Source: an optimization exercise on an open RTL-to-GDS flow (aim: small area, a short achievable clock period and few clock cycles per item). Production flows keep margins and buffers that such runs may drop. At most, simulation tests tie the RTL to the original design; equivalence was not proved. The series may have gaps, and a smaller design here may also do less where the tests do not look. The RTL of runs 2 to 5 and 11 to 16 was laid out without a check of its function.

[flow/config.mk]
export PLATFORM = sky130hd
export DESIGN_NAME = sha_256
export DESIGN_NICKNAME = sha_256
export VERILOG_FILES = /design/flow/design.v
export SDC_FILE = /design/flow/constraint.sdc
export NUM_CORES = 4
export LEC_CHECK = 0
export CAP_MARGIN = 20
export CORE_MARGIN = 2
export CORE_UTILIZATION = 40
export SLEW_MARGIN = 20
[flow/run.sh]
#!/bin/bash
# synth_recipe.tcl (not shown) runs the flow's synth.tcl, then flattens the netlist and writes it again
# the make line also repeats each setting of config.mk as NAME=value (left out here)
make -C /OpenROAD-flow-scripts/flow DESIGN_CONFIG=/design/flow/config.mk WORK_HOME=/design/flow/orfs CLKGATE_MAP_FILE= SYNTH_SCRIPT=/design/flow/synth_recipe.tcl finish
[flow/design.v]
module sha256_counter_i (
    input wire        i_clk,
    input wire        i_rst,
    input wire        clr_i,
    input wire        cnt_i_en,
    output reg [7:0]  i
);
    always @(posedge i_clk or negedge i_rst) begin
        if (!i_rst) begin
            i <= 0;
        end else begin
            if (clr_i) i <= 0;
            else if (cnt_i_en) i <= i + 8'd1;
            else i <= i;
        end
    end
endmodule
module sha256_counter_j (
    input wire        i_clk,
    input wire        i_rst,
    input wire        clr_j,
    input wire        cnt_j_en,
    output reg [6:0]  j
);
    always @(posedge i_clk or negedge i_rst) begin
        if (!i_rst) begin
            j <= 0;
        end else begin
            if (clr_j) j <= 0;
            else if (cnt_j_en) j <= j + 7'd1;
            else j <= j;
        end
    end
endmodule
module sha256_functions (
    input  wire [6:0]  j,
    output reg  [31:0] k_j
);
    always @(*) begin
        case (j)
            7'd0: k_j = 32'h428a2f98;
            7'd1: k_j = 32'h71374491;
            7'd2: k_j = 32'hb5c0fbcf;
            7'd3: k_j = 32'he9b5dba5;
            7'd4: k_j = 32'h3956c25b;
            7'd5: k_j = 32'h59f111f1;
            7'd6: k_j = 32'h923f82a4;
            7'd7: k_j = 32'hab1c5ed5;
            7'd8: k_j = 32'hd807aa98;
            7'd9: k_j = 32'h12835b01;
            7'd10: k_j = 32'h243185be;
            7'd11: k_j = 32'h550c7dc3;
            7'd12: k_j = 32'h72be5d74;
            7'd13: k_j = 32'h80deb1fe;
            7'd14: k_j = 32'h9bdc06a7;
            7'd15: k_j = 32'hc19bf174;
            7'd16: k_j = 32'he49b69c1;
            7'd17: k_j = 32'hefbe4786;
            7'd18: k_j = 32'h0fc19dc6;
            7'd19: k_j = 32'h240ca1cc;
            7'd20: k_j = 32'h2de92c6f;
            7'd21: k_j = 32'h4a7484aa;
            7'd22: k_j = 32'h5cb0a9dc;
            7'd23: k_j = 32'h76f988da;
            7'd24: k_j = 32'h983e5152;
            7'd25: k_j = 32'ha831c66d;
            7'd26: k_j = 32'hb00327c8;
            7'd27: k_j = 32'hbf597fc7;
            7'd28: k_j = 32'hc6e00bf3;
            7'd29: k_j = 32'hd5a79147;
            7'd30: k_j = 32'h06ca6351;
            7'd31: k_j = 32'h14292967;
            7'd32: k_j = 32'h27b70a85;
            7'd33: k_j = 32'h2e1b2138;
            7'd34: k_j = 32'h4d2c6dfc;
            7'd35: k_j = 32'h53380d13;
            7'd36: k_j = 32'h650a7354;
            7'd37: k_j = 32'h766a0abb;
            7'd38: k_j = 32'h81c2c92e;
            7'd39: k_j = 32'h92722c85;
            7'd40: k_j = 32'ha2bfe8a1;
            7'd41: k_j = 32'ha81a664b;
            7'd42: k_j = 32'hc24b8b70;
            7'd43: k_j = 32'hc76c51a3;
            7'd44: k_j = 32'hd192e819;
            7'd45: k_j = 32'hd6990624;
            7'd46: k_j = 32'hf40e3585;
            7'd47: k_j = 32'h106aa070;
            7'd48: k_j = 32'h19a4c116;
            7'd49: k_j = 32'h1e376c08;
            7'd50: k_j = 32'h2748774c;
            7'd51: k_j = 32'h34b0bcb5;
            7'd52: k_j = 32'h391c0cb3;
            7'd53: k_j = 32'h4ed8aa4a;
            7'd54: k_j = 32'h5b9cca4f;
            7'd55: k_j = 32'h682e6ff3;
            7'd56: k_j = 32'h748f82ee;
            7'd57: k_j = 32'h78a5636f;
            7'd58: k_j = 32'h84c87814;
            7'd59: k_j = 32'h8cc70208;
            7'd60: k_j = 32'h90befffa;
            7'd61: k_j = 32'ha4506ceb;
            7'd62: k_j = 32'hbef9a3f7;
            7'd63: k_j = 32'hc67178f2;
            default: k_j = 32'h00000000;
        endcase
    end
endmodule
module sha256_scheduler (
    input wire clk,
    input wire rst,
    input wire [511:0] i_block,
    input wire i_enable,
    output reg [31:0] W_out
);
    parameter  IDLE = 2'd0,
               LOAD = 2'd1,
               GEN  = 2'd2; 
    wire [31:0] w_new;
    reg [1:0] state, next_state;
    reg [511:0] i_block_reg;
    reg [31:0] w_mem [0:15];
    reg [5:0] j;
    assign w_new = sigma1(w_mem[14]) + w_mem[9] + sigma0(w_mem[1]) + w_mem[0];
    function [31:0] sigma0(input [31:0] x);
        sigma0 = {x[6:0], x[31:7]} ^ {x[17:0], x[31:18]} ^ (x >> 3);
    endfunction
    function [31:0] sigma1(input [31:0] x);
        sigma1 = {x[16:0], x[31:17]} ^ {x[18:0], x[31:19]} ^ (x >> 10);
    endfunction
    always @(*) begin
        next_state = state;
        case (state)
            IDLE: begin
                if (i_enable) next_state = LOAD;
            end
            LOAD: begin
                if (j == 6'd15) begin
                    next_state = GEN;
                end;
            end
            GEN: begin
                if (j == 6'd63) begin
                    next_state = IDLE;
                end
            end
            default: next_state = state;
        endcase
    end
    always @(posedge clk or negedge rst) begin
        if (!rst) begin
            state <= IDLE;
            j <= 0;
            W_out <= 0;
            i_block_reg <= 0;
            w_mem[0]  <= 0;
            w_mem[1]  <= 0;
            w_mem[2]  <= 0;
            w_mem[3]  <= 0;
            w_mem[4]  <= 0;
            w_mem[5]  <= 0;
            w_mem[6]  <= 0;
            w_mem[7]  <= 0;
            w_mem[8]  <= 0;
            w_mem[9]  <= 0;
            w_mem[10] <= 0;
            w_mem[11] <= 0;
            w_mem[12] <= 0;
            w_mem[13] <= 0;
            w_mem[14] <= 0;
            w_mem[15] <= 0;
        end else begin
            state <= next_state;
            i_block_reg <= i_block;
            case (state)
                IDLE: begin
                    j <= 0;
                    W_out <= 0;
                end
                LOAD: begin
                    w_mem[j] <= i_block_reg[511 - j*32 -: 32];
                    W_out <= i_block_reg[511 - j*32 -: 32];
                    j <= j + 1;
                end
                GEN: begin
                    W_out <= w_new;
                    w_mem[0] <= w_mem[1];
                    w_mem[1] <= w_mem[2];
                    w_mem[2] <= w_mem[3];
                    w_mem[3] <= w_mem[4];
                    w_mem[4] <= w_mem[5];
                    w_mem[5] <= w_mem[6];
                    w_mem[6] <= w_mem[7];
                    w_mem[7] <= w_mem[8];
                    w_mem[8] <= w_mem[9];
                    w_mem[9] <= w_mem[10];
                    w_mem[10] <= w_mem[11];
                    w_mem[11] <= w_mem[12];
                    w_mem[12] <= w_mem[13];
                    w_mem[13] <= w_mem[14];
                    w_mem[14] <= w_mem[15];
                    w_mem[15] <= w_new;
                    if (j < 63) begin
                        j <= j + 1;
                    end
                end
                default: state <= next_state;
            endcase
        end
    end
    reg [60:0] display;
    always @(*) begin
        case(state)
            IDLE: display = "IDLE";
            LOAD: display = "LOAD";
            GEN:  display = "GEN ";
            default: display = "UNKNOW";
        endcase
    end
endmodule
module sha_256(
    input wire i_clk,
    input wire i_rst,
    input wire i_enable,
    input [511:0] i_data,
    input [7:0] i_N,
    output reg [255:0] o_data,
    output reg o_done
);
    parameter IDLE = 2'd0,
              INITIAL = 2'd1,
              COMPRESS = 2'd2,
              FINISH = 2'd3;  
    reg [1:0] state, next_state;
    reg [31:0] a,b,c,d,e,f,g,h;
    reg [31:0] H [0:7];
    reg cnt_j_en, cnt_i_en;
    reg clr_j, clr_i;
    wire [31:0] w_out;
    wire [31:0] k_j;
    wire [6:0] counter_j;
    wire [7:0] counter_i;
    reg  [7:0] n_reg;
    wire [31:0] t1;
    wire [31:0] t2;
    wire last_blk = (counter_i == n_reg);
    sha256_counter_j u_counter_j(
        .i_clk(i_clk),
        .i_rst(i_rst),
        .clr_j(clr_j),
        .cnt_j_en(cnt_j_en),
        .j(counter_j)
    );
    sha256_counter_i u_counter_i(
        .i_clk(i_clk),
        .i_rst(i_rst),
        .clr_i(clr_i),
        .cnt_i_en(cnt_i_en),
        .i(counter_i)
    );
    sha256_scheduler u_scheduler(
        .clk(i_clk),
        .rst(i_rst),
        .i_block(i_data),
        .i_enable(i_enable),
        .W_out(w_out)
    );
    sha256_functions u_functions (
        .j(counter_j),
        .k_j(k_j)
    );
    always @(*) begin
        clr_j   = 0;
        clr_i   = 0;
        cnt_i_en = 0;
        cnt_j_en = 0;
        next_state = state;
        case(state)
            IDLE: begin
                clr_j = 1;
                clr_i = 1;
                if (i_enable) next_state = INITIAL;
            end
            INITIAL: begin
                next_state = COMPRESS;
                cnt_i_en = 1;
            end
            COMPRESS: begin
                cnt_j_en = 1;
                if (counter_j == 7'd64) begin
                    next_state = FINISH;
                    clr_j = 1;
                    cnt_j_en = 0;
                end
            end
            FINISH: begin
                if (last_blk) clr_i = 1;
                if (i_enable) next_state = INITIAL;
                else if(last_blk) next_state = IDLE;
            end
            default: next_state = state;
        endcase
    end
    always@(posedge i_clk or negedge i_rst) begin
        if(!i_rst) begin
            state <= IDLE;
            a <= 0; b <= 0; c <= 0; d <= 0; e <= 0; f <= 0; g <= 0; h <= 0;
            o_done <= 0;
            o_data <= 0;
            n_reg <= 0;
            H[0] <= 32'h6a09e667;
            H[1] <= 32'hbb67ae85;
            H[2] <= 32'h3c6ef372;
            H[3] <= 32'ha54ff53a;
            H[4] <= 32'h510e527f;
            H[5] <= 32'h9b05688c;
            H[6] <= 32'h1f83d9ab;
            H[7] <= 32'h5be0cd19;
        end else begin
            state <= next_state;
            case(state)
                IDLE: begin
                    o_done <= 1;
                    a <= H[0]; b <= H[1];
                    c <= H[2]; d <= H[3];
                    e <= H[4]; f <= H[5];
                    g <= H[6]; h <= H[7];
                    if (i_enable) begin
                        o_done <= 0;
                        n_reg <= i_N;
                    end
                    state <= next_state;
                end
                INITIAL: begin
                    o_done <= 0;
                    a <= H[0]; b <= H[1];
                    c <= H[2]; d <= H[3];
                    e <= H[4]; f <= H[5];
                    g <= H[6]; h <= H[7];
                    state <= next_state;
                end
                COMPRESS: begin
                    a <= t1 + t2;
                    b <= a;
                    c <= b;
                    d <= c;
                    e <= d + t1;
                    f <= e;
                    g <= f;
                    h <= g;
                    if (counter_j == 7'd64) begin
                        o_done <= 1;
                        H[0] <= a + H[0];
                        H[1] <= b + H[1];
                        H[2] <= c + H[2];
                        H[3] <= d + H[3];
                        H[4] <= e + H[4];
                        H[5] <= f + H[5];
                        H[6] <= g + H[6];
                        H[7] <= h + H[7];
                        if (last_blk) begin
                            o_data <= {
                                a + H[0],
                                b + H[1],
                                c + H[2],
                                d + H[3],
                                e + H[4],
                                f + H[5],
                                g + H[6],
                                h + H[7]
                            };
                        end
                    end 
                    state <= next_state;
                end
                FINISH: begin
                    if (i_enable) begin
                        o_done <= 0;
                        if (last_blk) n_reg <= i_N;
                    end
                    if (last_blk) begin
                        H[0] <= 32'h6a09e667;
                        H[1] <= 32'hbb67ae85;
                        H[2] <= 32'h3c6ef372;
                        H[3] <= 32'ha54ff53a;
                        H[4] <= 32'h510e527f;
                        H[5] <= 32'h9b05688c;
                        H[6] <= 32'h1f83d9ab;
                        H[7] <= 32'h5be0cd19;
                    end
                    state <= next_state;
                end
            endcase
        end
    end
    function [31:0] CH(input [31:0] e, f, g);
        CH = (e & f) ^ (~e & g);
    endfunction
    function [31:0] MAJ(input [31:0] a, b, c);
        MAJ = (a & b) ^ (a & c) ^ (b & c);
    endfunction
    function [31:0] SIG0(input [31:0] x);
        SIG0 = {x[1:0], x[31:2]} ^ {x[12:0], x[31:13]} ^ {x[21:0], x[31:22]};
    endfunction
    function [31:0] SIG1(input [31:0] x);
        SIG1 = {x[5:0], x[31:6]} ^ {x[10:0], x[31:11]} ^ {x[24:0], x[31:25]};
    endfunction
    assign t1 = h + SIG1(e) + CH(e, f, g) + k_j + w_out;
    assign t2 = SIG0(a) + MAJ(a, b, c);
    reg[8*8:0] DISPLAY;
    always@(*) begin
        case(state) 
            IDLE: DISPLAY = "IDLE";
            INITIAL: DISPLAY = "INITIAL";
            COMPRESS: DISPLAY = "COMPRESS";
            FINISH: DISPLAY = "FINISH";
            default: DISPLAY = "UNKNOW";
        endcase
    end
endmodule
[flow/constraint.sdc]
create_clock -name core_clock -period 10.0 [get_ports {i_clk}]
set_input_delay 2.0000 -clock core_clock [delete_from_list [all_inputs] [get_ports {i_clk}]]
set_output_delay 2.0000 -clock core_clock [all_outputs]
set_load 0.01 [all_outputs]
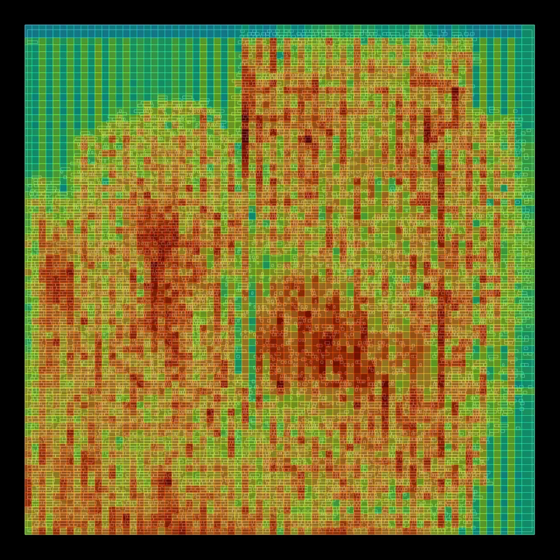
Figure 1: run 1, routing congestion map.
GRT Util Overall: 0.2932
met2 Use GR: 0.4790
global-route layer with the greatest usage: met2

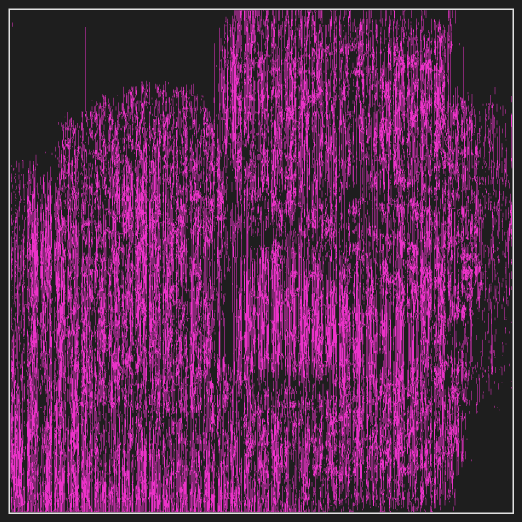
Figure 2: run 1, met2 routing.
Scale: 1 px per um.
main direction: vertical
longest straight run: 204 um
share of all routed wire: 47%
wire length on this layer: 177 mm

==> qor.txt, run 1 <==
status: no timing/DRC/antenna violations
CP endpoint: a[31]$_DFFE_PN0P_
main combinational cell family by area after synthesis: compound AO/OA/AOI/OAI gates
clk sink count: 1,858
invs w/o clock: 481
min-delay worst type: reg -> reg
total wire length: 373,700 um
CORE AREA: 246,400 um^2
I/O Buffers: 779
Bufs and invs on worst path: 9
Worst Setup Path Type: reg -> reg
detailed-route via count: 77,513
WL met2: 176,900 um
CTS Hold Buffers Added: 0
Worst Setup End Kind: flip-flop
simple-gate area share of the yosys netlist: 0.08102
crit path DAT: 10.12 ns
Via density: 5.623
Seq area share: 0.3923
number of iterations in the first detailed-routing pass: 7
R2R setup slack: 0.57 ns
met3 usage: 0.04161
Layout clock area frac: 0.06020
Syn Inst Count: 9,593
fmax: 106.0 MHz
Die W: 502.5 um
register area share after synthesis: 0.4696
GPL Wtd Cong: 0.9719
post-synth top area cell: dfrtp_1
WP depth: 41
WHS Endpoint: u_scheduler.W_out[11]$_DFFE_PN0N_
clock buf count: 285
Commonest cells post-synth: 1,722 x dfrtp_1, 1,324 x a21oi_1, 809 x nor2_1
count leader, synth: dfrtp_1
Mean Syn Cell Area: 10.36 um^2
non-clock buffer total of the final layout: 1,076
Layout Area Growth over Synthesis: 19.75%
Post-CTS Setup Inserts: 0
Hold Path Stages: 1
CP most frequent cell: inv_1
CP max stage cell: fa_1
Top delay family on crit path: compound AO/OA/AOI/OAI gates
placed cell areas: 111,700 um^2
slew margin rel.: 0.2148
# Taps: 3,312
Place WS: 0.3659 ns
root buffer cell: clkbuf_16
CTS tree: yes
met1 usage: 0.3904
largest net degree at the start of global routing: 243
CP startpoint kind: flip-flop
setup_tns: 0 ns
synth top area cells: dfrtp_1 43%, a21oi_1 6.7%, ha_1 5.1%
# setup viols final: 0
critical path startpoint: u_counter_j.j[1]$_DFFE_PN0P_
worst skew pair latency: 0.94 ns
initial drt markers: 7,069
detailed placer's ending HPWL: 284,000 um
Reg2Reg Capture Point: a[31]$_DFFE_PN0P_
CP max FO: 11
Yosys reg bits: 1,858
Max Cap Viol: 0
Ports: 780
RSZ-0062 raised after global routing: no
Worst Hold Launch: u_scheduler.W_out[11]$_DFFE_PN0N_
WL met3: 21,800 um
Layout Utilization: 0.4830
grt total ovfl: 0
M1 wire length: 157,000 um
Die H: 502.5 um
initial antenna violation count: 37
Fin Clk Skew: 0.1298 ns
non-filler cells, final: 13,786
FF+latch area: 46,680 um^2
CP required: 10.69 ns
H-tree depth: 4
Tmin final: 9.432 ns
share of layout cells above drive strength 1: 0.1220
Post-DRT Antenna Nets: 0
commonest non-fill, non-tap cell in the layout: dfrtp_1
library cells used by synthesis: 86
net count after synthesis: 10,717
Pins Over Slew Limit: 0
commonest non-fill, non-tap cells in the layout: 1,714 x dfrtp_1, 1,323 x a21oi_1, 796 x nor2_1, 778 x clkdlybuf4s50_1, 640 x nand2_1
multiplexer share of the synthesized area: 0.09026
vias in the first global route: 77,146
area occupied by multi-input gates: 48,860 um^2
WL per Instance: 27.11 um
highest metal used: met5
Layout Nets: 11,387
Placed Cells: 13,368
worst slew pin tran: 1.166 ns
Initial Util: 0.4033
Testbench counts for the RTL of run 1, summed over its fixed seeds: cycles 32,763, blocks 489.
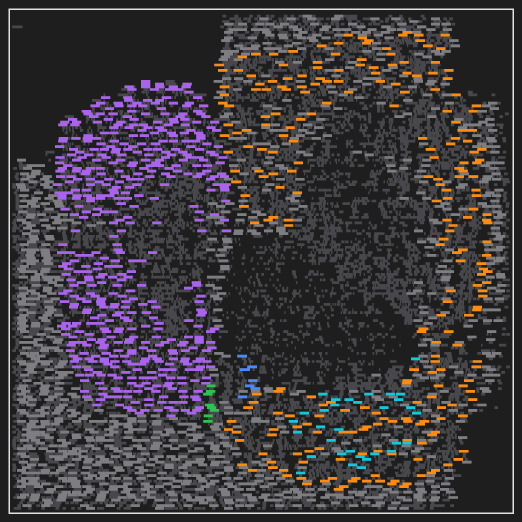
Figure 3: run 1, register map, names as in the netlist.
Scale: 1 px per um.
legend:
  u_scheduler.w_mem:
    color: purple
    placed_flops: 512
  u_counter_i.i:
    color: green
    placed_flops: 8
    where: bottom middle
  g:
    color: cyan
    placed_flops: 32
  H:
    color: orange
    placed_flops: 256
  u_counter_j.j:
    color: blue
    placed_flops: 7
    where: bottom middle
not colored: 1,043

## Run 2: files that changed since run 1, shown whole
==> flow/design.v <==
module sha256_counter_i (
    input wire        i_clk,
    input wire        i_rst,
    input wire        clr_i,
    input wire        cnt_i_en,
    output reg [7:0]  i
);
    always @(posedge i_clk or negedge i_rst) begin
        if (!i_rst) begin
            i <= 0;
        end else begin
            if (clr_i) i <= 0;
            else if (cnt_i_en) i <= i + 8'd1;
            else i <= i;
        end
    end
endmodule
module sha256_counter_j (
    input wire        i_clk,
    input wire        i_rst,
    input wire        clr_j,
    input wire        cnt_j_en,
    output reg [6:0]  j
);
    always @(posedge i_clk or negedge i_rst) begin
        if (!i_rst) begin
            j <= 0;
        end else begin
            if (clr_j) j <= 0;
            else if (cnt_j_en) j <= j + 7'd1;
            else j <= j;
        end
    end
endmodule
module sha256_functions (
    input  wire [5:0]  j,
    output reg  [31:0] k_j
);
    always @(*) begin
        case (j)
            6'd0: k_j = 32'h71374491;
            6'd1: k_j = 32'hb5c0fbcf;
            6'd2: k_j = 32'he9b5dba5;
            6'd3: k_j = 32'h3956c25b;
            6'd4: k_j = 32'h59f111f1;
            6'd5: k_j = 32'h923f82a4;
            6'd6: k_j = 32'hab1c5ed5;
            6'd7: k_j = 32'hd807aa98;
            6'd8: k_j = 32'h12835b01;
            6'd9: k_j = 32'h243185be;
            6'd10: k_j = 32'h550c7dc3;
            6'd11: k_j = 32'h72be5d74;
            6'd12: k_j = 32'h80deb1fe;
            6'd13: k_j = 32'h9bdc06a7;
            6'd14: k_j = 32'hc19bf174;
            6'd15: k_j = 32'he49b69c1;
            6'd16: k_j = 32'hefbe4786;
            6'd17: k_j = 32'h0fc19dc6;
            6'd18: k_j = 32'h240ca1cc;
            6'd19: k_j = 32'h2de92c6f;
            6'd20: k_j = 32'h4a7484aa;
            6'd21: k_j = 32'h5cb0a9dc;
            6'd22: k_j = 32'h76f988da;
            6'd23: k_j = 32'h983e5152;
            6'd24: k_j = 32'ha831c66d;
            6'd25: k_j = 32'hb00327c8;
            6'd26: k_j = 32'hbf597fc7;
            6'd27: k_j = 32'hc6e00bf3;
            6'd28: k_j = 32'hd5a79147;
            6'd29: k_j = 32'h06ca6351;
            6'd30: k_j = 32'h14292967;
            6'd31: k_j = 32'h27b70a85;
            6'd32: k_j = 32'h2e1b2138;
            6'd33: k_j = 32'h4d2c6dfc;
            6'd34: k_j = 32'h53380d13;
            6'd35: k_j = 32'h650a7354;
            6'd36: k_j = 32'h766a0abb;
            6'd37: k_j = 32'h81c2c92e;
            6'd38: k_j = 32'h92722c85;
            6'd39: k_j = 32'ha2bfe8a1;
            6'd40: k_j = 32'ha81a664b;
            6'd41: k_j = 32'hc24b8b70;
            6'd42: k_j = 32'hc76c51a3;
            6'd43: k_j = 32'hd192e819;
            6'd44: k_j = 32'hd6990624;
            6'd45: k_j = 32'hf40e3585;
            6'd46: k_j = 32'h106aa070;
            6'd47: k_j = 32'h19a4c116;
            6'd48: k_j = 32'h1e376c08;
            6'd49: k_j = 32'h2748774c;
            6'd50: k_j = 32'h34b0bcb5;
            6'd51: k_j = 32'h391c0cb3;
            6'd52: k_j = 32'h4ed8aa4a;
            6'd53: k_j = 32'h5b9cca4f;
            6'd54: k_j = 32'h682e6ff3;
            6'd55: k_j = 32'h748f82ee;
            6'd56: k_j = 32'h78a5636f;
            6'd57: k_j = 32'h84c87814;
            6'd58: k_j = 32'h8cc70208;
            6'd59: k_j = 32'h90befffa;
            6'd60: k_j = 32'ha4506ceb;
            6'd61: k_j = 32'hbef9a3f7;
            6'd62: k_j = 32'hc67178f2;
            default: k_j = 32'h428a2f98;
        endcase
    end
endmodule
module sha256_add (
    input  wire [31:0] x,
    input  wire [31:0] y,
    output wire [31:0] s
);
    reg [31:0] g, p;
    integer i, d;
    always @(*) begin
        g = x & y;
        p = x ^ y;
        for (d = 1; d < 32; d = d * 2)
            for (i = 2 * d - 1; i < 32; i = i + 2 * d) begin
                g[i] = g[i] | (p[i] & g[i - d]);
                p[i] = p[i] & p[i - d];
            end
        for (d = 8; d >= 1; d = d / 2)
            for (i = 3 * d - 1; i < 32; i = i + 2 * d) begin
                g[i] = g[i] | (p[i] & g[i - d]);
                p[i] = p[i] & p[i - d];
            end
    end
    assign s = x ^ y ^ {g[30:0], 1'b0};
endmodule
module sha256_scheduler (
    input  wire         clk,
    input  wire [511:0] i_block,
    input  wire [5:0]   k,
    output wire [31:0]  W_out
);
    reg [511:0] win;    
    function [31:0] sigma0(input [31:0] x);
        sigma0 = {x[6:0], x[31:7]} ^ {x[17:0], x[31:18]} ^ (x >> 3);
    endfunction
    function [31:0] sigma1(input [31:0] x);
        sigma1 = {x[16:0], x[31:17]} ^ {x[18:0], x[31:19]} ^ (x >> 10);
    endfunction
    wire [31:0] o1 = win[9*32 +: 32], o2 = win[0 +: 32];
    wire [31:0] o3 = sigma0(win[1*32 +: 32]), o4 = sigma1(win[14*32 +: 32]);
    wire [31:0] s1 = o1 ^ o2 ^ o3;
    wire [31:0] c1 = {(o1[30:0] & o2[30:0]) | (o1[30:0] & o3[30:0]) | (o2[30:0] & o3[30:0]), 1'b0};
    wire [31:0] s2 = s1 ^ c1 ^ o4;
    wire [31:0] c2 = {(s1[30:0] & c1[30:0]) | (s1[30:0] & o4[30:0]) | (c1[30:0] & o4[30:0]), 1'b0};
    wire [31:0] w_new;
    sha256_add u_add (.x(s2), .y(c2), .s(w_new));
    wire [31:0] w_blk = i_block[511 - 32*k[3:0] -: 32];
    wire [31:0] w_in  = (k[5:4] != 2'd0) ? w_new : w_blk;
    always @(posedge clk) win <= {w_in, win[511:32]};
    assign W_out = win[511:480];
endmodule
module sha_256(
    input wire i_clk,
    input wire i_rst,
    input wire i_enable,
    input [511:0] i_data,
    input [7:0] i_N,
    output reg [255:0] o_data,
    output reg o_done
);
    localparam [255:0] IV = {32'h6a09e667, 32'hbb67ae85, 32'h3c6ef372, 32'ha54ff53a,
                             32'h510e527f, 32'h9b05688c, 32'h1f83d9ab, 32'h5be0cd19};
    reg  [5:0]  k;        
    reg         fin;      
    reg         first;    
    reg  [7:0]  nrem;     
    reg         is_new;   
    reg  [31:0] a, b, c, d, e, f, g, h;
    reg  [31:0] hk;       
    reg  [31:0] kq;       
    wire busy   = ~o_done;
    wire [7:0] nrem_n = is_new ? i_N : nrem - 8'd1;
    wire hsh    = busy & ((k[5:1] == 5'b11111) | (k == 6'd0));
    wire [31:0] w;
    wire [31:0] k_j;
    sha256_scheduler u_scheduler (
        .clk(i_clk),
        .i_block(i_data),
        .k(k),
        .W_out(w)
    );
    sha256_functions u_functions (
        .j(k),
        .k_j(k_j)
    );
    function [31:0] CH(input [31:0] x, y, z);
        CH = (x & y) ^ (~x & z);
    endfunction
    function [31:0] MAJ(input [31:0] x, y, z);
        MAJ = (x & y) ^ (x & z) ^ (y & z);
    endfunction
    function [31:0] SIG0(input [31:0] x);
        SIG0 = {x[1:0], x[31:2]} ^ {x[12:0], x[31:13]} ^ {x[21:0], x[31:22]};
    endfunction
    function [31:0] SIG1(input [31:0] x);
        SIG1 = {x[5:0], x[31:6]} ^ {x[10:0], x[31:11]} ^ {x[24:0], x[31:25]};
    endfunction
    wire [31:0] s1 = SIG1(e);
    wire [31:0] ch = CH(e, f, g);
    wire [31:0] s0 = SIG0(a);
    wire [31:0] mj = MAJ(a, b, c);
    function [31:0] FS(input [31:0] x, y, z);
        FS = x ^ y ^ z;
    endfunction
    function [31:0] FC(input [31:0] x, y, z);
        FC = {(x[30:0] & y[30:0]) | (x[30:0] & z[30:0]) | (y[30:0] & z[30:0]), 1'b0};
    endfunction
    wire [31:0] a_n = hk + w + s1 + ch + s0 + mj;
    wire [31:0] e_n = d + hk + w + s1 + ch;
    wire [31:0] H0 = o_data[255:224], H1 = o_data[223:192], H2 = o_data[191:160], H3 = o_data[159:128];
    wire [31:0] H4 = o_data[127:96],  H5 = o_data[95:64],   H6 = o_data[63:32],   H7 = o_data[31:0];
    wire [255:0] start = is_new ? IV : o_data;
    wire [31:0] hk_in = o_done ? (is_new ? IV[31:0] : H7) : g;
    wire [31:0] hk_n, h3a, h7e;
    sha256_add u_addk (.x(hk_in), .y(o_done ? 32'h428a2f98 : kq), .s(hk_n));
    sha256_add u_addh (.x(H3), .y(a), .s(h3a));
    sha256_add u_addl (.x(H7), .y(e), .s(h7e));
    always @(posedge i_clk or negedge i_rst) begin
        if (!i_rst) begin
            o_done <= 1'b0;
            k      <= 6'd0;
            fin    <= 1'b0;
            first  <= 1'b0;
            nrem   <= 8'd1;
            is_new <= 1'b1;
        end else if (o_done) begin
            if (i_enable) begin
                o_done <= 1'b0;
                k      <= 6'd1;
                first  <= is_new;
                nrem   <= nrem_n;
                is_new <= (nrem_n == 8'd1);
            end
        end else if (fin) begin
            fin    <= 1'b0;
            o_done <= 1'b1;
        end else if (k == 6'd0) begin
            fin <= 1'b1;
        end else begin
            k <= k + 6'd1;
        end
    end
    always @(posedge i_clk) begin
        if (o_done) begin
            {a, b, c, d, e, f, g, h} <= start;
            kq <= 32'h71374491;
        end else begin
            a <= a_n; b <= a; c <= b; d <= c;
            e <= e_n; f <= e; g <= f; h <= g;
            kq <= k_j;
        end
        hk <= hk_n;
    end
    always @(posedge i_clk) begin
        if (busy & first & (k == 6'd1)) begin
            o_data <= IV;
        end else if (hsh) begin
            o_data <= {h3a, H0, H1, H2, h7e, H4, H5, H6};
        end
    end
endmodule
==> flow/config.mk <==
export PLATFORM = sky130hd
export DESIGN_NAME = sha_256
export DESIGN_NICKNAME = sha_256
export VERILOG_FILES = /design/flow/design.v
export SDC_FILE = /design/flow/constraint.sdc
export NUM_CORES = 4
export LEC_CHECK = 0
export CAP_MARGIN = 20
export CORE_MARGIN = 2
export CORE_UTILIZATION = 40
export SETUP_SLACK_MARGIN = 5
export SLEW_MARGIN = 20
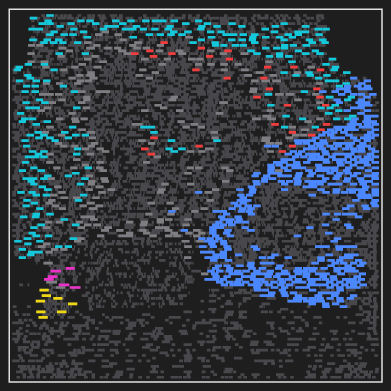
Figure 4: run 2, register map, names as in the netlist.
Scale: 1 px per um.
legend:
  g:
    color: red
    placed_flops: 32
  k:
    color: magenta
    placed_flops: 6
    where: bottom left
  o_data:
    color: cyan
    placed_flops: 256
  nrem:
    color: yellow
    placed_flops: 8
    where: bottom left
  u_scheduler.win:
    color: blue
    placed_flops: 512
    where: right middle
not colored: 260

==> qor.txt, run 2 <==
status: no timing/DRC/antenna violations
Hold Path Stages: 0
H-tree depth: 3
met3 usage: 0.06333
count leader, synth: dfxtp_1
Placed Cells: 7,717
Worst Setup Path Type: reg -> reg
Layout Nets: 7,147
Reg2Reg Capture Point: e[31]$_DFF_P_
grt total ovfl: 0
critical path startpoint: e[16]$_DFF_P_
Ports: 780
simple-gate area share of the yosys netlist: 0.1157
net count after synthesis: 6,535
Place WS: 4.546 ns
M1 wire length: 112,200 um
synth top area cells: dfxtp_1 39%, fa_1 13%, mux4_2 6.9%
CORE AREA: 133,600 um^2
WHS Endpoint: u_scheduler.win[370]$_DFF_P_
detailed placer's ending HPWL: 187,400 um
Tmin final: 4.950 ns
commonest non-fill, non-tap cells in the layout: 1,011 x dfxtp_1, 778 x clkdlybuf4s50_1, 712 x nand2_1, 439 x inv_1, 373 x a21oi_1
slew margin rel.: 0.2849
invs w/o clock: 445
Worst Setup End Kind: flip-flop
clock buf count: 153
Yosys reg bits: 1,074
Layout Utilization: 0.5053
clk sink count: 1,074
worst slew pin tran: 1.073 ns
share of layout cells above drive strength 1: 0.09595
Via density: 5.544
CTS Hold Buffers Added: 0
Worst Hold Launch: u_scheduler.win[402]$_DFF_P_
non-filler cells, final: 7,948
highest metal used: met5
initial drt markers: 5,029
root buffer cell: clkbuf_16
vias in the first global route: 41,808
register area share after synthesis: 0.4001
WL met3: 19,340 um
area occupied by multi-input gates: 29,960 um^2
Post-DRT Antenna Nets: 0
Post-CTS Setup Inserts: 5
Top delay family on crit path: adder cells
I/O Buffers: 779
Bufs and invs on worst path: 2
R2R setup slack: 5.05 ns
Die W: 371.3 um
met1 usage: 0.5193
global-route layer with the greatest usage: met1
CP endpoint: e[31]$_DFF_P_
Commonest cells post-synth: 1,056 x dfxtp_1, 712 x nand2_1, 443 x inv_1
detailed-route via count: 44,066
RSZ-0062 raised after global routing: yes
Mean Syn Cell Area: 9.864 um^2
Fin Clk Skew: 0.07590 ns
worst skew pair latency: 0.76 ns
WP depth: 17
Die H: 371.3 um
post-synth top area cell: dfxtp_1
met2 Use GR: 0.4758
GPL Wtd Cong: 0.9854
min-delay worst type: reg -> reg
CTS tree: yes
setup_tns: 0 ns
crit path DAT: 5.53 ns
Layout clock area frac: 0.05175
fmax: 202.0 MHz
non-clock buffer total of the final layout: 849
WL per Instance: 29.42 um
placed cell areas: 63,040 um^2
# setup viols final: 0
largest net degree at the start of global routing: 161
initial antenna violation count: 34
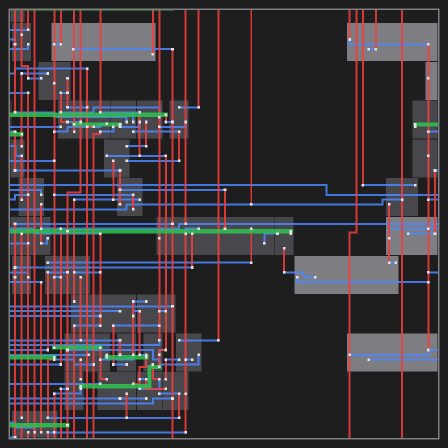
Figure 5: run 2, close-up of the layout.
Region (171, 96) to (201, 126) um. Cells in gray, sequential cells in the stronger gray; small squares are vias.
legend:
  met2:
    color: red
  met3:
    color: green
  met1:
    color: blue
netlist names of flops here include: kq (2), u_scheduler.win (2)
most frequent: nand2_1 (5), a21oi_1 (4), dfxtp_1 (4)
sequential cells in the window: 4
cells with their middle in the window: 33

==> inputs of run 3 (changes only) <==
--- a/flow/config.mk
+++ b/flow/config.mk
@@ -9,4 +9,4 @@
 export CORE_MARGIN = 2
 export CORE_UTILIZATION = 40
-export SETUP_SLACK_MARGIN = 5
+export SETUP_SLACK_MARGIN = 3
 export SLEW_MARGIN = 20
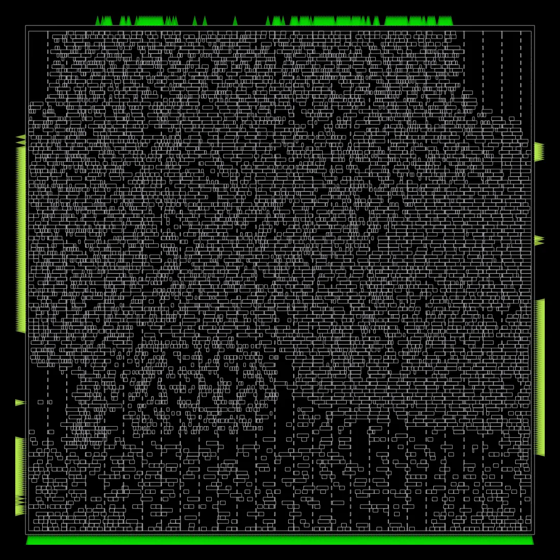
Figure 6: run 3, cell placement.
Seq area share: 0.3248
Layout Utilization: 0.4981
CORE AREA: 133,600 um^2
sequential cell count: 1,074
FILL cells: 12,281

==> qor.txt, run 3 <==
status: no timing/DRC/antenna violations
Initial Util: 0.4039
share of layout cells above drive strength 1: 0.07246
met2 Use GR: 0.4718
Worst Setup End Kind: flip-flop
invs w/o clock: 445
initial antenna violation count: 38
GPL Wtd Cong: 0.9854
# Taps: 1,768
non-clock buffer total of the final layout: 820
met1 usage: 0.5188
WHS Endpoint: u_scheduler.win[370]$_DFF_P_
highest metal used: met5
Worst Setup Path Type: reg -> reg
H-tree depth: 3
Fin Clk Skew: 0.07209 ns
Hold Path Stages: 0
Commonest cells post-synth: 1,056 x dfxtp_1, 712 x nand2_1, 443 x inv_1
clk sink count: 1,074
min-delay worst type: reg -> reg
crit path DAT: 6.24 ns
Layout Area Growth over Synthesis: 23.31%
CP required: 10.59 ns
initial drt markers: 5,118
worst slew pin tran: 1.130 ns
CP startpoint kind: flip-flop
commonest non-fill, non-tap cells in the layout: 1,056 x dfxtp_1, 778 x clkdlybuf4s50_1, 712 x nand2_1, 441 x inv_1, 378 x a21oi_1
worst skew pair latency: 0.76 ns
main combinational cell family by area after synthesis: adder cells
Layout Nets: 7,118
CP max FO: 7
Via density: 5.517
# setup viols final: 0
GRT Util Overall: 0.3320
Syn Inst Count: 5,472
total wire length: 231,900 um
Bufs and invs on worst path: 2
Layout clock area frac: 0.05251
Ports: 780
net count after synthesis: 6,535
met3 usage: 0.06220
WL met2: 96,760 um
Worst Hold Launch: u_scheduler.win[402]$_DFF_P_
CP endpoint: e[31]$_DFF_P_
Die H: 371.3 um
CP most frequent cell: fa_1
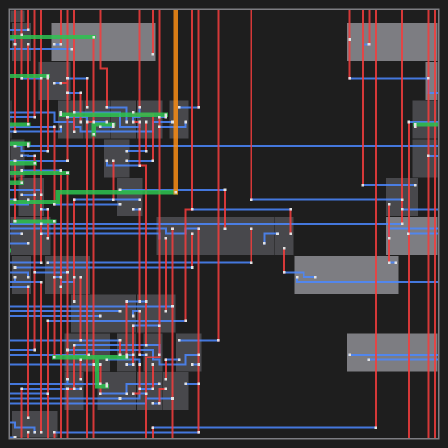
Figure 7: run 3, close-up of the layout.
Region (171, 96) to (201, 126) um. Cells in gray, sequential cells in the stronger gray; small squares are vias.
legend:
  met1:
    color: blue
  met3:
    color: green
  met4:
    color: orange
  met2:
    color: red
cells with their middle in the window: 33
netlist names of flops here include: kq (2), u_scheduler.win (2)
sequential cells in the window: 4
most frequent: nand2_1 (5), a21oi_1 (4), dfxtp_1 (4)

==> inputs of run 4 (changes only) <==
==> flow/flow/run.sh (new file) <==
#!/bin/bash
# Own layout flow: the standard ORFS flow with a few settings changed.
#  - ports are buffered with a plain buffer instead of the delay buffer the
#    resizer picks by default
set -euo pipefail
export BUFFER_PORTS_ARGS="-buffer_cell sky130_fd_sc_hd__buf_1"
export SETUP_SLACK_MARGIN=6

bash standard.sh > standard_flow.log 2>&1
==> flow/standard.sh (new file) <==
#!/bin/bash
# synth_recipe.tcl (not shown) runs the flow's synth.tcl, then flattens the netlist and writes it again
# the make line also repeats each setting of config.mk as NAME=value (left out here)
make -C /OpenROAD-flow-scripts/flow DESIGN_CONFIG=/design/flow/config.mk WORK_HOME=/design/flow/orfs CLKGATE_MAP_FILE= SYNTH_SCRIPT=/design/flow/synth_recipe.tcl "${@:-finish}"
--- a/flow/config.mk
+++ b/flow/config.mk
@@ -9,4 +9,3 @@
 export CORE_MARGIN = 2
 export CORE_UTILIZATION = 40
-export SETUP_SLACK_MARGIN = 3
 export SLEW_MARGIN = 20
removed: flow/run.sh
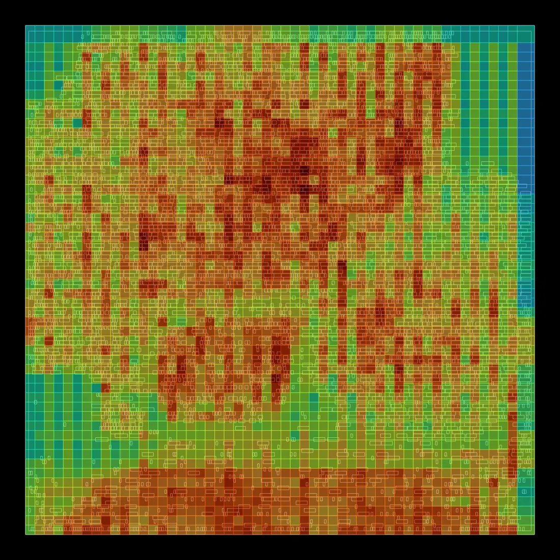
Figure 8: run 4, routing congestion map.
global-route layer with the greatest usage: met1
GRT Util Overall: 0.3295

==> qor.txt, run 4 <==
status: no timing/DRC/antenna violations
sequential cell count: 1,074
I/O Buffers: 779
commonest non-fill, non-tap cell in the layout: dfxtp_1
Worst Setup End Kind: flip-flop
net count after synthesis: 6,535
WP depth: 24
detailed-route via count: 45,102
Commonest cells post-synth: 1,056 x dfxtp_1, 712 x nand2_1, 443 x inv_1
Mean Syn Cell Area: 9.864 um^2
crit path DAT: 5.57 ns
slew margin rel.: 0.2535
Tmin final: 4.951 ns
CP most frequent cell: buf_6
Placed Cells: 7,714
min-delay worst type: reg -> reg
Place WS: 4.642 ns
fmax: 202.0 MHz
# setup viols final: 0
Layout Area Growth over Synthesis: 22.82%
highest metal used: met5
Bufs and invs on worst path: 8
Fin Clk Skew: 0.05857 ns
RSZ-0062 raised after global routing: yes
largest net degree at the start of global routing: 184
initial antenna violation count: 55
met2 Use GR: 0.4754
main combinational cell family by area after synthesis: adder cells
CP max FO: 4
count leader, synth: dfxtp_1
Hold Path Stages: 0
Post-CTS Setup Inserts: 78
Worst Hold Launch: u_scheduler.win[348]$_DFF_P_
area occupied by multi-input gates: 31,900 um^2
Seq area share: 0.3298
met1 usage: 0.4856
critical path startpoint: e[12]$_DFF_P_
invs w/o clock: 445
Die H: 371.3 um
root buffer cell: clkbuf_16
Top delay family on crit path: adder cells
Layout clock area frac: 0.05307
non-filler cells, final: 8,083
worst skew pair latency: 0.75 ns
placed cell areas: 58,680 um^2
CP required: 10.62 ns
Pins Over Slew Limit: 0
register area share after synthesis: 0.4001
H-tree depth: 3
commonest non-fill, non-tap cells in the layout: 968 x dfxtp_1, 778 x buf_1, 704 x nand2_1, 433 x inv_1, 362 x nor2_1
worst slew pin tran: 1.120 ns
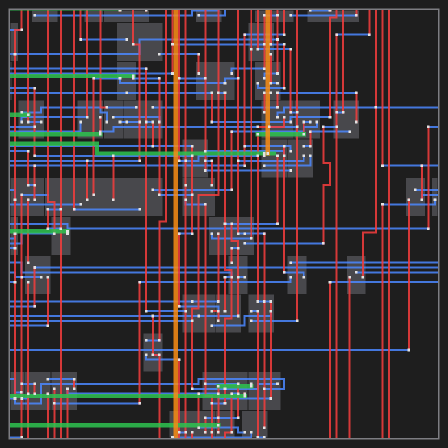
Figure 9: run 4, close-up of the layout.
Region (171, 96) to (201, 126) um. Cells in gray, sequential cells in the stronger gray; small squares are vias.
legend:
  met2:
    color: red
  met1:
    color: blue
  met4:
    color: orange
  met3:
    color: green
most frequent: a21oi_1 (8), o21ai_0 (6), nor2_1 (5)
sequential cells in the window: 0
cells with their middle in the window: 37

==> inputs of run 5 (changes only) <==
--- a/flow/flow/run.sh
+++ b/flow/flow/run.sh
@@ -6,4 +6,4 @@
 export BUFFER_PORTS_ARGS="-buffer_cell sky130_fd_sc_hd__buf_1"
 export SETUP_SLACK_MARGIN=6
-
+export ADDER_MAP_FILE=
 bash standard.sh > standard_flow.log 2>&1
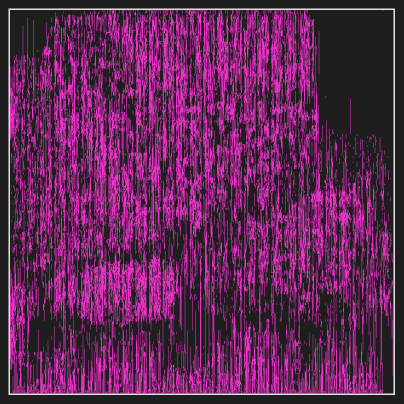
Figure 10: run 5, met2 routing.
Scale: 1 px per um.
share of all routed wire: 42%
wire length on this layer: 105 mm
main direction: vertical

==> qor.txt, run 5 <==
Ports: 780
met1 usage: 0.4823
fmax: 153.7 MHz
WL met3: 23,290 um
I/O Buffers: 779
sequential cell count: 1,074
Syn Inst Count: 6,571
CP startpoint kind: flip-flop
Layout clock area frac: 0.05354
simple-gate area share of the yosys netlist: 0.1469
WHS Endpoint: u_scheduler.win[113]$_DFF_P_
Layout Area Growth over Synthesis: 21.84%
H-tree depth: 3
GRT Util Overall: 0.3234
status: no timing/DRC/antenna violations
detailed-route via count: 53,148
CP required: 10.65 ns
Top delay family on crit path: adder cells
Yosys reg bits: 1,074
WP depth: 22
CP most frequent cell: maj3_2
root buffer cell: clkbuf_16
worst skew pair latency: 0.76 ns
Commonest cells post-synth: 1,056 x dfxtp_1, 995 x nand2_1, 680 x xnor2_1
grt total ovfl: 0
net count after synthesis: 7,094
Worst Setup End Kind: flip-flop
clock buf count: 148
Pins Over Slew Limit: 0
non-filler cells, final: 9,363
share of layout cells above drive strength 1: 0.1515
setup_tns: 0 ns
Hold Path Stages: 0
area occupied by multi-input gates: 36,190 um^2
Fin Clk Skew: 0.07358 ns
detailed placer's ending HPWL: 188,300 um
# setup viols final: 0
multiplexer share of the synthesized area: 0.07407
count leader, synth: dfxtp_1
total wire length: 248,800 um
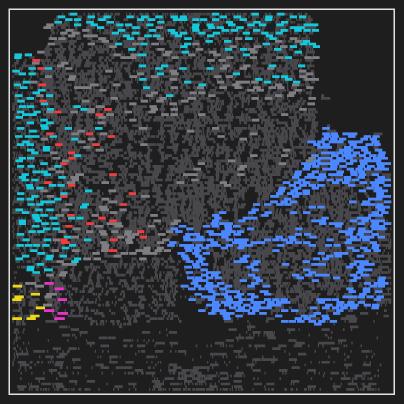
Figure 11: run 5, register map, names as in the netlist.
Scale: 1 px per um.
legend:
  g:
    color: red
    placed_flops: 32
  o_data:
    color: cyan
    placed_flops: 256
  u_scheduler.win:
    color: blue
    placed_flops: 512
  nrem:
    color: yellow
    placed_flops: 8
    where: bottom left
  k:
    color: magenta
    placed_flops: 6
    where: bottom left

==> inputs of run 6 (changes only) <==
--- a/flow/design.v
+++ b/flow/design.v
@@ -211,6 +211,13 @@
         FC = {(x[30:0] & y[30:0]) | (x[30:0] & z[30:0]) | (y[30:0] & z[30:0]), 1'b0};
     endfunction
-    wire [31:0] a_n = hk + w + s1 + ch + s0 + mj;
-    wire [31:0] e_n = d + hk + w + s1 + ch;
+    wire [31:0] pa1 = FS(hk, w, ch),     qa1 = FC(hk, w, ch);
+    wire [31:0] pa2 = FS(s1, s0, mj),    qa2 = FC(s1, s0, mj);
+    wire [31:0] pa3 = FS(pa1, qa1, pa2), qa3 = FC(pa1, qa1, pa2);
+    wire [31:0] pa4 = FS(pa3, qa3, qa2), qa4 = FC(pa3, qa3, qa2);
+    wire [31:0] pe1 = FS(d, hk, w),      qe1 = FC(d, hk, w);
+    wire [31:0] pe2 = FS(pe1, qe1, ch),  qe2 = FC(pe1, qe1, ch);
+    wire [31:0] pe3 = FS(pe2, qe2, s1),  qe3 = FC(pe2, qe2, s1);
+    wire [31:0] a_n = pa4 + qa4;
+    wire [31:0] e_n = pe3 + qe3;
     wire [31:0] H0 = o_data[255:224], H1 = o_data[223:192], H2 = o_data[191:160], H3 = o_data[159:128];
     wire [31:0] H4 = o_data[127:96],  H5 = o_data[95:64],   H6 = o_data[63:32],   H7 = o_data[31:0];
--- a/flow/flow/run.sh
+++ b/flow/flow/run.sh
@@ -6,4 +6,4 @@
 export BUFFER_PORTS_ARGS="-buffer_cell sky130_fd_sc_hd__buf_1"
 export SETUP_SLACK_MARGIN=6
-export ADDER_MAP_FILE=
+
 bash standard.sh > standard_flow.log 2>&1
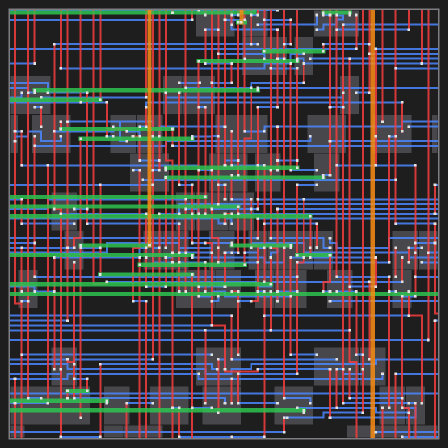
Figure 12: run 6, close-up of the layout.
Region (171, 97) to (201, 127) um. Cells in gray, sequential cells in the stronger gray; small squares are vias.
legend:
  met1:
    color: blue
  met3:
    color: green
  met4:
    color: orange
  met2:
    color: red
cells with their middle in the window: 51
sequential cells in the window: 0
most frequent: nor2_1 (7), nand2_1 (6), o21ai_0 (6)

==> qor.txt, run 6 <==
status: no timing/DRC/antenna violations
initial drt markers: 5,180
Reg2Reg Capture Point: a[29]$_DFF_P_
global-route layer with the greatest usage: met2
Layout Nets: 7,456
grt total ovfl: 0
WL per Instance: 31.30 um
R2R setup slack: 5.12 ns
Biggest register: u_scheduler.win
clk sink count: 1,074
Worst Setup End Kind: flip-flop
FF+latch area: 21,880 um^2
CP max FO: 5
sequential cell count: 1,074
simple-gate area share of the yosys netlist: 0.1214
Hold Path Stages: 0
Ports: 780
met2 Use GR: 0.5373
WL met2: 110,600 um
CTS tree: yes
met1 usage: 0.5361
share of layout cells above drive strength 1: 0.1743
largest net degree at the start of global routing: 183
Tmin final: 4.884 ns
Initial Util: 0.4023
Post-Layout Inst Area: 67,500 um^2
crit path DAT: 5.55 ns
GRT Util Overall: 0.3633
multiplexer share of the synthesized area: 0.07528
critical path startpoint: e[20]$_DFF_P_
synth top area cells: dfxtp_1 39%, fa_1 12%, mux4_2 6.8%
Fin Clk Skew: 0.06902 ns
worst slew pin tran: 0.9853 ns
detailed-route via count: 46,452
WL met3: 22,970 um
WP depth: 16
WHS Endpoint: u_scheduler.win[322]$_DFF_P_
main combinational cell family by area after synthesis: adder cells
Post-DRT Antenna Nets: 0
non-clock buffer total of the final layout: 1,022
count leader, synth: dfxtp_1
Post-CTS Setup Inserts: 124
net count after synthesis: 6,676
vias in the first global route: 44,303
CP most frequent cell: fa_1
clock buf count: 136
H-tree depth: 3
CP max stage cell: fa_1
CTS Hold Buffers Added: 0
CP startpoint kind: flip-flop
post-synth top area cell: dfxtp_1
library cells used by synthesis: 85
Yosys reg bits: 1,074
fmax: 204.7 MHz
Die H: 372.9 um
area occupied by multi-input gates: 32,420 um^2
number of iterations in the first detailed-routing pass: 6
Layout Area Growth over Synthesis: 24.02%
Mean Syn Cell Area: 9.697 um^2
setup_tns: 0 ns
CP endpoint: a[29]$_DFF_P_
root buffer cell: clkbuf_16
Place WS: 4.646 ns
met3 usage: 0.07290
# Taps: 1,781
highest metal used: met5
register area share after synthesis: 0.3967
# diodes: 20
commonest non-fill, non-tap cell in the layout: dfxtp_1
initial antenna violation count: 59
Die W: 372.9 um
CORE AREA: 135,300 um^2
worst skew pair latency: 0.74 ns
Layout Utilization: 0.4989
GPL Wtd Cong: 1.019
Layout clock area frac: 0.05271
Placed Cells: 7,870
Worst Setup Path Type: reg -> reg
Syn Inst Count: 5,613
Bufs and invs on worst path: 2
Via density: 5.612
M1 wire length: 116,900 um
placed cell areas: 58,950 um^2
commonest non-fill, non-tap cells in the layout: 946 x dfxtp_1, 778 x buf_1, 728 x nand2_1, 471 x inv_1, 410 x nor2_1
FILL cells: 12,573
slew margin rel.: 0.3424
Commonest cells post-synth: 1,056 x dfxtp_1, 741 x nand2_1, 492 x inv_1
CP required: 10.66 ns
Top delay family on crit path: adder cells
total wire length: 259,100 um
# setup viols final: 0
Max Cap Viol: 0
Ys Warns: 4
Pins Over Slew Limit: 0
Seq area share: 0.3242
RSZ-0062 raised after global routing: yes
I/O Buffers: 779
detailed placer's ending HPWL: 200,700 um
Testbench counts for the RTL of run 6, summed over its fixed seeds: cycles 32,274, blocks 489.
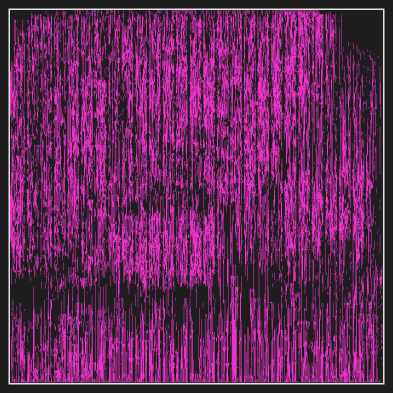
Figure 13: run 6, met2 routing.
Scale: 1 px per um.
share of all routed wire: 43%
nets with wire on the layer: 6,314
wire length on this layer: 111 mm
main direction: vertical
longest straight run: 108 um

==> inputs of run 7 (changes only) <==
--- a/flow/flow/run.sh
+++ b/flow/flow/run.sh
@@ -6,4 +6,4 @@
 export BUFFER_PORTS_ARGS="-buffer_cell sky130_fd_sc_hd__buf_1"
 export SETUP_SLACK_MARGIN=6
-
+export ADDER_MAP_FILE=
 bash standard.sh > standard_flow.log 2>&1
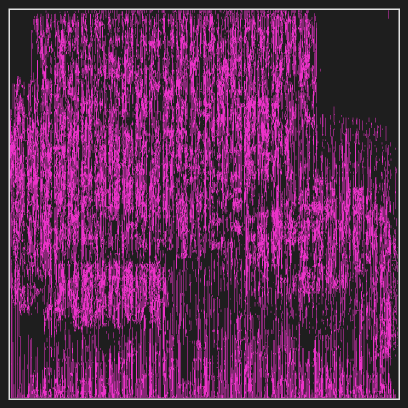
Figure 14: run 7, met2 routing.
Scale: 1 px per um.
longest straight run: 179 um
wire length on this layer: 116 mm
nets with wire on the layer: 6,828
share of all routed wire: 43%

==> qor.txt, run 7 <==
met3 usage: 0.05973
Die W: 388.5 um
CP required: 10.60 ns
non-filler cells, final: 9,429
WL met2: 116,100 um
multiplexer share of the synthesized area: 0.07316
Worst Setup Path Type: reg -> reg
Pins Over Slew Limit: 0
Syn Inst Count: 6,504
Ys Warns: 4
CP endpoint: u_scheduler.win[495]$_DFF_P_
Die H: 388.5 um
RSZ-0062 raised after global routing: yes
# Taps: 1,930
commonest non-fill, non-tap cells in the layout: 926 x dfxtp_1, 903 x nand2_1, 779 x buf_1, 603 x nor2_1, 547 x xnor2_1
area occupied by multi-input gates: 38,300 um^2
status: no timing/DRC/antenna violations
met1 usage: 0.4901
root buffer cell: clkbuf_16
Fin Clk Skew: 0.05296 ns
Commonest cells post-synth: 1,056 x dfxtp_1, 910 x nand2_1, 638 x xnor2_1
WP depth: 17
share of layout cells above drive strength 1: 0.1853
CORE AREA: 147,300 um^2
Post-Layout Inst Area: 73,050 um^2
Ports: 780
GPL Wtd Cong: 1.026
global-route layer with the greatest usage: met2
Hold Path Stages: 0
CP max stage cell: xnor3_2
Biggest register: u_scheduler.win
net count after synthesis: 7,027
invs w/o clock: 98
worst slew pin tran: 1.083 ns
FF+latch area: 21,980 um^2
Layout Area Growth over Synthesis: 23.56%
# setup viols final: 0
CTS tree: yes
library cells used by synthesis: 110
crit path DAT: 4.97 ns
Via density: 5.842
Yosys reg bits: 1,074
Bufs and invs on worst path: 3
register area share after synthesis: 0.3652
WHS Endpoint: u_scheduler.win[389]$_DFF_P_
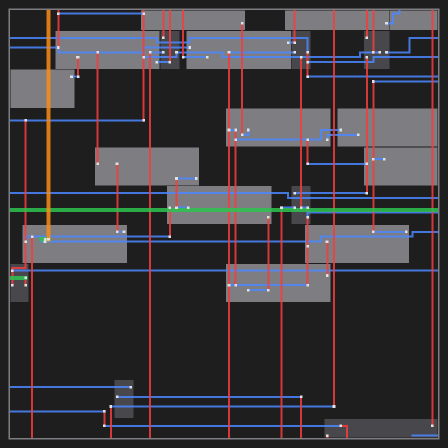
Figure 15: run 7, close-up of the layout.
Region (179, 102) to (209, 132) um. Cells in gray, sequential cells in the stronger gray; small squares are vias.
legend:
  met4:
    color: orange
  met1:
    color: blue
  met3:
    color: green
  met2:
    color: red
most frequent: dfxtp_1 (13), nor2_1 (3)
netlist names of flops here include: u_scheduler.win (13)
cells with their middle in the window: 20
sequential cells in the window: 13

==> inputs of run 8 (changes only) <==
--- a/flow/flow/run.sh
+++ b/flow/flow/run.sh
@@ -6,4 +6,4 @@
 export BUFFER_PORTS_ARGS="-buffer_cell sky130_fd_sc_hd__buf_1"
 export SETUP_SLACK_MARGIN=6
-export ADDER_MAP_FILE=
+
 bash standard.sh > standard_flow.log 2>&1
--- a/flow/config.mk
+++ b/flow/config.mk
@@ -6,4 +6,5 @@
 export NUM_CORES = 4
 export LEC_CHECK = 0
+export ABC_AREA = 1
 export CAP_MARGIN = 20
 export CORE_MARGIN = 2
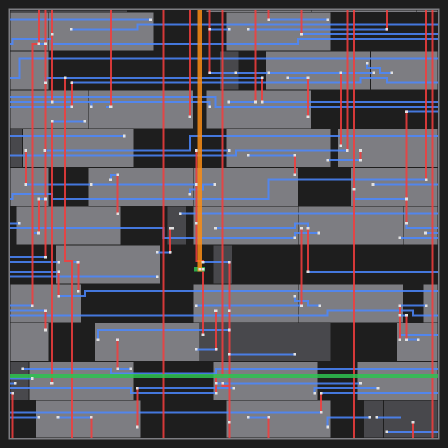
Figure 16: run 8, close-up of the layout.
Region (173, 98) to (203, 128) um. Cells in gray, sequential cells in the stronger gray; small squares are vias.
legend:
  met3:
    color: green
  met4:
    color: orange
  met2:
    color: red
  met1:
    color: blue
most frequent: dfxtp_1 (24), inv_1 (3), clkbuf_1 (2)
sequential cells in the window: 26
netlist names of flops here include: u_scheduler.win (26)
cells with their middle in the window: 33

==> qor.txt, run 8 <==
main combinational cell family by area after synthesis: simple AND/OR/NAND/NOR gates
Die H: 375.4 um
Layout Nets: 8,541
worst slew pin tran: 1.145 ns
net count after synthesis: 7,693
Initial Util: 0.4024
status: no timing/DRC/antenna violations
H-tree depth: 3
Yosys reg bits: 1,074
critical path startpoint: u_scheduler.win[56]$_DFF_P_
Commonest cells post-synth: 1,139 x nand2_1, 1,056 x dfxtp_1, 804 x inv_1
Placed Cells: 8,939
Seq area share: 0.3175
non-filler cells, final: 9,376
I/O Buffers: 779
CP required: 10.60 ns
highest metal used: met5
clock buf count: 142
sequential cell count: 1,074
FILL cells: 13,112
Hold Path Stages: 0
Place WS: 4.905 ns
Biggest register: u_scheduler.win
WHS Endpoint: u_scheduler.win[114]$_DFF_P_
Pins Over Slew Limit: 0
Worst Setup End Kind: flip-flop
# setup viols final: 0
WP depth: 22
CP startpoint kind: flip-flop
Syn Inst Count: 6,630
largest net degree at the start of global routing: 161
initial antenna violation count: 32
Mean Syn Cell Area: 8.323 um^2
setup_tns: 0 ns
clk sink count: 1,074
commonest non-fill, non-tap cells in the layout: 1,057 x nand2_1, 931 x dfxtp_1, 784 x inv_1, 778 x buf_1, 604 x nor2_1
GPL Wtd Cong: 1.013
simple-gate area share of the yosys netlist: 0.1712
library cells used by synthesis: 55
met3 usage: 0.05288
GRT Util Overall: 0.3604
number of iterations in the first detailed-routing pass: 6
multiplexer share of the synthesized area: 0
Ys Warns: 4
# diodes: 10
share of layout cells above drive strength 1: 0.1508
Fin Clk Skew: 0.02690 ns
placed cell areas: 59,430 um^2
grt total ovfl: 0
total wire length: 265,500 um
CTS Hold Buffers Added: 0
Top delay family on crit path: adder cells
Post-CTS Setup Inserts: 90
Reg2Reg Capture Point: u_scheduler.win[511]$_DFF_P_
CP endpoint: u_scheduler.win[511]$_DFF_P_
area occupied by multi-input gates: 32,470 um^2
FF+latch area: 21,980 um^2
RSZ-0062 raised after global routing: yes
initial drt markers: 5,021
WL met3: 18,340 um
invs w/o clock: 823
commonest non-fill, non-tap cell in the layout: nand2_1
Post-Layout Inst Area: 69,230 um^2
fmax: 234.2 MHz
register area share after synthesis: 0.3913
Via density: 5.448
WL met2: 120,500 um
Worst Setup Path Type: reg -> reg
Layout Area Growth over Synthesis: 25.46%
CORE AREA: 137,200 um^2
Max Cap Viol: 0
CP most frequent cell: nand2_4
worst skew pair latency: 0.75 ns
root buffer cell: clkbuf_16
CP max FO: 3
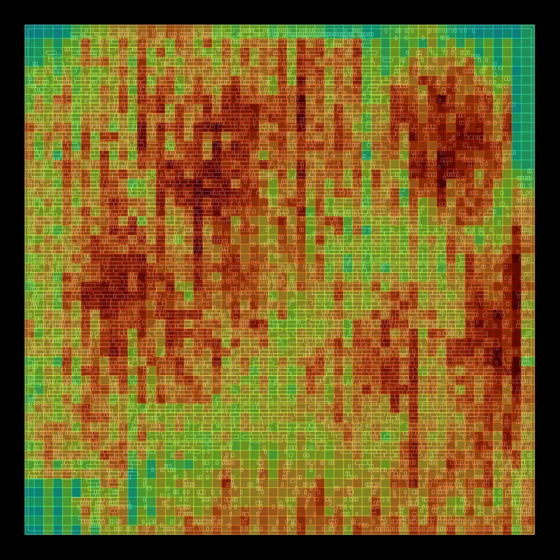
Figure 17: run 8, routing congestion map.
global-route layer with the greatest usage: met2
WL per Instance: 28.32 um
met1 usage: 0.4759

==> inputs of run 9 (changes only) <==
--- a/flow/flow/run.sh
+++ b/flow/flow/run.sh
@@ -6,4 +6,4 @@
 export BUFFER_PORTS_ARGS="-buffer_cell sky130_fd_sc_hd__buf_1"
 export SETUP_SLACK_MARGIN=6
-
+export ADDER_MAP_FILE=
 bash standard.sh > standard_flow.log 2>&1
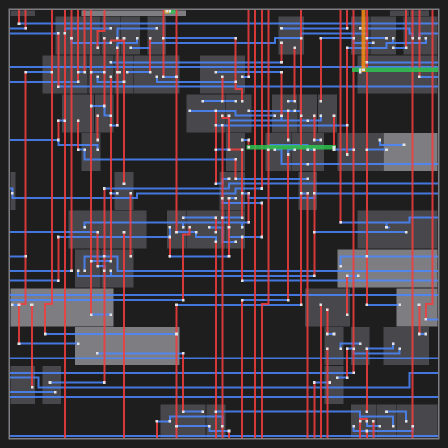
Figure 18: run 9, close-up of the layout.
Region (179, 101) to (209, 131) um. Cells in gray, sequential cells in the stronger gray; small squares are vias.
legend:
  met4:
    color: orange
  met2:
    color: red
  met1:
    color: blue
  met3:
    color: green
cells with their middle in the window: 52
sequential cells in the window: 4
most frequent: nand2_1 (15), o21ai_0 (5), xor2_1 (5)
netlist names of flops here include: hk (4)

==> qor.txt, run 9 <==
CP max FO: 71
Pins Over Slew Limit: 0
net count after synthesis: 9,245
Layout Utilization: 0.4625
commonest non-fill, non-tap cell in the layout: nand2_1
WL per Instance: 24.89 um
Reg2Reg Capture Point: a[23]$_DFF_P_
CP required: 8.00 ns
Commonest cells post-synth: 2,665 x nand2_1, 1,056 x dfxtp_1, 985 x inv_1
area occupied by multi-input gates: 31,980 um^2
Post-Layout Inst Area: 67,480 um^2
Place WS: 5.599 ns
clk sink count: 1,074
Initial Util: 0.4033
Worst Hold Launch: u_scheduler.win[166]$_DFF_P_
clock buf count: 157
total wire length: 283,600 um
root buffer cell: clkbuf_16
RSZ-0062 raised after global routing: yes
grt total ovfl: 0
CORE AREA: 145,900 um^2
WP depth: 2
# setup viols final: 0
invs w/o clock: 1,061
non-filler cells, final: 11,393
initial antenna violation count: 40
M1 wire length: 123,400 um
Post-CTS Setup Inserts: 2
Tmin final: 3.931 ns
met3 usage: 0.07047
post-synth top area cell: dfxtp_1
Layout clock area frac: 0.05696
CP startpoint kind: flip-flop
CP max stage cell: dfrtp_4
status: no timing/DRC/antenna violations
Biggest register: u_scheduler.win
Worst Setup Path Type: reg -> out
I/O Buffers: 779
Seq area share: 0.3207
WL met3: 23,690 um
number of iterations in the first detailed-routing pass: 7
Placed Cells: 11,160
register area share after synthesis: 0.3669
crit path DAT: 1.93 ns
critical path startpoint: o_done$_DFF_PN0_
simple-gate area share of the yosys netlist: 0.3118
commonest non-fill, non-tap cells in the layout: 2,663 x nand2_1, 1,027 x dfxtp_1, 984 x inv_1, 779 x buf_1, 620 x nand3_1
WHS Endpoint: u_scheduler.win[134]$_DFF_P_
Worst Setup End Kind: output pin
global-route layer with the greatest usage: met2
worst skew pair latency: 0.78 ns
initial drt markers: 5,999
non-clock buffer total of the final layout: 846
Ports: 780
Via density: 5.381
library cells used by synthesis: 77
setup_tns: 0 ns
H-tree depth: 3
Top delay family on crit path: flip-flops
Max Cap Viol: 0
Layout Area Growth over Synthesis: 14.67%
synth top area cells: dfxtp_1 36%, nand2_1 17%, inv_1 6.3%
CP endpoint: o_done
Die W: 387.6 um
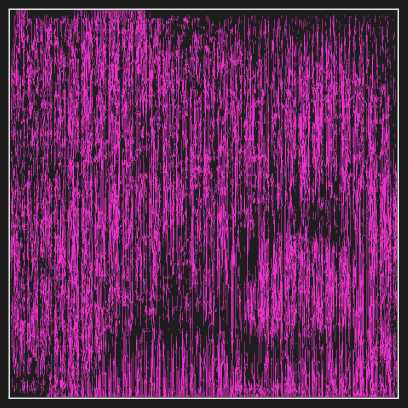
Figure 19: run 9, met2 routing.
Scale: 1 px per um.
longest straight run: 196 um
nets with wire on the layer: 8,012
main direction: vertical
wire length on this layer: 124 mm
share of all routed wire: 44%

==> inputs of run 10 (changes only) <==
--- a/flow/config.mk
+++ b/flow/config.mk
@@ -10,3 +10,5 @@
 export CORE_MARGIN = 2
 export CORE_UTILIZATION = 40
+export CTS_CLUSTER_DIAMETER = 100
+export CTS_CLUSTER_SIZE = 30
 export SLEW_MARGIN = 20
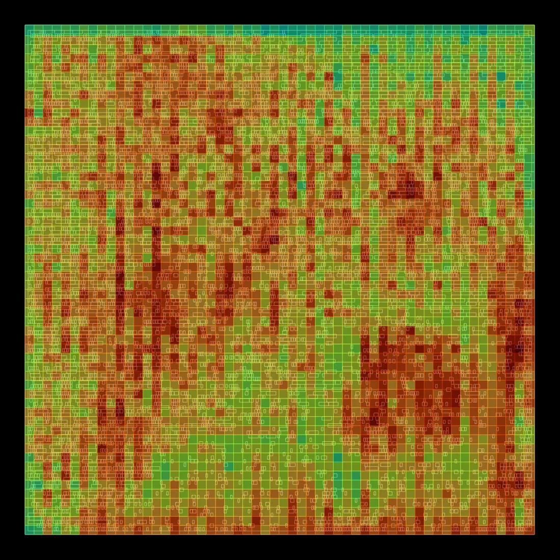
Figure 20: run 10, routing congestion map.
Layout Utilization: 0.4468
WL per Instance: 24.92 um
met3 usage: 0.05898
met2 Use GR: 0.5665

==> qor.txt, run 10 <==
Syn Inst Count: 8,722
Die W: 387.6 um
slew margin rel.: 0.2256
Ports: 780
I/O Buffers: 779
Yosys reg bits: 1,074
multiplexer share of the synthesized area: 0
area occupied by multi-input gates: 31,980 um^2
register area share after synthesis: 0.3669
count leader, synth: nand2_1
clock buf count: 53
Post-CTS Setup Inserts: 2
worst slew pin tran: 1.150 ns
CP required: 8.00 ns
initial drt markers: 6,032
status: no timing/DRC/antenna violations
commonest non-fill, non-tap cell in the layout: nand2_1
FF+latch area: 21,650 um^2
Fin Clk Skew: 0.05582 ns
WL met2: 122,900 um
number of iterations in the first detailed-routing pass: 6
CP max FO: 71
net count after synthesis: 9,245
root buffer cell: clkbuf_16
Die H: 387.6 um
# Taps: 1,917
share of layout cells above drive strength 1: 0.06321
CTS tree: yes
sequential cell count: 1,074
synth top area cells: dfxtp_1 36%, nand2_1 17%, inv_1 6.3%
Layout clock area frac: 0.02495
clk sink count: 1,074
Mean Syn Cell Area: 6.747 um^2
Top delay family on crit path: buffers and inverters
Via density: 5.389
detailed placer's ending HPWL: 229,600 um
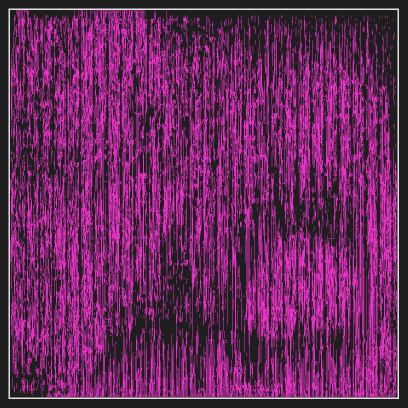
Figure 21: run 10, met2 routing.
Scale: 1 px per um.
main direction: vertical
longest straight run: 195 um
nets with wire on the layer: 7,933
share of all routed wire: 44%

==> inputs of run 11 (changes only) <==
--- a/flow/design.v
+++ b/flow/design.v
@@ -142,15 +142,15 @@
         sigma1 = {x[16:0], x[31:17]} ^ {x[18:0], x[31:19]} ^ (x >> 10);
     endfunction
-    wire [31:0] o1 = win[9*32 +: 32], o2 = win[0 +: 32];
-    wire [31:0] o3 = sigma0(win[1*32 +: 32]), o4 = sigma1(win[14*32 +: 32]);
-    wire [31:0] s1 = o1 ^ o2 ^ o3;
-    wire [31:0] c1 = {(o1[30:0] & o2[30:0]) | (o1[30:0] & o3[30:0]) | (o2[30:0] & o3[30:0]), 1'b0};
-    wire [31:0] s2 = s1 ^ c1 ^ o4;
-    wire [31:0] c2 = {(s1[30:0] & c1[30:0]) | (s1[30:0] & o4[30:0]) | (c1[30:0] & o4[30:0]), 1'b0};
-    wire [31:0] w_new;
-    sha256_add u_add (.x(s2), .y(c2), .s(w_new));
+    reg  [31:0] pre;
+    wire [31:0] o1 = win[10*32 +: 32], o2 = win[1*32 +: 32], o3 = sigma0(win[2*32 +: 32]);
+    wire [31:0] ps = o1 ^ o2 ^ o3;
+    wire [31:0] pc = {(o1[30:0] & o2[30:0]) | (o1[30:0] & o3[30:0]) | (o2[30:0] & o3[30:0]), 1'b0};
+    wire [31:0] w_new = sigma1(win[14*32 +: 32]) + pre;
     wire [31:0] w_blk = i_block[511 - 32*k[3:0] -: 32];
     wire [31:0] w_in  = (k[5:4] != 2'd0) ? w_new : w_blk;
-    always @(posedge clk) win <= {w_in, win[511:32]};
+    always @(posedge clk) begin
+        win <= {w_in, win[511:32]};
+        pre <= ps + pc;
+    end
     assign W_out = win[511:480];
 endmodule
@@ -226,6 +226,15 @@
     wire [31:0] hk_n, h3a, h7e;
     sha256_add u_addk (.x(hk_in), .y(o_done ? 32'h428a2f98 : kq), .s(hk_n));
-    sha256_add u_addh (.x(H3), .y(a), .s(h3a));
-    sha256_add u_addl (.x(H7), .y(e), .s(h7e));
+    reg [31:0] iva, ive;
+    always @(*) begin
+        case ({k[5], k[0], fin})
+            3'b100:  begin iva = IV[159:128]; ive = IV[31:0];  end
+            3'b110:  begin iva = IV[191:160]; ive = IV[63:32]; end
+            3'b000:  begin iva = IV[223:192]; ive = IV[95:64]; end
+            default: begin iva = IV[255:224]; ive = IV[127:96]; end
+        endcase
+    end
+    sha256_add u_addh (.x(first ? iva : H3), .y(a), .s(h3a));
+    sha256_add u_addl (.x(first ? ive : H7), .y(e), .s(h7e));
     always @(posedge i_clk or negedge i_rst) begin
         if (!i_rst) begin
@@ -265,7 +274,5 @@
     end
     always @(posedge i_clk) begin
-        if (busy & first & (k == 6'd1)) begin
-            o_data <= IV;
-        end else if (hsh) begin
+        if (hsh) begin
             o_data <= {h3a, H0, H1, H2, h7e, H4, H5, H6};
         end
--- a/flow/config.mk
+++ b/flow/config.mk
@@ -6,9 +6,6 @@
 export NUM_CORES = 4
 export LEC_CHECK = 0
-export ABC_AREA = 1
 export CAP_MARGIN = 20
 export CORE_MARGIN = 2
 export CORE_UTILIZATION = 40
-export CTS_CLUSTER_DIAMETER = 100
-export CTS_CLUSTER_SIZE = 30
 export SLEW_MARGIN = 20
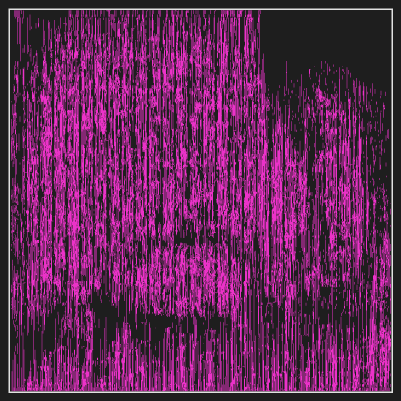
Figure 22: run 11, met2 routing.
Scale: 1 px per um.
wire length on this layer: 108 mm
main direction: vertical
share of all routed wire: 44%
nets with wire on the layer: 6,261

==> qor.txt, run 11 <==
Pins Over Slew Limit: 0
Max Cap Viol: 0
Post-DRT Antenna Nets: 0
initial drt markers: 5,014
commonest non-fill, non-tap cells in the layout: 778 x buf_1, 699 x dfxtp_1, 591 x xnor2_1, 475 x nor2_1, 416 x nand2_1
status: no timing/DRC/antenna violations
Mean Syn Cell Area: 10.32 um^2
Fin Clk Skew: 0.07121 ns
invs w/o clock: 124
Yosys reg bits: 1,074
min-delay worst type: reg -> reg
register area share after synthesis: 0.4239
# setup viols final: 0
Bufs and invs on worst path: 3
count leader, synth: dfxtp_1
CP most frequent cell: maj3_2
met3 usage: 0.07071
Worst Setup Path Type: reg -> reg
area occupied by multi-input gates: 33,880 um^2
multiplexer share of the synthesized area: 0.07245
post-synth top area cell: dfxtp_1
Ys Warns: 4
Initial Util: 0.4030
placed cell areas: 62,110 um^2
global-route layer with the greatest usage: met2
clock buf count: 142
worst slew pin tran: 1.036 ns
Layout Nets: 7,005
critical path startpoint: e[1]$_DFF_P_
Post-CTS Setup Inserts: 167
Placed Cells: 7,983
synth top area cells: dfxtp_1 28%, edfxtp_1 13%, xnor2_1 10%
met1 usage: 0.4523
GPL Wtd Cong: 0.9936
Worst Hold Launch: u_scheduler.win[413]$_DFF_P_
detailed placer's ending HPWL: 189,500 um
sequential cell count: 1,074
Syn Inst Count: 5,525
Commonest cells post-synth: 800 x dfxtp_1, 674 x xnor2_1, 485 x nor2_1
CP required: 10.62 ns
CP max stage cell: or4_4
Ports: 780
Layout Area Growth over Synthesis: 24.69%
WL per Instance: 28.98 um
Place WS: 3.867 ns
R2R setup slack: 5.15 ns
grt total ovfl: 0
met2 Use GR: 0.4995
Die W: 381.5 um
largest net degree at the start of global routing: 123
WHS Endpoint: u_scheduler.win[381]$_DFF_P_
Via density: 5.761
setup_tns: 0 ns
Die H: 381.5 um
Hold Path Stages: 0
Worst Setup End Kind: flip-flop
Post-Layout Inst Area: 71,060 um^2
M1 wire length: 105,100 um
non-clock buffer total of the final layout: 1,110
FF+latch area: 24,430 um^2
share of layout cells above drive strength 1: 0.1918
GRT Util Overall: 0.3251
RSZ-0062 raised after global routing: yes
root buffer cell: clkbuf_16
simple-gate area share of the yosys netlist: 0.09787
Layout Utilization: 0.5025
Reg2Reg Capture Point: a[25]$_DFF_P_
Seq area share: 0.3438
WP depth: 19
commonest non-fill, non-tap cell in the layout: buf_1
highest metal used: met5
total wire length: 245,800 um
WL met3: 23,200 um
FILL cells: 12,901
Tmin final: 4.852 ns
I/O Buffers: 779
vias in the first global route: 46,028
Biggest register: u_scheduler.win
number of iterations in the first detailed-routing pass: 6
CORE AREA: 141,400 um^2
main combinational cell family by area after synthesis: XOR/XNOR gates
H-tree depth: 3
clk sink count: 1,074
worst skew pair latency: 0.77 ns
fmax: 206.1 MHz
library cells used by synthesis: 111
CP startpoint kind: flip-flop
Layout clock area frac: 0.05571
CTS tree: yes
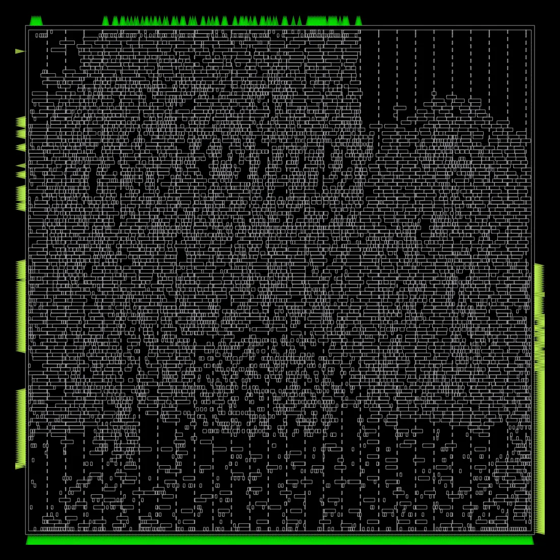
Figure 23: run 11, cell placement.
non-filler cells, final: 8,480
# Taps: 1,890

==> inputs of run 12 (changes only) <==
--- a/flow/flow/run.sh
+++ b/flow/flow/run.sh
@@ -6,4 +6,4 @@
 export BUFFER_PORTS_ARGS="-buffer_cell sky130_fd_sc_hd__buf_1"
 export SETUP_SLACK_MARGIN=6
-export ADDER_MAP_FILE=
+
 bash standard.sh > standard_flow.log 2>&1
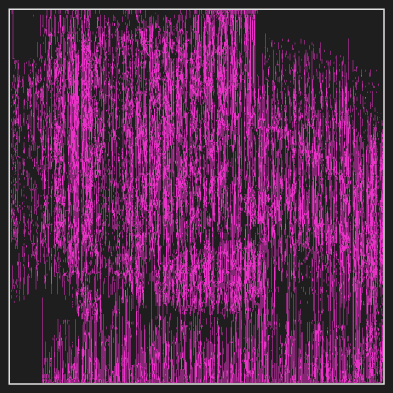
Figure 24: run 12, met2 routing.
Scale: 1 px per um.
wire length on this layer: 101 mm
main direction: vertical
share of all routed wire: 43%
longest straight run: 129 um

==> qor.txt, run 12 <==
status: no timing/DRC/antenna violations
sequential cell count: 1,074
CP required: 10.61 ns
Pins Over Slew Limit: 0
library cells used by synthesis: 92
CP endpoint: a[31]$_DFF_P_
Layout Utilization: 0.4928
setup_tns: 0 ns
CP max stage cell: fa_1
WL met2: 101,300 um
Via density: 5.605
main combinational cell family by area after synthesis: adder cells
Yosys reg bits: 1,074
WL per Instance: 30.78 um
Post-CTS Setup Inserts: 110
RSZ-0062 raised after global routing: yes
met2 Use GR: 0.4960
area occupied by multi-input gates: 29,330 um^2
simple-gate area share of the yosys netlist: 0.06442
FILL cells: 12,352
largest net degree at the start of global routing: 98
Worst Setup End Kind: flip-flop
clk buf depth: 3
Placed Cells: 7,201
highest metal used: met5
commonest non-fill, non-tap cells in the layout: 778 x buf_1, 711 x dfxtp_1, 545 x inv_1, 276 x fa_1, 256 x edfxtp_1
vias in the first global route: 41,334
FF+latch area: 24,410 um^2
Commonest cells post-synth: 800 x dfxtp_1, 565 x inv_1, 296 x fa_1
clk sink count: 1,074
initial drt markers: 4,891
WHS: 0.3145 ns
Top delay family on crit path: adder cells
Fin Clk Skew: 0.04461 ns
commonest non-fill, non-tap cell in the layout: buf_1
post-synth top area cell: dfxtp_1
Syn Inst Count: 4,847
total wire length: 233,700 um
met1 usage: 0.4670
CP max FO: 6
I/O Buffers: 779
CP most frequent cell: fa_1
root buffer cell: clkbuf_16
grt total ovfl: 0
detailed-route via count: 42,542
Layout clock area frac: 0.05207
worst slew pin tran: 1.022 ns
# setup viols final: 0
Layout Area Growth over Synthesis: 22.31%
count leader, synth: dfxtp_1
synth top area cells: dfxtp_1 29%, edfxtp_1 14%, fa_1 11%
CORE AREA: 135,300 um^2
multiplexer share of the synthesized area: 0.07530
CTS Hold Buffers Added: 0
Biggest register: u_scheduler.win
register area share after synthesis: 0.4431
Tmin final: 5.079 ns
min-delay worst type: reg -> reg
H-tree depth: 3
Post-Layout Inst Area: 66,680 um^2
# Taps: 1,781
initial antenna violation count: 58
invs w/o clock: 571
Layout Nets: 6,753
GPL Wtd Cong: 1.018
GRT Util Overall: 0.3280
Die H: 373.2 um
WP depth: 16
critical path startpoint: e[18]$_DFF_P_
worst skew pair latency: 0.74 ns
Place WS: 4.095 ns
slew margin rel.: 0.3180
Die W: 373.2 um
Ports: 780
Bufs and invs on worst path: 1
non-clock buffer total of the final layout: 986
Worst Setup Path Type: reg -> reg
non-filler cells, final: 7,590
global-route layer with the greatest usage: met2
Reg2Reg Capture Point: a[31]$_DFF_P_
CP startpoint kind: flip-flop
crit path DAT: 5.69 ns
CTS tree: yes
R2R setup slack: 4.92 ns
Mean Syn Cell Area: 11.25 um^2
WL met3: 19,790 um
Initial Util: 0.4029
Post-DRT Antenna Nets: 0
M1 wire length: 101,900 um
Seq area share: 0.3661
clock buf count: 137
Worst Hold Launch: u_scheduler.win[420]$_DFF_P_
fmax: 196.9 MHz
share of layout cells above drive strength 1: 0.1713
Ys Warns: 4
# diodes: 19
WHS Endpoint: u_scheduler.win[388]$_DFF_P_
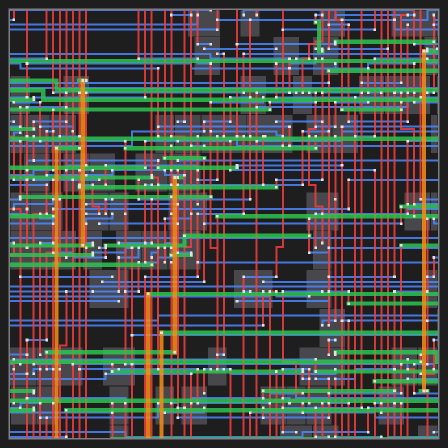
Figure 25: run 12, close-up of the layout.
Region (172, 97) to (202, 127) um. Cells in gray, sequential cells in the stronger gray; small squares are vias.
legend:
  met4:
    color: orange
  met2:
    color: red
  met1:
    color: blue
  met3:
    color: green
most frequent: nor3_1 (11), o21ai_0 (10), nor2_1 (7)
sequential cells in the window: 0
cells with their middle in the window: 61

==> inputs of run 13 (changes only) <==
--- a/flow/flow/run.sh
+++ b/flow/flow/run.sh
@@ -6,4 +6,4 @@
 export BUFFER_PORTS_ARGS="-buffer_cell sky130_fd_sc_hd__buf_1"
 export SETUP_SLACK_MARGIN=6
-
+export ADDER_MAP_FILE=
 bash standard.sh > standard_flow.log 2>&1
--- a/flow/config.mk
+++ b/flow/config.mk
@@ -6,4 +6,5 @@
 export NUM_CORES = 4
 export LEC_CHECK = 0
+export ABC_AREA = 1
 export CAP_MARGIN = 20
 export CORE_MARGIN = 2
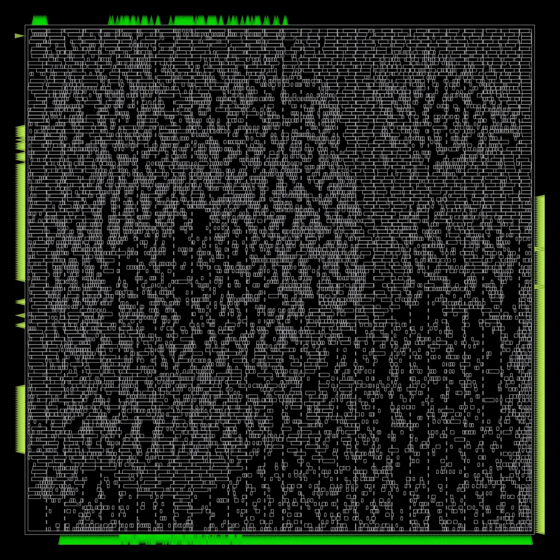
Figure 26: run 13, cell placement.
# Taps: 1,917
CORE AREA: 145,600 um^2

==> qor.txt, run 13 <==
status: no timing/DRC/antenna violations
FILL cells: 14,758
RSZ-0062 raised after global routing: yes
Worst Setup End Kind: flip-flop
Biggest register: u_scheduler.win
count leader, synth: nand2_1
library cells used by synthesis: 76
min-delay worst type: reg -> reg
H-tree depth: 3
CP max stage cell: o41ai_1
clk sink count: 1,074
M1 wire length: 123,800 um
net count after synthesis: 8,920
setup_tns: 0 ns
Layout Area Growth over Synthesis: 15.97%
area occupied by multi-input gates: 29,890 um^2
highest metal used: met5
Die W: 386.7 um
Post-CTS Setup Inserts: 1
Layout Utilization: 0.4666
I/O Buffers: 779
WHS: 0.2926 ns
GRT Util Overall: 0.3825
fmax: 250.0 MHz
FF+latch area: 24,190 um^2
Post-DRT Antenna Nets: 0
multiplexer share of the synthesized area: 0
invs w/o clock: 1,044
CTS Hold Buffers Added: 0
Placed Cells: 10,946
vias in the first global route: 56,624
Ys Warns: 4
Die H: 386.7 um
Max Cap Viol: 0
Initial Util: 0.4024
Top delay family on crit path: compound AO/OA/AOI/OAI gates
WL met2: 129,300 um
Mean Syn Cell Area: 6.975 um^2
detailed-route via count: 61,360
Yosys reg bits: 1,074
clk buf depth: 3
Ports: 780
# setup viols final: 0
root buffer cell: clkbuf_16
synth top area cells: dfxtp_1 27%, nand2_1 18%, edfxtp_1 13%
R2R setup slack: 6.00 ns
Worst Setup Path Type: reg -> reg
Pins Over Slew Limit: 0
commonest non-fill, non-tap cells in the layout: 2,750 x nand2_1, 954 x inv_1, 781 x dfxtp_1, 779 x buf_1, 647 x nor2_1
post-synth top area cell: dfxtp_1
Tmin final: 4.000 ns
Bufs and invs on worst path: 3
sequential cell count: 1,074
met2 Use GR: 0.5930
Place WS: 5.703 ns
Hold Path Stages: 0
CP startpoint kind: flip-flop
Reg2Reg Capture Point: u_scheduler.win[485]$_DFF_P_
CP max FO: 81
main combinational cell family by area after synthesis: simple AND/OR/NAND/NOR gates
crit path DAT: 4.52 ns
Fin Clk Skew: 0.04244 ns
CTS tree: yes
worst skew pair latency: 0.76 ns
register area share after synthesis: 0.4124
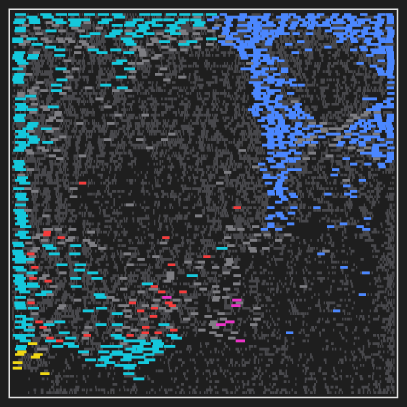
Figure 27: run 13, register map, names as in the netlist.
Scale: 1 px per um.
legend:
  o_data:
    color: cyan
    placed_flops: 256
  k:
    color: magenta
    placed_flops: 6
    where: bottom middle
  nrem:
    color: yellow
    placed_flops: 8
    where: bottom left
  g:
    color: red
    placed_flops: 32
  u_scheduler.win:
    color: blue
    placed_flops: 480

==> inputs of run 14 (changes only) <==
--- a/flow/flow/run.sh
+++ b/flow/flow/run.sh
@@ -5,5 +5,5 @@
 set -euo pipefail
 export BUFFER_PORTS_ARGS="-buffer_cell sky130_fd_sc_hd__buf_1"
-export SETUP_SLACK_MARGIN=6
+export SETUP_SLACK_MARGIN=7
 export ADDER_MAP_FILE=
 bash standard.sh > standard_flow.log 2>&1
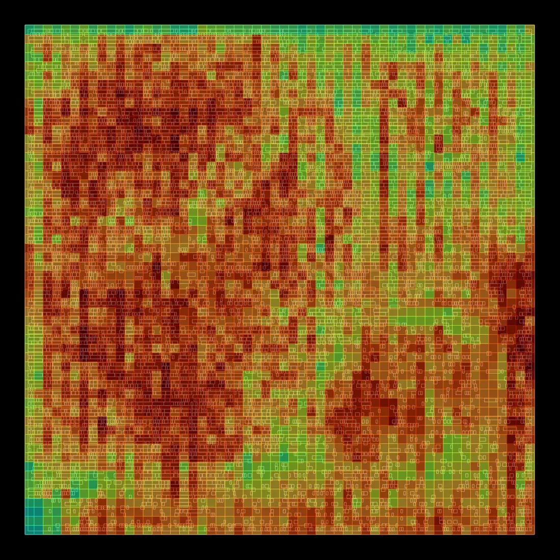
Figure 28: run 14, routing congestion map.
met3 usage: 0.09446
met2 Use GR: 0.6229

==> qor.txt, run 14 <==
Die W: 386.7 um
Commonest cells post-synth: 2,752 x nand2_1, 959 x inv_1, 800 x dfxtp_1
Syn Inst Count: 8,397
sequential cell count: 1,074
Worst Hold Launch: u_scheduler.win[213]$_DFF_P_
initial antenna violation count: 51
# setup viols final: 0
detailed-route via count: 67,901
Layout Nets: 10,480
invs w/o clock: 1,047
post-synth top area cell: dfxtp_1
Place WS: 5.703 ns
area occupied by multi-input gates: 38,110 um^2
met1 usage: 0.5238
H-tree depth: 3
Tmin final: 3.518 ns
Fin Clk Skew: 0.05110 ns
non-filler cells, final: 11,996
Layout clock area frac: 0.04759
critical path startpoint: o_data[126]$_DFFE_PP_
Initial Util: 0.4024
Layout Utilization: 0.5829
Post-CTS Setup Inserts: 443
clk sink count: 1,074
Die H: 386.7 um
CP endpoint: o_data[126]
commonest non-fill, non-tap cell in the layout: nand2_1
crit path DAT: 1.52 ns
main combinational cell family by area after synthesis: simple AND/OR/NAND/NOR gates
total wire length: 329,100 um
GRT Util Overall: 0.4063
worst slew pin tran: 1.021 ns
CP max FO: 3
non-clock buffer total of the final layout: 1,630
clock buf count: 140
Ports: 780
multiplexer share of the synthesized area: 0
# Taps: 1,917
Post-DRT Antenna Nets: 0
slew margin rel.: 0.3194
Ys Warns: 4
WHS: 0.2954 ns
Placed Cells: 10,946
WHS Endpoint: u_scheduler.win[181]$_DFF_P_
R2R setup slack: 6.73 ns
commonest non-fill, non-tap cells in the layout: 2,031 x nand2_1, 839 x inv_1, 697 x buf_4, 620 x dfxtp_1, 575 x buf_1
vias in the first global route: 60,616
WL met3: 35,860 um
status: no timing/DRC/antenna violations
Reg2Reg Capture Point: o_data[127]$_DFFE_PP_
WP depth: 1
worst skew pair latency: 0.77 ns
root buffer cell: clkbuf_16
count leader, synth: nand2_1
CTS tree: yes
min-delay worst type: reg -> reg
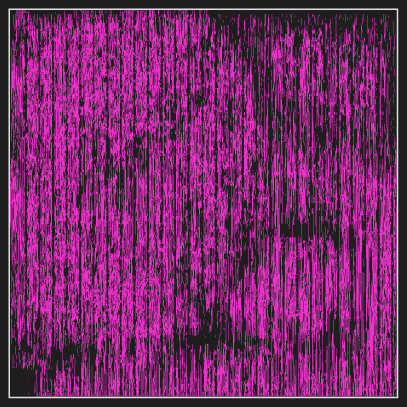
Figure 29: run 14, met2 routing.
Scale: 1 px per um.
nets with wire on the layer: 9,090
longest straight run: 179 um
main direction: vertical
wire length on this layer: 140 mm
share of all routed wire: 43%

==> inputs of run 15 (changes only) <==
--- a/flow/flow/run.sh
+++ b/flow/flow/run.sh
@@ -5,5 +5,5 @@
 set -euo pipefail
 export BUFFER_PORTS_ARGS="-buffer_cell sky130_fd_sc_hd__buf_1"
-export SETUP_SLACK_MARGIN=7
+export SETUP_SLACK_MARGIN=6.5
 export ADDER_MAP_FILE=
 bash standard.sh > standard_flow.log 2>&1
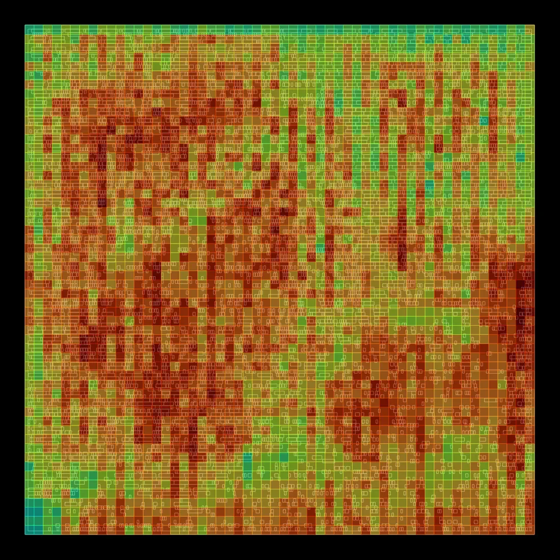
Figure 30: run 15, routing congestion map.
Layout Utilization: 0.4831
met1 usage: 0.5102
met3 usage: 0.07788
GRT Util Overall: 0.3860
WL per Instance: 26.79 um

==> qor.txt, run 15 <==
status: no timing/DRC/antenna violations
Fin Clk Skew: 0.04606 ns
CP max stage cell: a21oi_1
Die W: 386.7 um
CORE AREA: 145,600 um^2
R2R setup slack: 6.31 ns
net count after synthesis: 8,920
grt total ovfl: 0
Via density: 5.540
Pins Over Slew Limit: 0
RSZ-0062 raised after global routing: yes
Layout clock area frac: 0.05742
Worst Hold Launch: u_scheduler.win[213]$_DFF_P_
largest net degree at the start of global routing: 129
crit path DAT: 4.35 ns
Post-DRT Antenna Nets: 0
WHS: 0.2911 ns
synth top area cells: dfxtp_1 27%, nand2_1 18%, edfxtp_1 13%
WHS Endpoint: u_scheduler.win[181]$_DFF_P_
area occupied by multi-input gates: 30,920 um^2
Layout Nets: 9,780
share of layout cells above drive strength 1: 0.1071
Die H: 386.7 um
M1 wire length: 125,200 um
min-delay worst type: reg -> reg
post-cts gate resize count: 142
root buffer cell: clkbuf_16
non-clock buffer total of the final layout: 933
Max Cap Viol: 0
clock buf count: 140
slew margin rel.: 0.2148
global-route layer with the greatest usage: met2
CTS tree: yes
register area share after synthesis: 0.4124
vias in the first global route: 57,125
met2 Use GR: 0.5965
initial antenna violation count: 44
clk buf depth: 3
Top delay family on crit path: compound AO/OA/AOI/OAI gates
commonest non-fill, non-tap cell in the layout: nand2_1
Ys Warns: 4
Worst Setup End Kind: flip-flop
Yosys reg bits: 1,074
CP startpoint kind: flip-flop
initial drt markers: 7,040
Critical Path, Cell by Cell: buf_12 -> inv_1 -> nor2_4 -> buf_6 -> a22oi_1 -> a21oi_1 -> nor3_1 -> a21oi_1 -> o21bai_1
Post-CTS Setup Inserts: 48
WP depth: 9
CP most frequent cell: a21oi_1
Reg2Reg Capture Point: u_scheduler.win[489]$_DFF_P_
# diodes: 28
worst slew pin tran: 1.178 ns
clk sink count: 1,074
critical path startpoint: k[0]$_DFFE_PN0P_
library cells used by synthesis: 76
Worst Setup Path Type: reg -> reg
highest metal used: met5
GPL Wtd Cong: 1.055
I/O Buffers: 779
# Taps: 1,917
CP max FO: 66
H-tree depth: 3
# setup viols final: 0
detailed-route via count: 62,600
simple-gate area share of the yosys netlist: 0.3024
total wire length: 302,700 um
Placed Cells: 10,946
multiplexer share of the synthesized area: 0
placed cell areas: 63,520 um^2
Place WS: 5.703 ns
Layout Area Growth over Synthesis: 20.05%
main combinational cell family by area after synthesis: simple AND/OR/NAND/NOR gates
setup_tns: 0 ns
Biggest register: u_scheduler.win
fmax: 270.7 MHz
Syn Inst Count: 8,397
Hold Path Stages: 0
WL met3: 28,690 um
invs w/o clock: 1,044
Initial Util: 0.4024
Tmin final: 3.695 ns
count leader, synth: nand2_1
commonest non-fill, non-tap cells in the layout: 2,682 x nand2_1, 931 x inv_1, 774 x buf_1, 704 x dfxtp_1, 597 x nor2_1
CTS Hold Buffers Added: 0
worst skew pair latency: 0.77 ns
Post-Layout Inst Area: 70,320 um^2
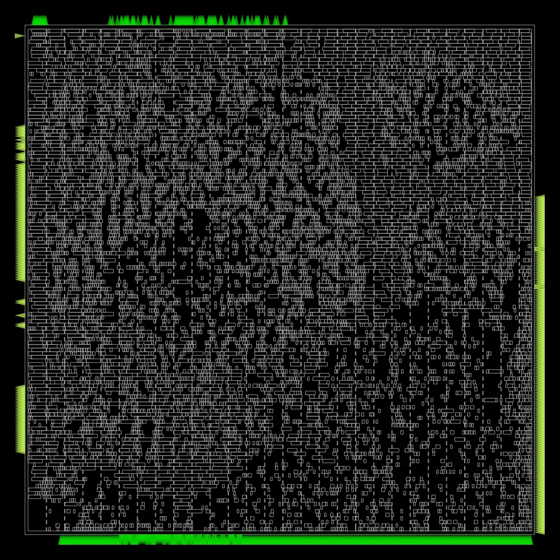
Figure 31: run 15, cell placement.
Seq area share: 0.3466
FILL cells: 14,577
non-filler cells, final: 11,299
num rows: 140

==> inputs of run 16 (changes only) <==
--- a/flow/config.mk
+++ b/flow/config.mk
@@ -9,4 +9,5 @@
 export CAP_MARGIN = 20
 export CORE_MARGIN = 2
-export CORE_UTILIZATION = 40
+export CORE_UTILIZATION = 50
+export PLACE_DENSITY = 0.65
 export SLEW_MARGIN = 20
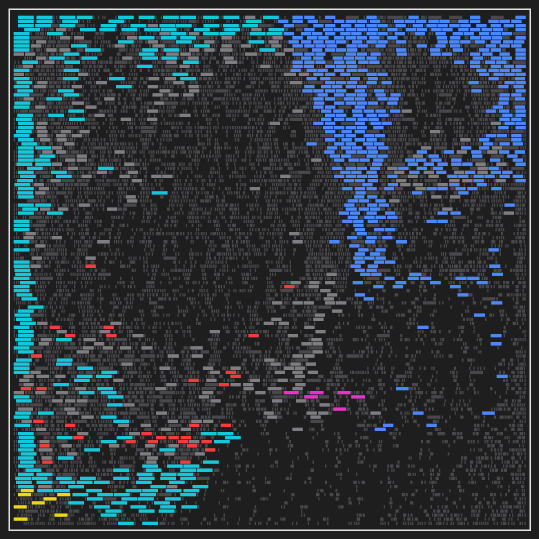
Figure 32: run 16, register map, names as in the netlist.
Scale: 1.5 px per um.
legend:
  u_scheduler.win:
    color: blue
    placed_flops: 480
  o_data:
    color: cyan
    placed_flops: 256
  g:
    color: red
    placed_flops: 32
  nrem:
    color: yellow
    placed_flops: 8
    where: bottom left
  k:
    color: magenta
    placed_flops: 6
    where: bottom middle
not colored: 292

==> qor.txt, run 16 <==
status: no timing/DRC/antenna violations
critical path startpoint: k[2]$_DFFE_PN0P_
CP required: 10.40 ns
clk buf depth: 3
Top delay family on crit path: simple AND/OR/NAND/NOR gates
met2 Use GR: 0.6988
CP startpoint kind: flip-flop
placed cell areas: 63,060 um^2
Commonest cells post-synth: 2,752 x nand2_1, 959 x inv_1, 800 x dfxtp_1
WP depth: 11
detailed-route via count: 65,423
FF+latch area: 24,330 um^2
Syn Inst Count: 8,397
initial drt markers: 9,470
commonest non-fill, non-tap cell in the layout: nand2_1
CORE AREA: 116,200 um^2
Placed Cells: 10,559
invs w/o clock: 1,044
net count after synthesis: 8,920
Die W: 346.3 um
clock buf count: 138
Post-CTS Setup Inserts: 30
non-clock buffer total of the final layout: 916
WL met3: 44,010 um
# diodes: 41
Via density: 6.006
count leader, synth: nand2_1
main combinational cell family by area after synthesis: simple AND/OR/NAND/NOR gates
M1 wire length: 111,000 um
sequential cell count: 1,074
setup_tns: 0 ns
Post-DRT Antenna Nets: 0
Worst Setup Path Type: reg -> reg
post-cts gate resize count: 100
GPL Wtd Cong: 1.108
detailed placer's ending HPWL: 240,600 um
synth top area cells: dfxtp_1 27%, nand2_1 18%, edfxtp_1 13%
register area share after synthesis: 0.4124
Fin Clk Skew: 0.04950 ns
Layout Utilization: 0.5949
clk sink count: 1,074
# Taps: 1,524
vias in the first global route: 58,941
CP max FO: 21
I/O Buffers: 779
WL per Instance: 28.20 um
Place WS: 5.723 ns
Initial Util: 0.5040
GRT Util Overall: 0.4874
Biggest register: u_scheduler.win
Pins Over Slew Limit: 0
Mean Syn Cell Area: 6.975 um^2
share of layout cells above drive strength 1: 0.09970
library cells used by synthesis: 76
WHS Endpoint: u_scheduler.win[349]$_DFF_P_
Bufs and invs on worst path: 3
CP most frequent cell: nand2_1
Layout Nets: 9,759
Layout clock area frac: 0.05397
Critical Path, Cell by Cell: buf_4 -> nor2_1 -> inv_1 -> nand2_1 -> inv_1 -> nand2_1 -> nand2_1 -> a31oi_1 -> o21ai_0 -> nand2_1 -> nand3_1
WHS: 0.3231 ns
H-tree depth: 3
post-synth top area cell: dfxtp_1
fmax: 271.6 MHz
number of iterations in the first detailed-routing pass: 10
CTS tree: yes
Tmin final: 3.682 ns
# setup viols final: 0
CTS Hold Buffers Added: 0
Layout Area Growth over Synthesis: 18.02%
multiplexer share of the synthesized area: 0
non-filler cells, final: 10,893
WL met2: 124,400 um
Hold Path Stages: 0
total wire length: 307,200 um
R2R setup slack: 6.32 ns
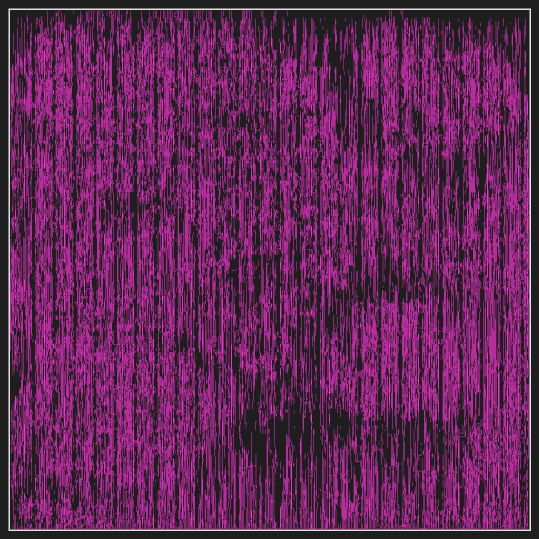
Figure 33: run 16, met2 routing.
Scale: 1.5 px per um.
longest straight run: 103 um
main direction: vertical
nets with wire on the layer: 8,376
wire length on this layer: 124 mm

==> run 17: too many edits to list; what changed since run 16 <==
flow/design.v: 280 -> 277 lines; modules unchanged: 3
  sha256_functions: edited, 73 -> 73 lines
  sha256_scheduler: edited, 26 -> 26 lines
  sha_256: edited, 124 -> 121 lines
==> module sha256_scheduler as of run 17 <==
module sha256_scheduler (
    input  wire         clk,
    input  wire [511:0] i_block,
    input  wire [5:0]   k,
    output wire [31:0]  W_out
);
    reg [511:0] win;    
    function [31:0] sigma0(input [31:0] x);
        sigma0 = {x[6:0], x[31:7]} ^ {x[17:0], x[31:18]} ^ (x >> 3);
    endfunction
    function [31:0] sigma1(input [31:0] x);
        sigma1 = {x[16:0], x[31:17]} ^ {x[18:0], x[31:19]} ^ (x >> 10);
    endfunction
    wire [31:0] o1 = win[9*32 +: 32], o2 = win[0 +: 32];
    wire [31:0] o3 = sigma0(win[1*32 +: 32]), o4 = sigma1(win[14*32 +: 32]);
    wire [31:0] s1 = o1 ^ o2 ^ o3;
    wire [31:0] c1 = {(o1[30:0] & o2[30:0]) | (o1[30:0] & o3[30:0]) | (o2[30:0] & o3[30:0]), 1'b0};
    wire [31:0] s2 = s1 ^ c1 ^ o4;
    wire [31:0] c2 = {(s1[30:0] & c1[30:0]) | (s1[30:0] & o4[30:0]) | (c1[30:0] & o4[30:0]), 1'b0};
    wire [31:0] w_new;
    sha256_add u_add (.x(s2), .y(c2), .s(w_new));
    wire [31:0] w_blk = i_block[511 - 32*k[3:0] -: 32];
    wire [31:0] w_in  = (k[5:4] != 2'd0) ? w_new : w_blk;
    always @(posedge clk) win <= {w_in, win[511:32]};
    assign W_out = win[511:480];
endmodule
==> module sha256_functions as of run 17 <==
module sha256_functions (
    input  wire [5:0]  j,
    output reg  [31:0] k_j
);
    always @(*) begin
        case (j)
            6'd0: k_j = 32'h428a2f98;
            6'd1: k_j = 32'h71374491;
            6'd2: k_j = 32'hb5c0fbcf;
            6'd3: k_j = 32'he9b5dba5;
            6'd4: k_j = 32'h3956c25b;
            6'd5: k_j = 32'h59f111f1;
            6'd6: k_j = 32'h923f82a4;
            6'd7: k_j = 32'hab1c5ed5;
            6'd8: k_j = 32'hd807aa98;
            6'd9: k_j = 32'h12835b01;
            6'd10: k_j = 32'h243185be;
            6'd11: k_j = 32'h550c7dc3;
            6'd12: k_j = 32'h72be5d74;
            6'd13: k_j = 32'h80deb1fe;
            6'd14: k_j = 32'h9bdc06a7;
            6'd15: k_j = 32'hc19bf174;
            6'd16: k_j = 32'he49b69c1;
            6'd17: k_j = 32'hefbe4786;
            6'd18: k_j = 32'h0fc19dc6;
            6'd19: k_j = 32'h240ca1cc;
            6'd20: k_j = 32'h2de92c6f;
            6'd21: k_j = 32'h4a7484aa;
            6'd22: k_j = 32'h5cb0a9dc;
            6'd23: k_j = 32'h76f988da;
            6'd24: k_j = 32'h983e5152;
            6'd25: k_j = 32'ha831c66d;
            6'd26: k_j = 32'hb00327c8;
            6'd27: k_j = 32'hbf597fc7;
            6'd28: k_j = 32'hc6e00bf3;
            6'd29: k_j = 32'hd5a79147;
            6'd30: k_j = 32'h06ca6351;
            6'd31: k_j = 32'h14292967;
            6'd32: k_j = 32'h27b70a85;
            6'd33: k_j = 32'h2e1b2138;
            6'd34: k_j = 32'h4d2c6dfc;
            6'd35: k_j = 32'h53380d13;
            6'd36: k_j = 32'h650a7354;
            6'd37: k_j = 32'h766a0abb;
            6'd38: k_j = 32'h81c2c92e;
            6'd39: k_j = 32'h92722c85;
            6'd40: k_j = 32'ha2bfe8a1;
            6'd41: k_j = 32'ha81a664b;
            6'd42: k_j = 32'hc24b8b70;
            6'd43: k_j = 32'hc76c51a3;
            6'd44: k_j = 32'hd192e819;
            6'd45: k_j = 32'hd6990624;
            6'd46: k_j = 32'hf40e3585;
            6'd47: k_j = 32'h106aa070;
            6'd48: k_j = 32'h19a4c116;
            6'd49: k_j = 32'h1e376c08;
            6'd50: k_j = 32'h2748774c;
            6'd51: k_j = 32'h34b0bcb5;
            6'd52: k_j = 32'h391c0cb3;
            6'd53: k_j = 32'h4ed8aa4a;
            6'd54: k_j = 32'h5b9cca4f;
            6'd55: k_j = 32'h682e6ff3;
            6'd56: k_j = 32'h748f82ee;
            6'd57: k_j = 32'h78a5636f;
            6'd58: k_j = 32'h84c87814;
            6'd59: k_j = 32'h8cc70208;
            6'd60: k_j = 32'h90befffa;
            6'd61: k_j = 32'ha4506ceb;
            6'd62: k_j = 32'hbef9a3f7;
            default: k_j = 32'hc67178f2;
        endcase
    end
endmodule
--- a/flow/flow/run.sh
+++ b/flow/flow/run.sh
@@ -5,5 +5,5 @@
 set -euo pipefail
 export BUFFER_PORTS_ARGS="-buffer_cell sky130_fd_sc_hd__buf_1"
-export SETUP_SLACK_MARGIN=6.5
+export SETUP_SLACK_MARGIN=6.2
 export ADDER_MAP_FILE=
 bash standard.sh > standard_flow.log 2>&1
--- a/flow/config.mk
+++ b/flow/config.mk
@@ -9,5 +9,6 @@
 export CAP_MARGIN = 20
 export CORE_MARGIN = 2
-export CORE_UTILIZATION = 50
-export PLACE_DENSITY = 0.65
+export CORE_UTILIZATION = 40
+export CTS_CLUSTER_DIAMETER = 90
+export CTS_CLUSTER_SIZE = 24
 export SLEW_MARGIN = 20
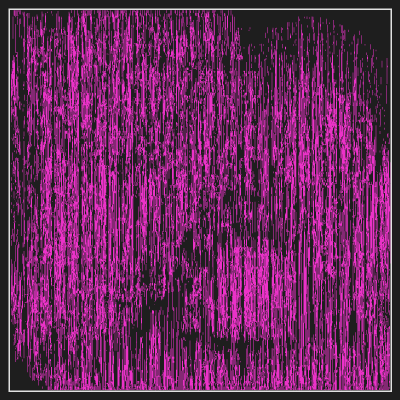
Figure 34: run 17, met2 routing.
Scale: 1 px per um.
share of all routed wire: 44%
main direction: vertical

==> qor.txt, run 17 <==
main combinational cell family by area after synthesis: simple AND/OR/NAND/NOR gates
Yosys reg bits: 1,042
highest metal used: met5
Seq area share: 0.3635
placed cell areas: 61,380 um^2
global-route layer with the greatest usage: met2
R2R setup slack: 6.32 ns
register area share after synthesis: 0.4150
invs w/o clock: 1,003
initial drt markers: 5,766
total wire length: 264,400 um
Post-Layout Inst Area: 65,110 um^2
RSZ-0062 raised after global routing: yes
library cells used by synthesis: 78
I/O Buffers: 779
status: no timing/DRC/antenna violations
Die W: 380.4 um
min-delay worst type: reg -> reg
Reg2Reg Capture Point: u_scheduler.win[491]$_DFF_P_
Critical Path, Cell by Cell: buf_12 -> buf_8 -> nand2_4 -> clkinv_8 -> buf_12 -> buf_6 -> a22oi_1 -> a21oi_1 -> nor3_1 -> a21oi_1 -> o21bai_1
Max Cap Viol: 0
vias in the first global route: 52,539
Worst Setup End Kind: flip-flop
H-tree depth: 2
Mean Syn Cell Area: 7.128 um^2
post-synth top area cell: dfxtp_1
WHS Endpoint: u_scheduler.win[357]$_DFF_P_
CORE AREA: 141,100 um^2
number of iterations in the first detailed-routing pass: 7
multiplexer share of the synthesized area: 0
# Taps: 1,890
met3 usage: 0.05458
Tmin final: 3.682 ns
WL met3: 20,430 um
WHS: 0.3105 ns
Worst Setup Path Type: reg -> reg
Worst Hold Launch: u_scheduler.win[389]$_DFF_P_
fmax: 271.6 MHz
Ys Warns: 4
non-filler cells, final: 10,606
Syn Inst Count: 7,949
post-cts gate resize count: 82
largest net degree at the start of global routing: 107
synth top area cells: dfxtp_1 27%, nand2_1 17%, edfxtp_1 14%
CP endpoint: u_scheduler.win[491]$_DFF_P_
Placed Cells: 10,451
M1 wire length: 112,300 um
Via density: 5.358
non-clock buffer total of the final layout: 868
grt total ovfl: 0
crit path DAT: 4.28 ns
CP max stage cell: nor3_1
Ports: 780
Layout Utilization: 0.4615
CTS Hold Buffers Added: 0
CP startpoint kind: flip-flop
Commonest cells post-synth: 2,602 x nand2_1, 969 x inv_1, 768 x dfxtp_1
CTS tree: yes
share of layout cells above drive strength 1: 0.06942
Layout clock area frac: 0.03054
worst slew pin tran: 1.235 ns
simple-gate area share of the yosys netlist: 0.2885
Place WS: 5.492 ns
commonest non-fill, non-tap cell in the layout: nand2_1
# diodes: 15
detailed-route via count: 56,822
Pins Over Slew Limit: 0
# setup viols final: 0
Testbench counts for the RTL of run 17, summed over its fixed seeds: cycles 32,274, blocks 489.
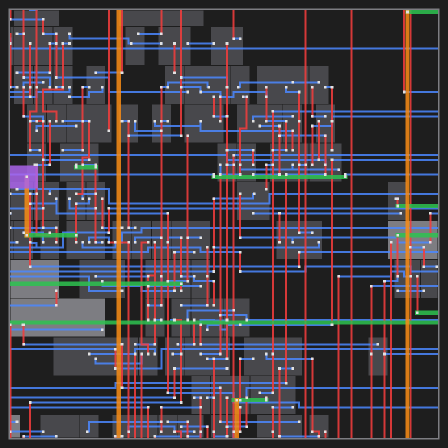
Figure 35: run 17, close-up of the layout.
Region (175, 99) to (205, 129) um. Cells in gray, sequential cells in the stronger gray; small squares are vias.
legend:
  met1:
    color: blue
  met4:
    color: orange
  met2:
    color: red
  met5:
    color: purple
  met3:
    color: green
netlist names of flops here include: hk (1)
sequential cells in the window: 1
most frequent: nand2_1 (22), nor2_1 (8), inv_1 (6)
cells with their middle in the window: 69

==> inputs of run 18 (changes only) <==
--- a/flow/flow/run.sh
+++ b/flow/flow/run.sh
@@ -5,5 +5,5 @@
 set -euo pipefail
 export BUFFER_PORTS_ARGS="-buffer_cell sky130_fd_sc_hd__buf_1"
-export SETUP_SLACK_MARGIN=6.2
+export SETUP_SLACK_MARGIN=6.35
 export ADDER_MAP_FILE=
 bash standard.sh > standard_flow.log 2>&1
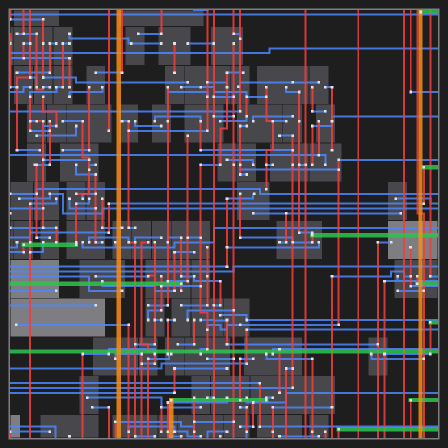
Figure 36: run 18, close-up of the layout.
Region (175, 99) to (205, 129) um. Cells in gray, sequential cells in the stronger gray; small squares are vias.
legend:
  met2:
    color: red
  met3:
    color: green
  met1:
    color: blue
  met4:
    color: orange
netlist names of flops here include: hk (1)
cells with their middle in the window: 69
sequential cells in the window: 1
most frequent: nand2_1 (22), nor2_1 (8), inv_1 (6)

==> qor.txt, run 18 <==
CP endpoint: hk[31]$_DFF_P_
highest metal used: met5
Post-DRT Antenna Nets: 0
WHS: 0.3093 ns
Layout clock area frac: 0.03002
Tmin final: 3.643 ns
Reg2Reg Capture Point: hk[31]$_DFF_P_
CP max stage cell: dfrtp_2
CORE AREA: 141,100 um^2
worst skew pair latency: 0.75 ns
grt total ovfl: 0
CTS tree: yes
CTS Hold Buffers Added: 0
Layout Utilization: 0.4696
initial antenna violation count: 33
CP max FO: 11
crit path DAT: 4.27 ns
count leader, synth: nand2_1
Die H: 380.4 um
Layout Area Growth over Synthesis: 16.90%
met2 Use GR: 0.5622
met3 usage: 0.05533
total wire length: 266,800 um
post-synth top area cell: dfxtp_1
setup_tns: 0 ns
FF+latch area: 23,780 um^2
worst slew pin tran: 1.131 ns
GPL Wtd Cong: 1.036
sequential cell count: 1,042
critical path startpoint: k[0]$_DFFE_PN0P_
# setup viols final: 0
Max Cap Viol: 0
WP depth: 22
fmax: 274.5 MHz
share of layout cells above drive strength 1: 0.08823
M1 wire length: 112,600 um
detailed placer's ending HPWL: 217,100 um
FILL cells: 14,490
largest net degree at the start of global routing: 107
Top delay family on crit path: simple AND/OR/NAND/NOR gates
Post-CTS Setup Inserts: 20
clk sink count: 1,042
number of iterations in the first detailed-routing pass: 6
commonest non-fill, non-tap cells in the layout: 2,568 x nand2_1, 955 x inv_1, 779 x buf_1, 649 x dfxtp_1, 470 x nand3_1
WHS Endpoint: u_scheduler.win[357]$_DFF_P_
Initial Util: 0.4017
root buffer cell: clkbuf_16
Fin Clk Skew: 0.04991 ns
I/O Buffers: 779
Yosys reg bits: 1,042
R2R setup slack: 6.36 ns
# diodes: 14
detailed-route via count: 57,344
Critical Path, Cell by Cell: buf_12 -> nor2_4 -> inv_2 -> nand2_1 -> nand2_1 -> o21ai_0 -> a31oi_1 -> or2_1 -> nand2_1 -> inv_1 -> nand2_1 -> o21ai_0 -> a21oi_1 -> nand2_4 -> nand2_1 -> nand2_2 -> nand2_1 -> nand2_2 -> nand2_1 -> nand2_1 -> nand2_1 -> nand2_1
initial drt markers: 5,734
commonest non-fill, non-tap cell in the layout: nand2_1
met1 usage: 0.4687
multiplexer share of the synthesized area: 0
net count after synthesis: 8,472
Post-Layout Inst Area: 66,240 um^2
Via density: 5.382
invs w/o clock: 1,006
global-route layer with the greatest usage: met2
library cells used by synthesis: 78
Die W: 380.4 um
status: no timing/DRC/antenna violations
Place WS: 5.492 ns
H-tree depth: 2
simple-gate area share of the yosys netlist: 0.2885
Syn Inst Count: 7,949
clk buf depth: 3
Ports: 780
CP required: 10.62 ns
CP startpoint kind: flip-flop
register area share after synthesis: 0.4150
clock buf count: 75
post-cts gate resize count: 177
GRT Util Overall: 0.3531
Ys Warns: 4
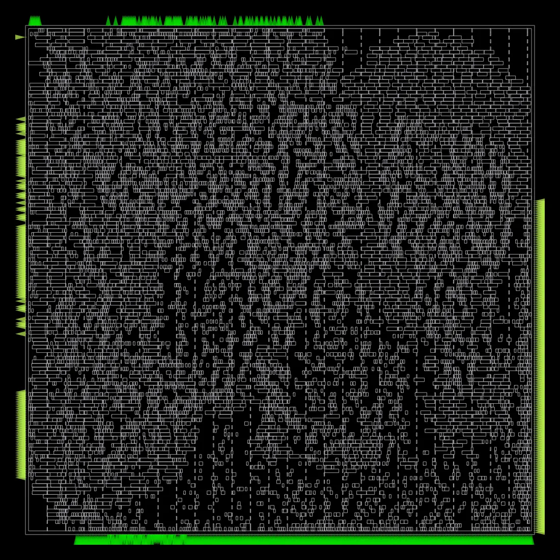
Figure 37: run 18, cell placement.
# Taps: 1,890
num rows: 138
Seq area share: 0.3591
non-filler cells, final: 10,654


==> notes/layouts.md <==
Pictures saved along the way, in no particular order.

Routing congestion map.
panel A
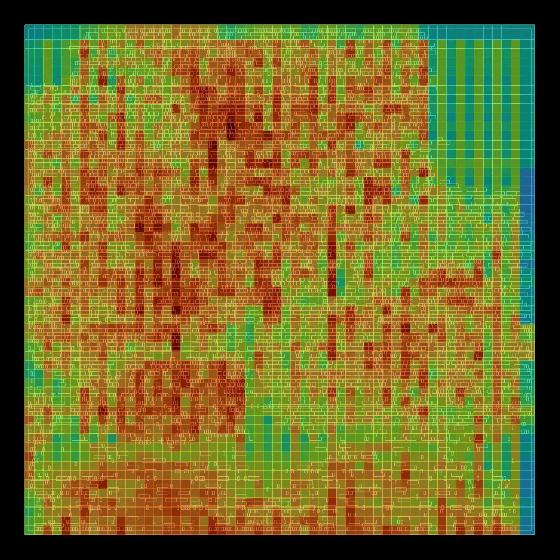
panel B
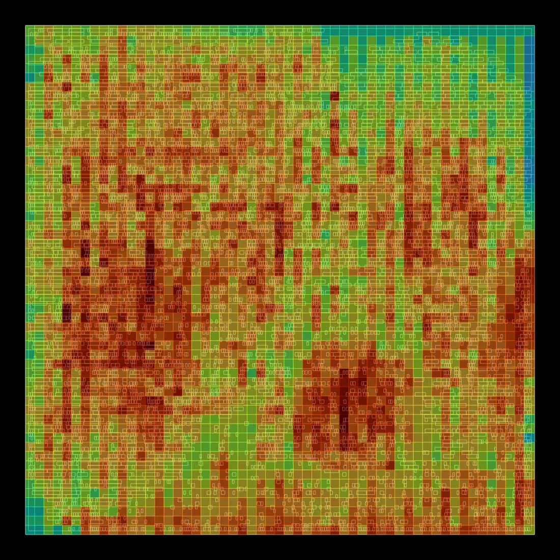
panel C
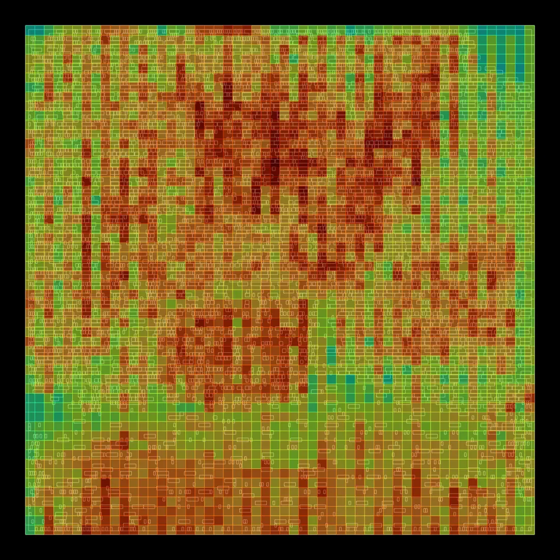
panel D
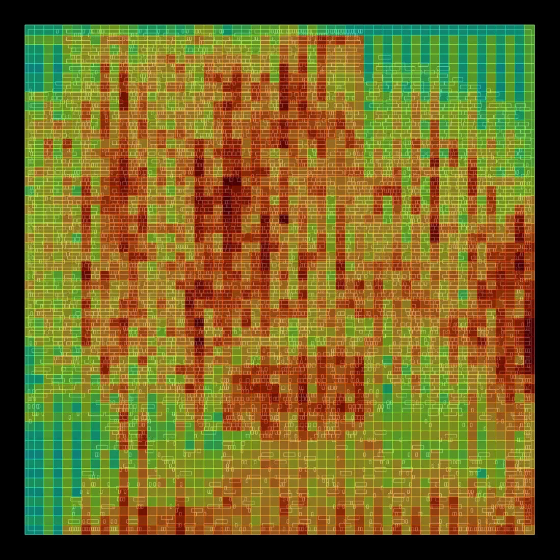
panel E
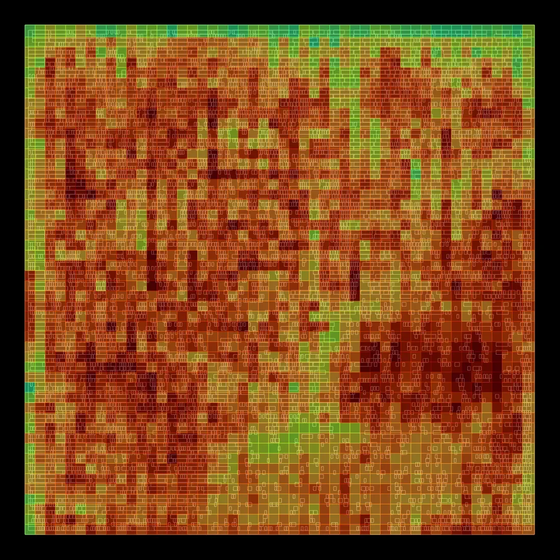
panel F
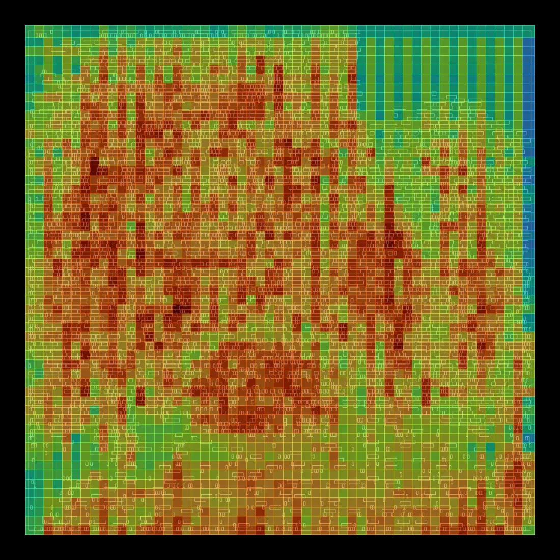
panel F -> run 11
panel A -> run 5
panel B -> run 17
panel D -> run 12
panel C -> run 6
panel E -> run 16
Of these, highest utilization: panel E

[port drivers added, routing unchanged]
How much do the figures lean on ideal ports? The routed layouts below were timed once more, with nothing changed but the port constraints. Step 1 (the two cells are an assumption about what drives the block):
set clk [get_ports {i_clk}]
set_driving_cell -lib_cell sky130_fd_sc_hd__clkbuf_16 $clk
set_driving_cell -lib_cell sky130_fd_sc_hd__buf_2 [delete_from_list [all_inputs] $clk]
Step 2 moves the port delays by t, midway between the first and last clock arrival at a register: inputs arrive t later, outputs are due t later. That takes back most of the time a late clock gives input paths. Three values: ideal, step 1, step 2; two values: the first two.
| run | shift t [ns] | setup slack, ns | worst setup path at the end | latest minus earliest clock arrival (ns) | worst slew at a driven data input, ns |
|---|---|---|---|---|---|
| run 1 | 0.968 | 0.568 / 0.568 / 0.568 | register to register | 0.132 / 0.132 | 0.20 |
| run 2 | 0.812 | 5.050 / 5.050 / 5.050 | register to register | 0.076 / 0.076 | 0.28 |
| run 3 | 0.811 | 4.353 / 4.310 / 4.353 | register to register | 0.073 / 0.072 | 0.27 |
| run 4 | 0.805 | 5.049 / 5.049 / 5.049 | register to register | 0.059 / 0.059 | 0.37 |
| run 5 | 0.801 | 3.492 / 3.492 / 3.492 | register to register | 0.075 / 0.074 | 0.39 |
| run 6 | 0.788 | 5.116 / 5.116 / 5.116 | register to register | 0.069 / 0.069 | 0.40 |
| run 7 | 0.813 | 5.626 / 5.626 / 5.626 | register to register | 0.055 / 0.054 | 0.36 |
| run 8 | 0.820 | 5.731 / 5.731 / 5.731 | register to register | 0.034 / 0.034 | 0.19 |
| run 9 | 0.847 | 6.069 / 5.981 / 5.588 | input to register | 0.051 / 0.051 | 0.29 |
| run 10 | 0.794 | 6.031 / 5.941 / 5.655 | input to register | 0.060 / 0.060 | 0.29 |
| run 11 | 0.818 | 5.148 / 5.148 / 5.148 | register to register | 0.073 / 0.073 | 0.31 |
| run 12 | 0.795 | 4.921 / 4.921 / 4.921 | register to register | 0.044 / 0.045 | 0.29 |
| run 13 | 0.823 | 6.000 / 6.000 / 5.891 | input to register | 0.047 / 0.046 | 0.32 |
| run 14 | 0.838 | 6.482 / 6.390 / 6.143 | input to register | 0.059 / 0.059 | 0.36 |
| run 15 | 0.826 | 6.305 / 6.305 / 5.930 | input to register | 0.053 / 0.053 | 0.35 |
| run 16 | 0.814 | 6.318 / 6.318 / 5.992 | input to register | 0.050 / 0.050 | 0.47 |
| run 17 | 0.809 | 6.318 / 6.298 / 5.700 | input to register | 0.060 / 0.059 | 0.29 |
| run 18 | 0.810 | 6.357 / 6.357 / 5.722 | input to register | 0.057 / 0.057 | 0.28 |
After both steps setup and hold are still met in every run listed. The setup slack of run 18, which loses most, moves by 0.000 ns with the drivers and by -0.635 ns with both steps.
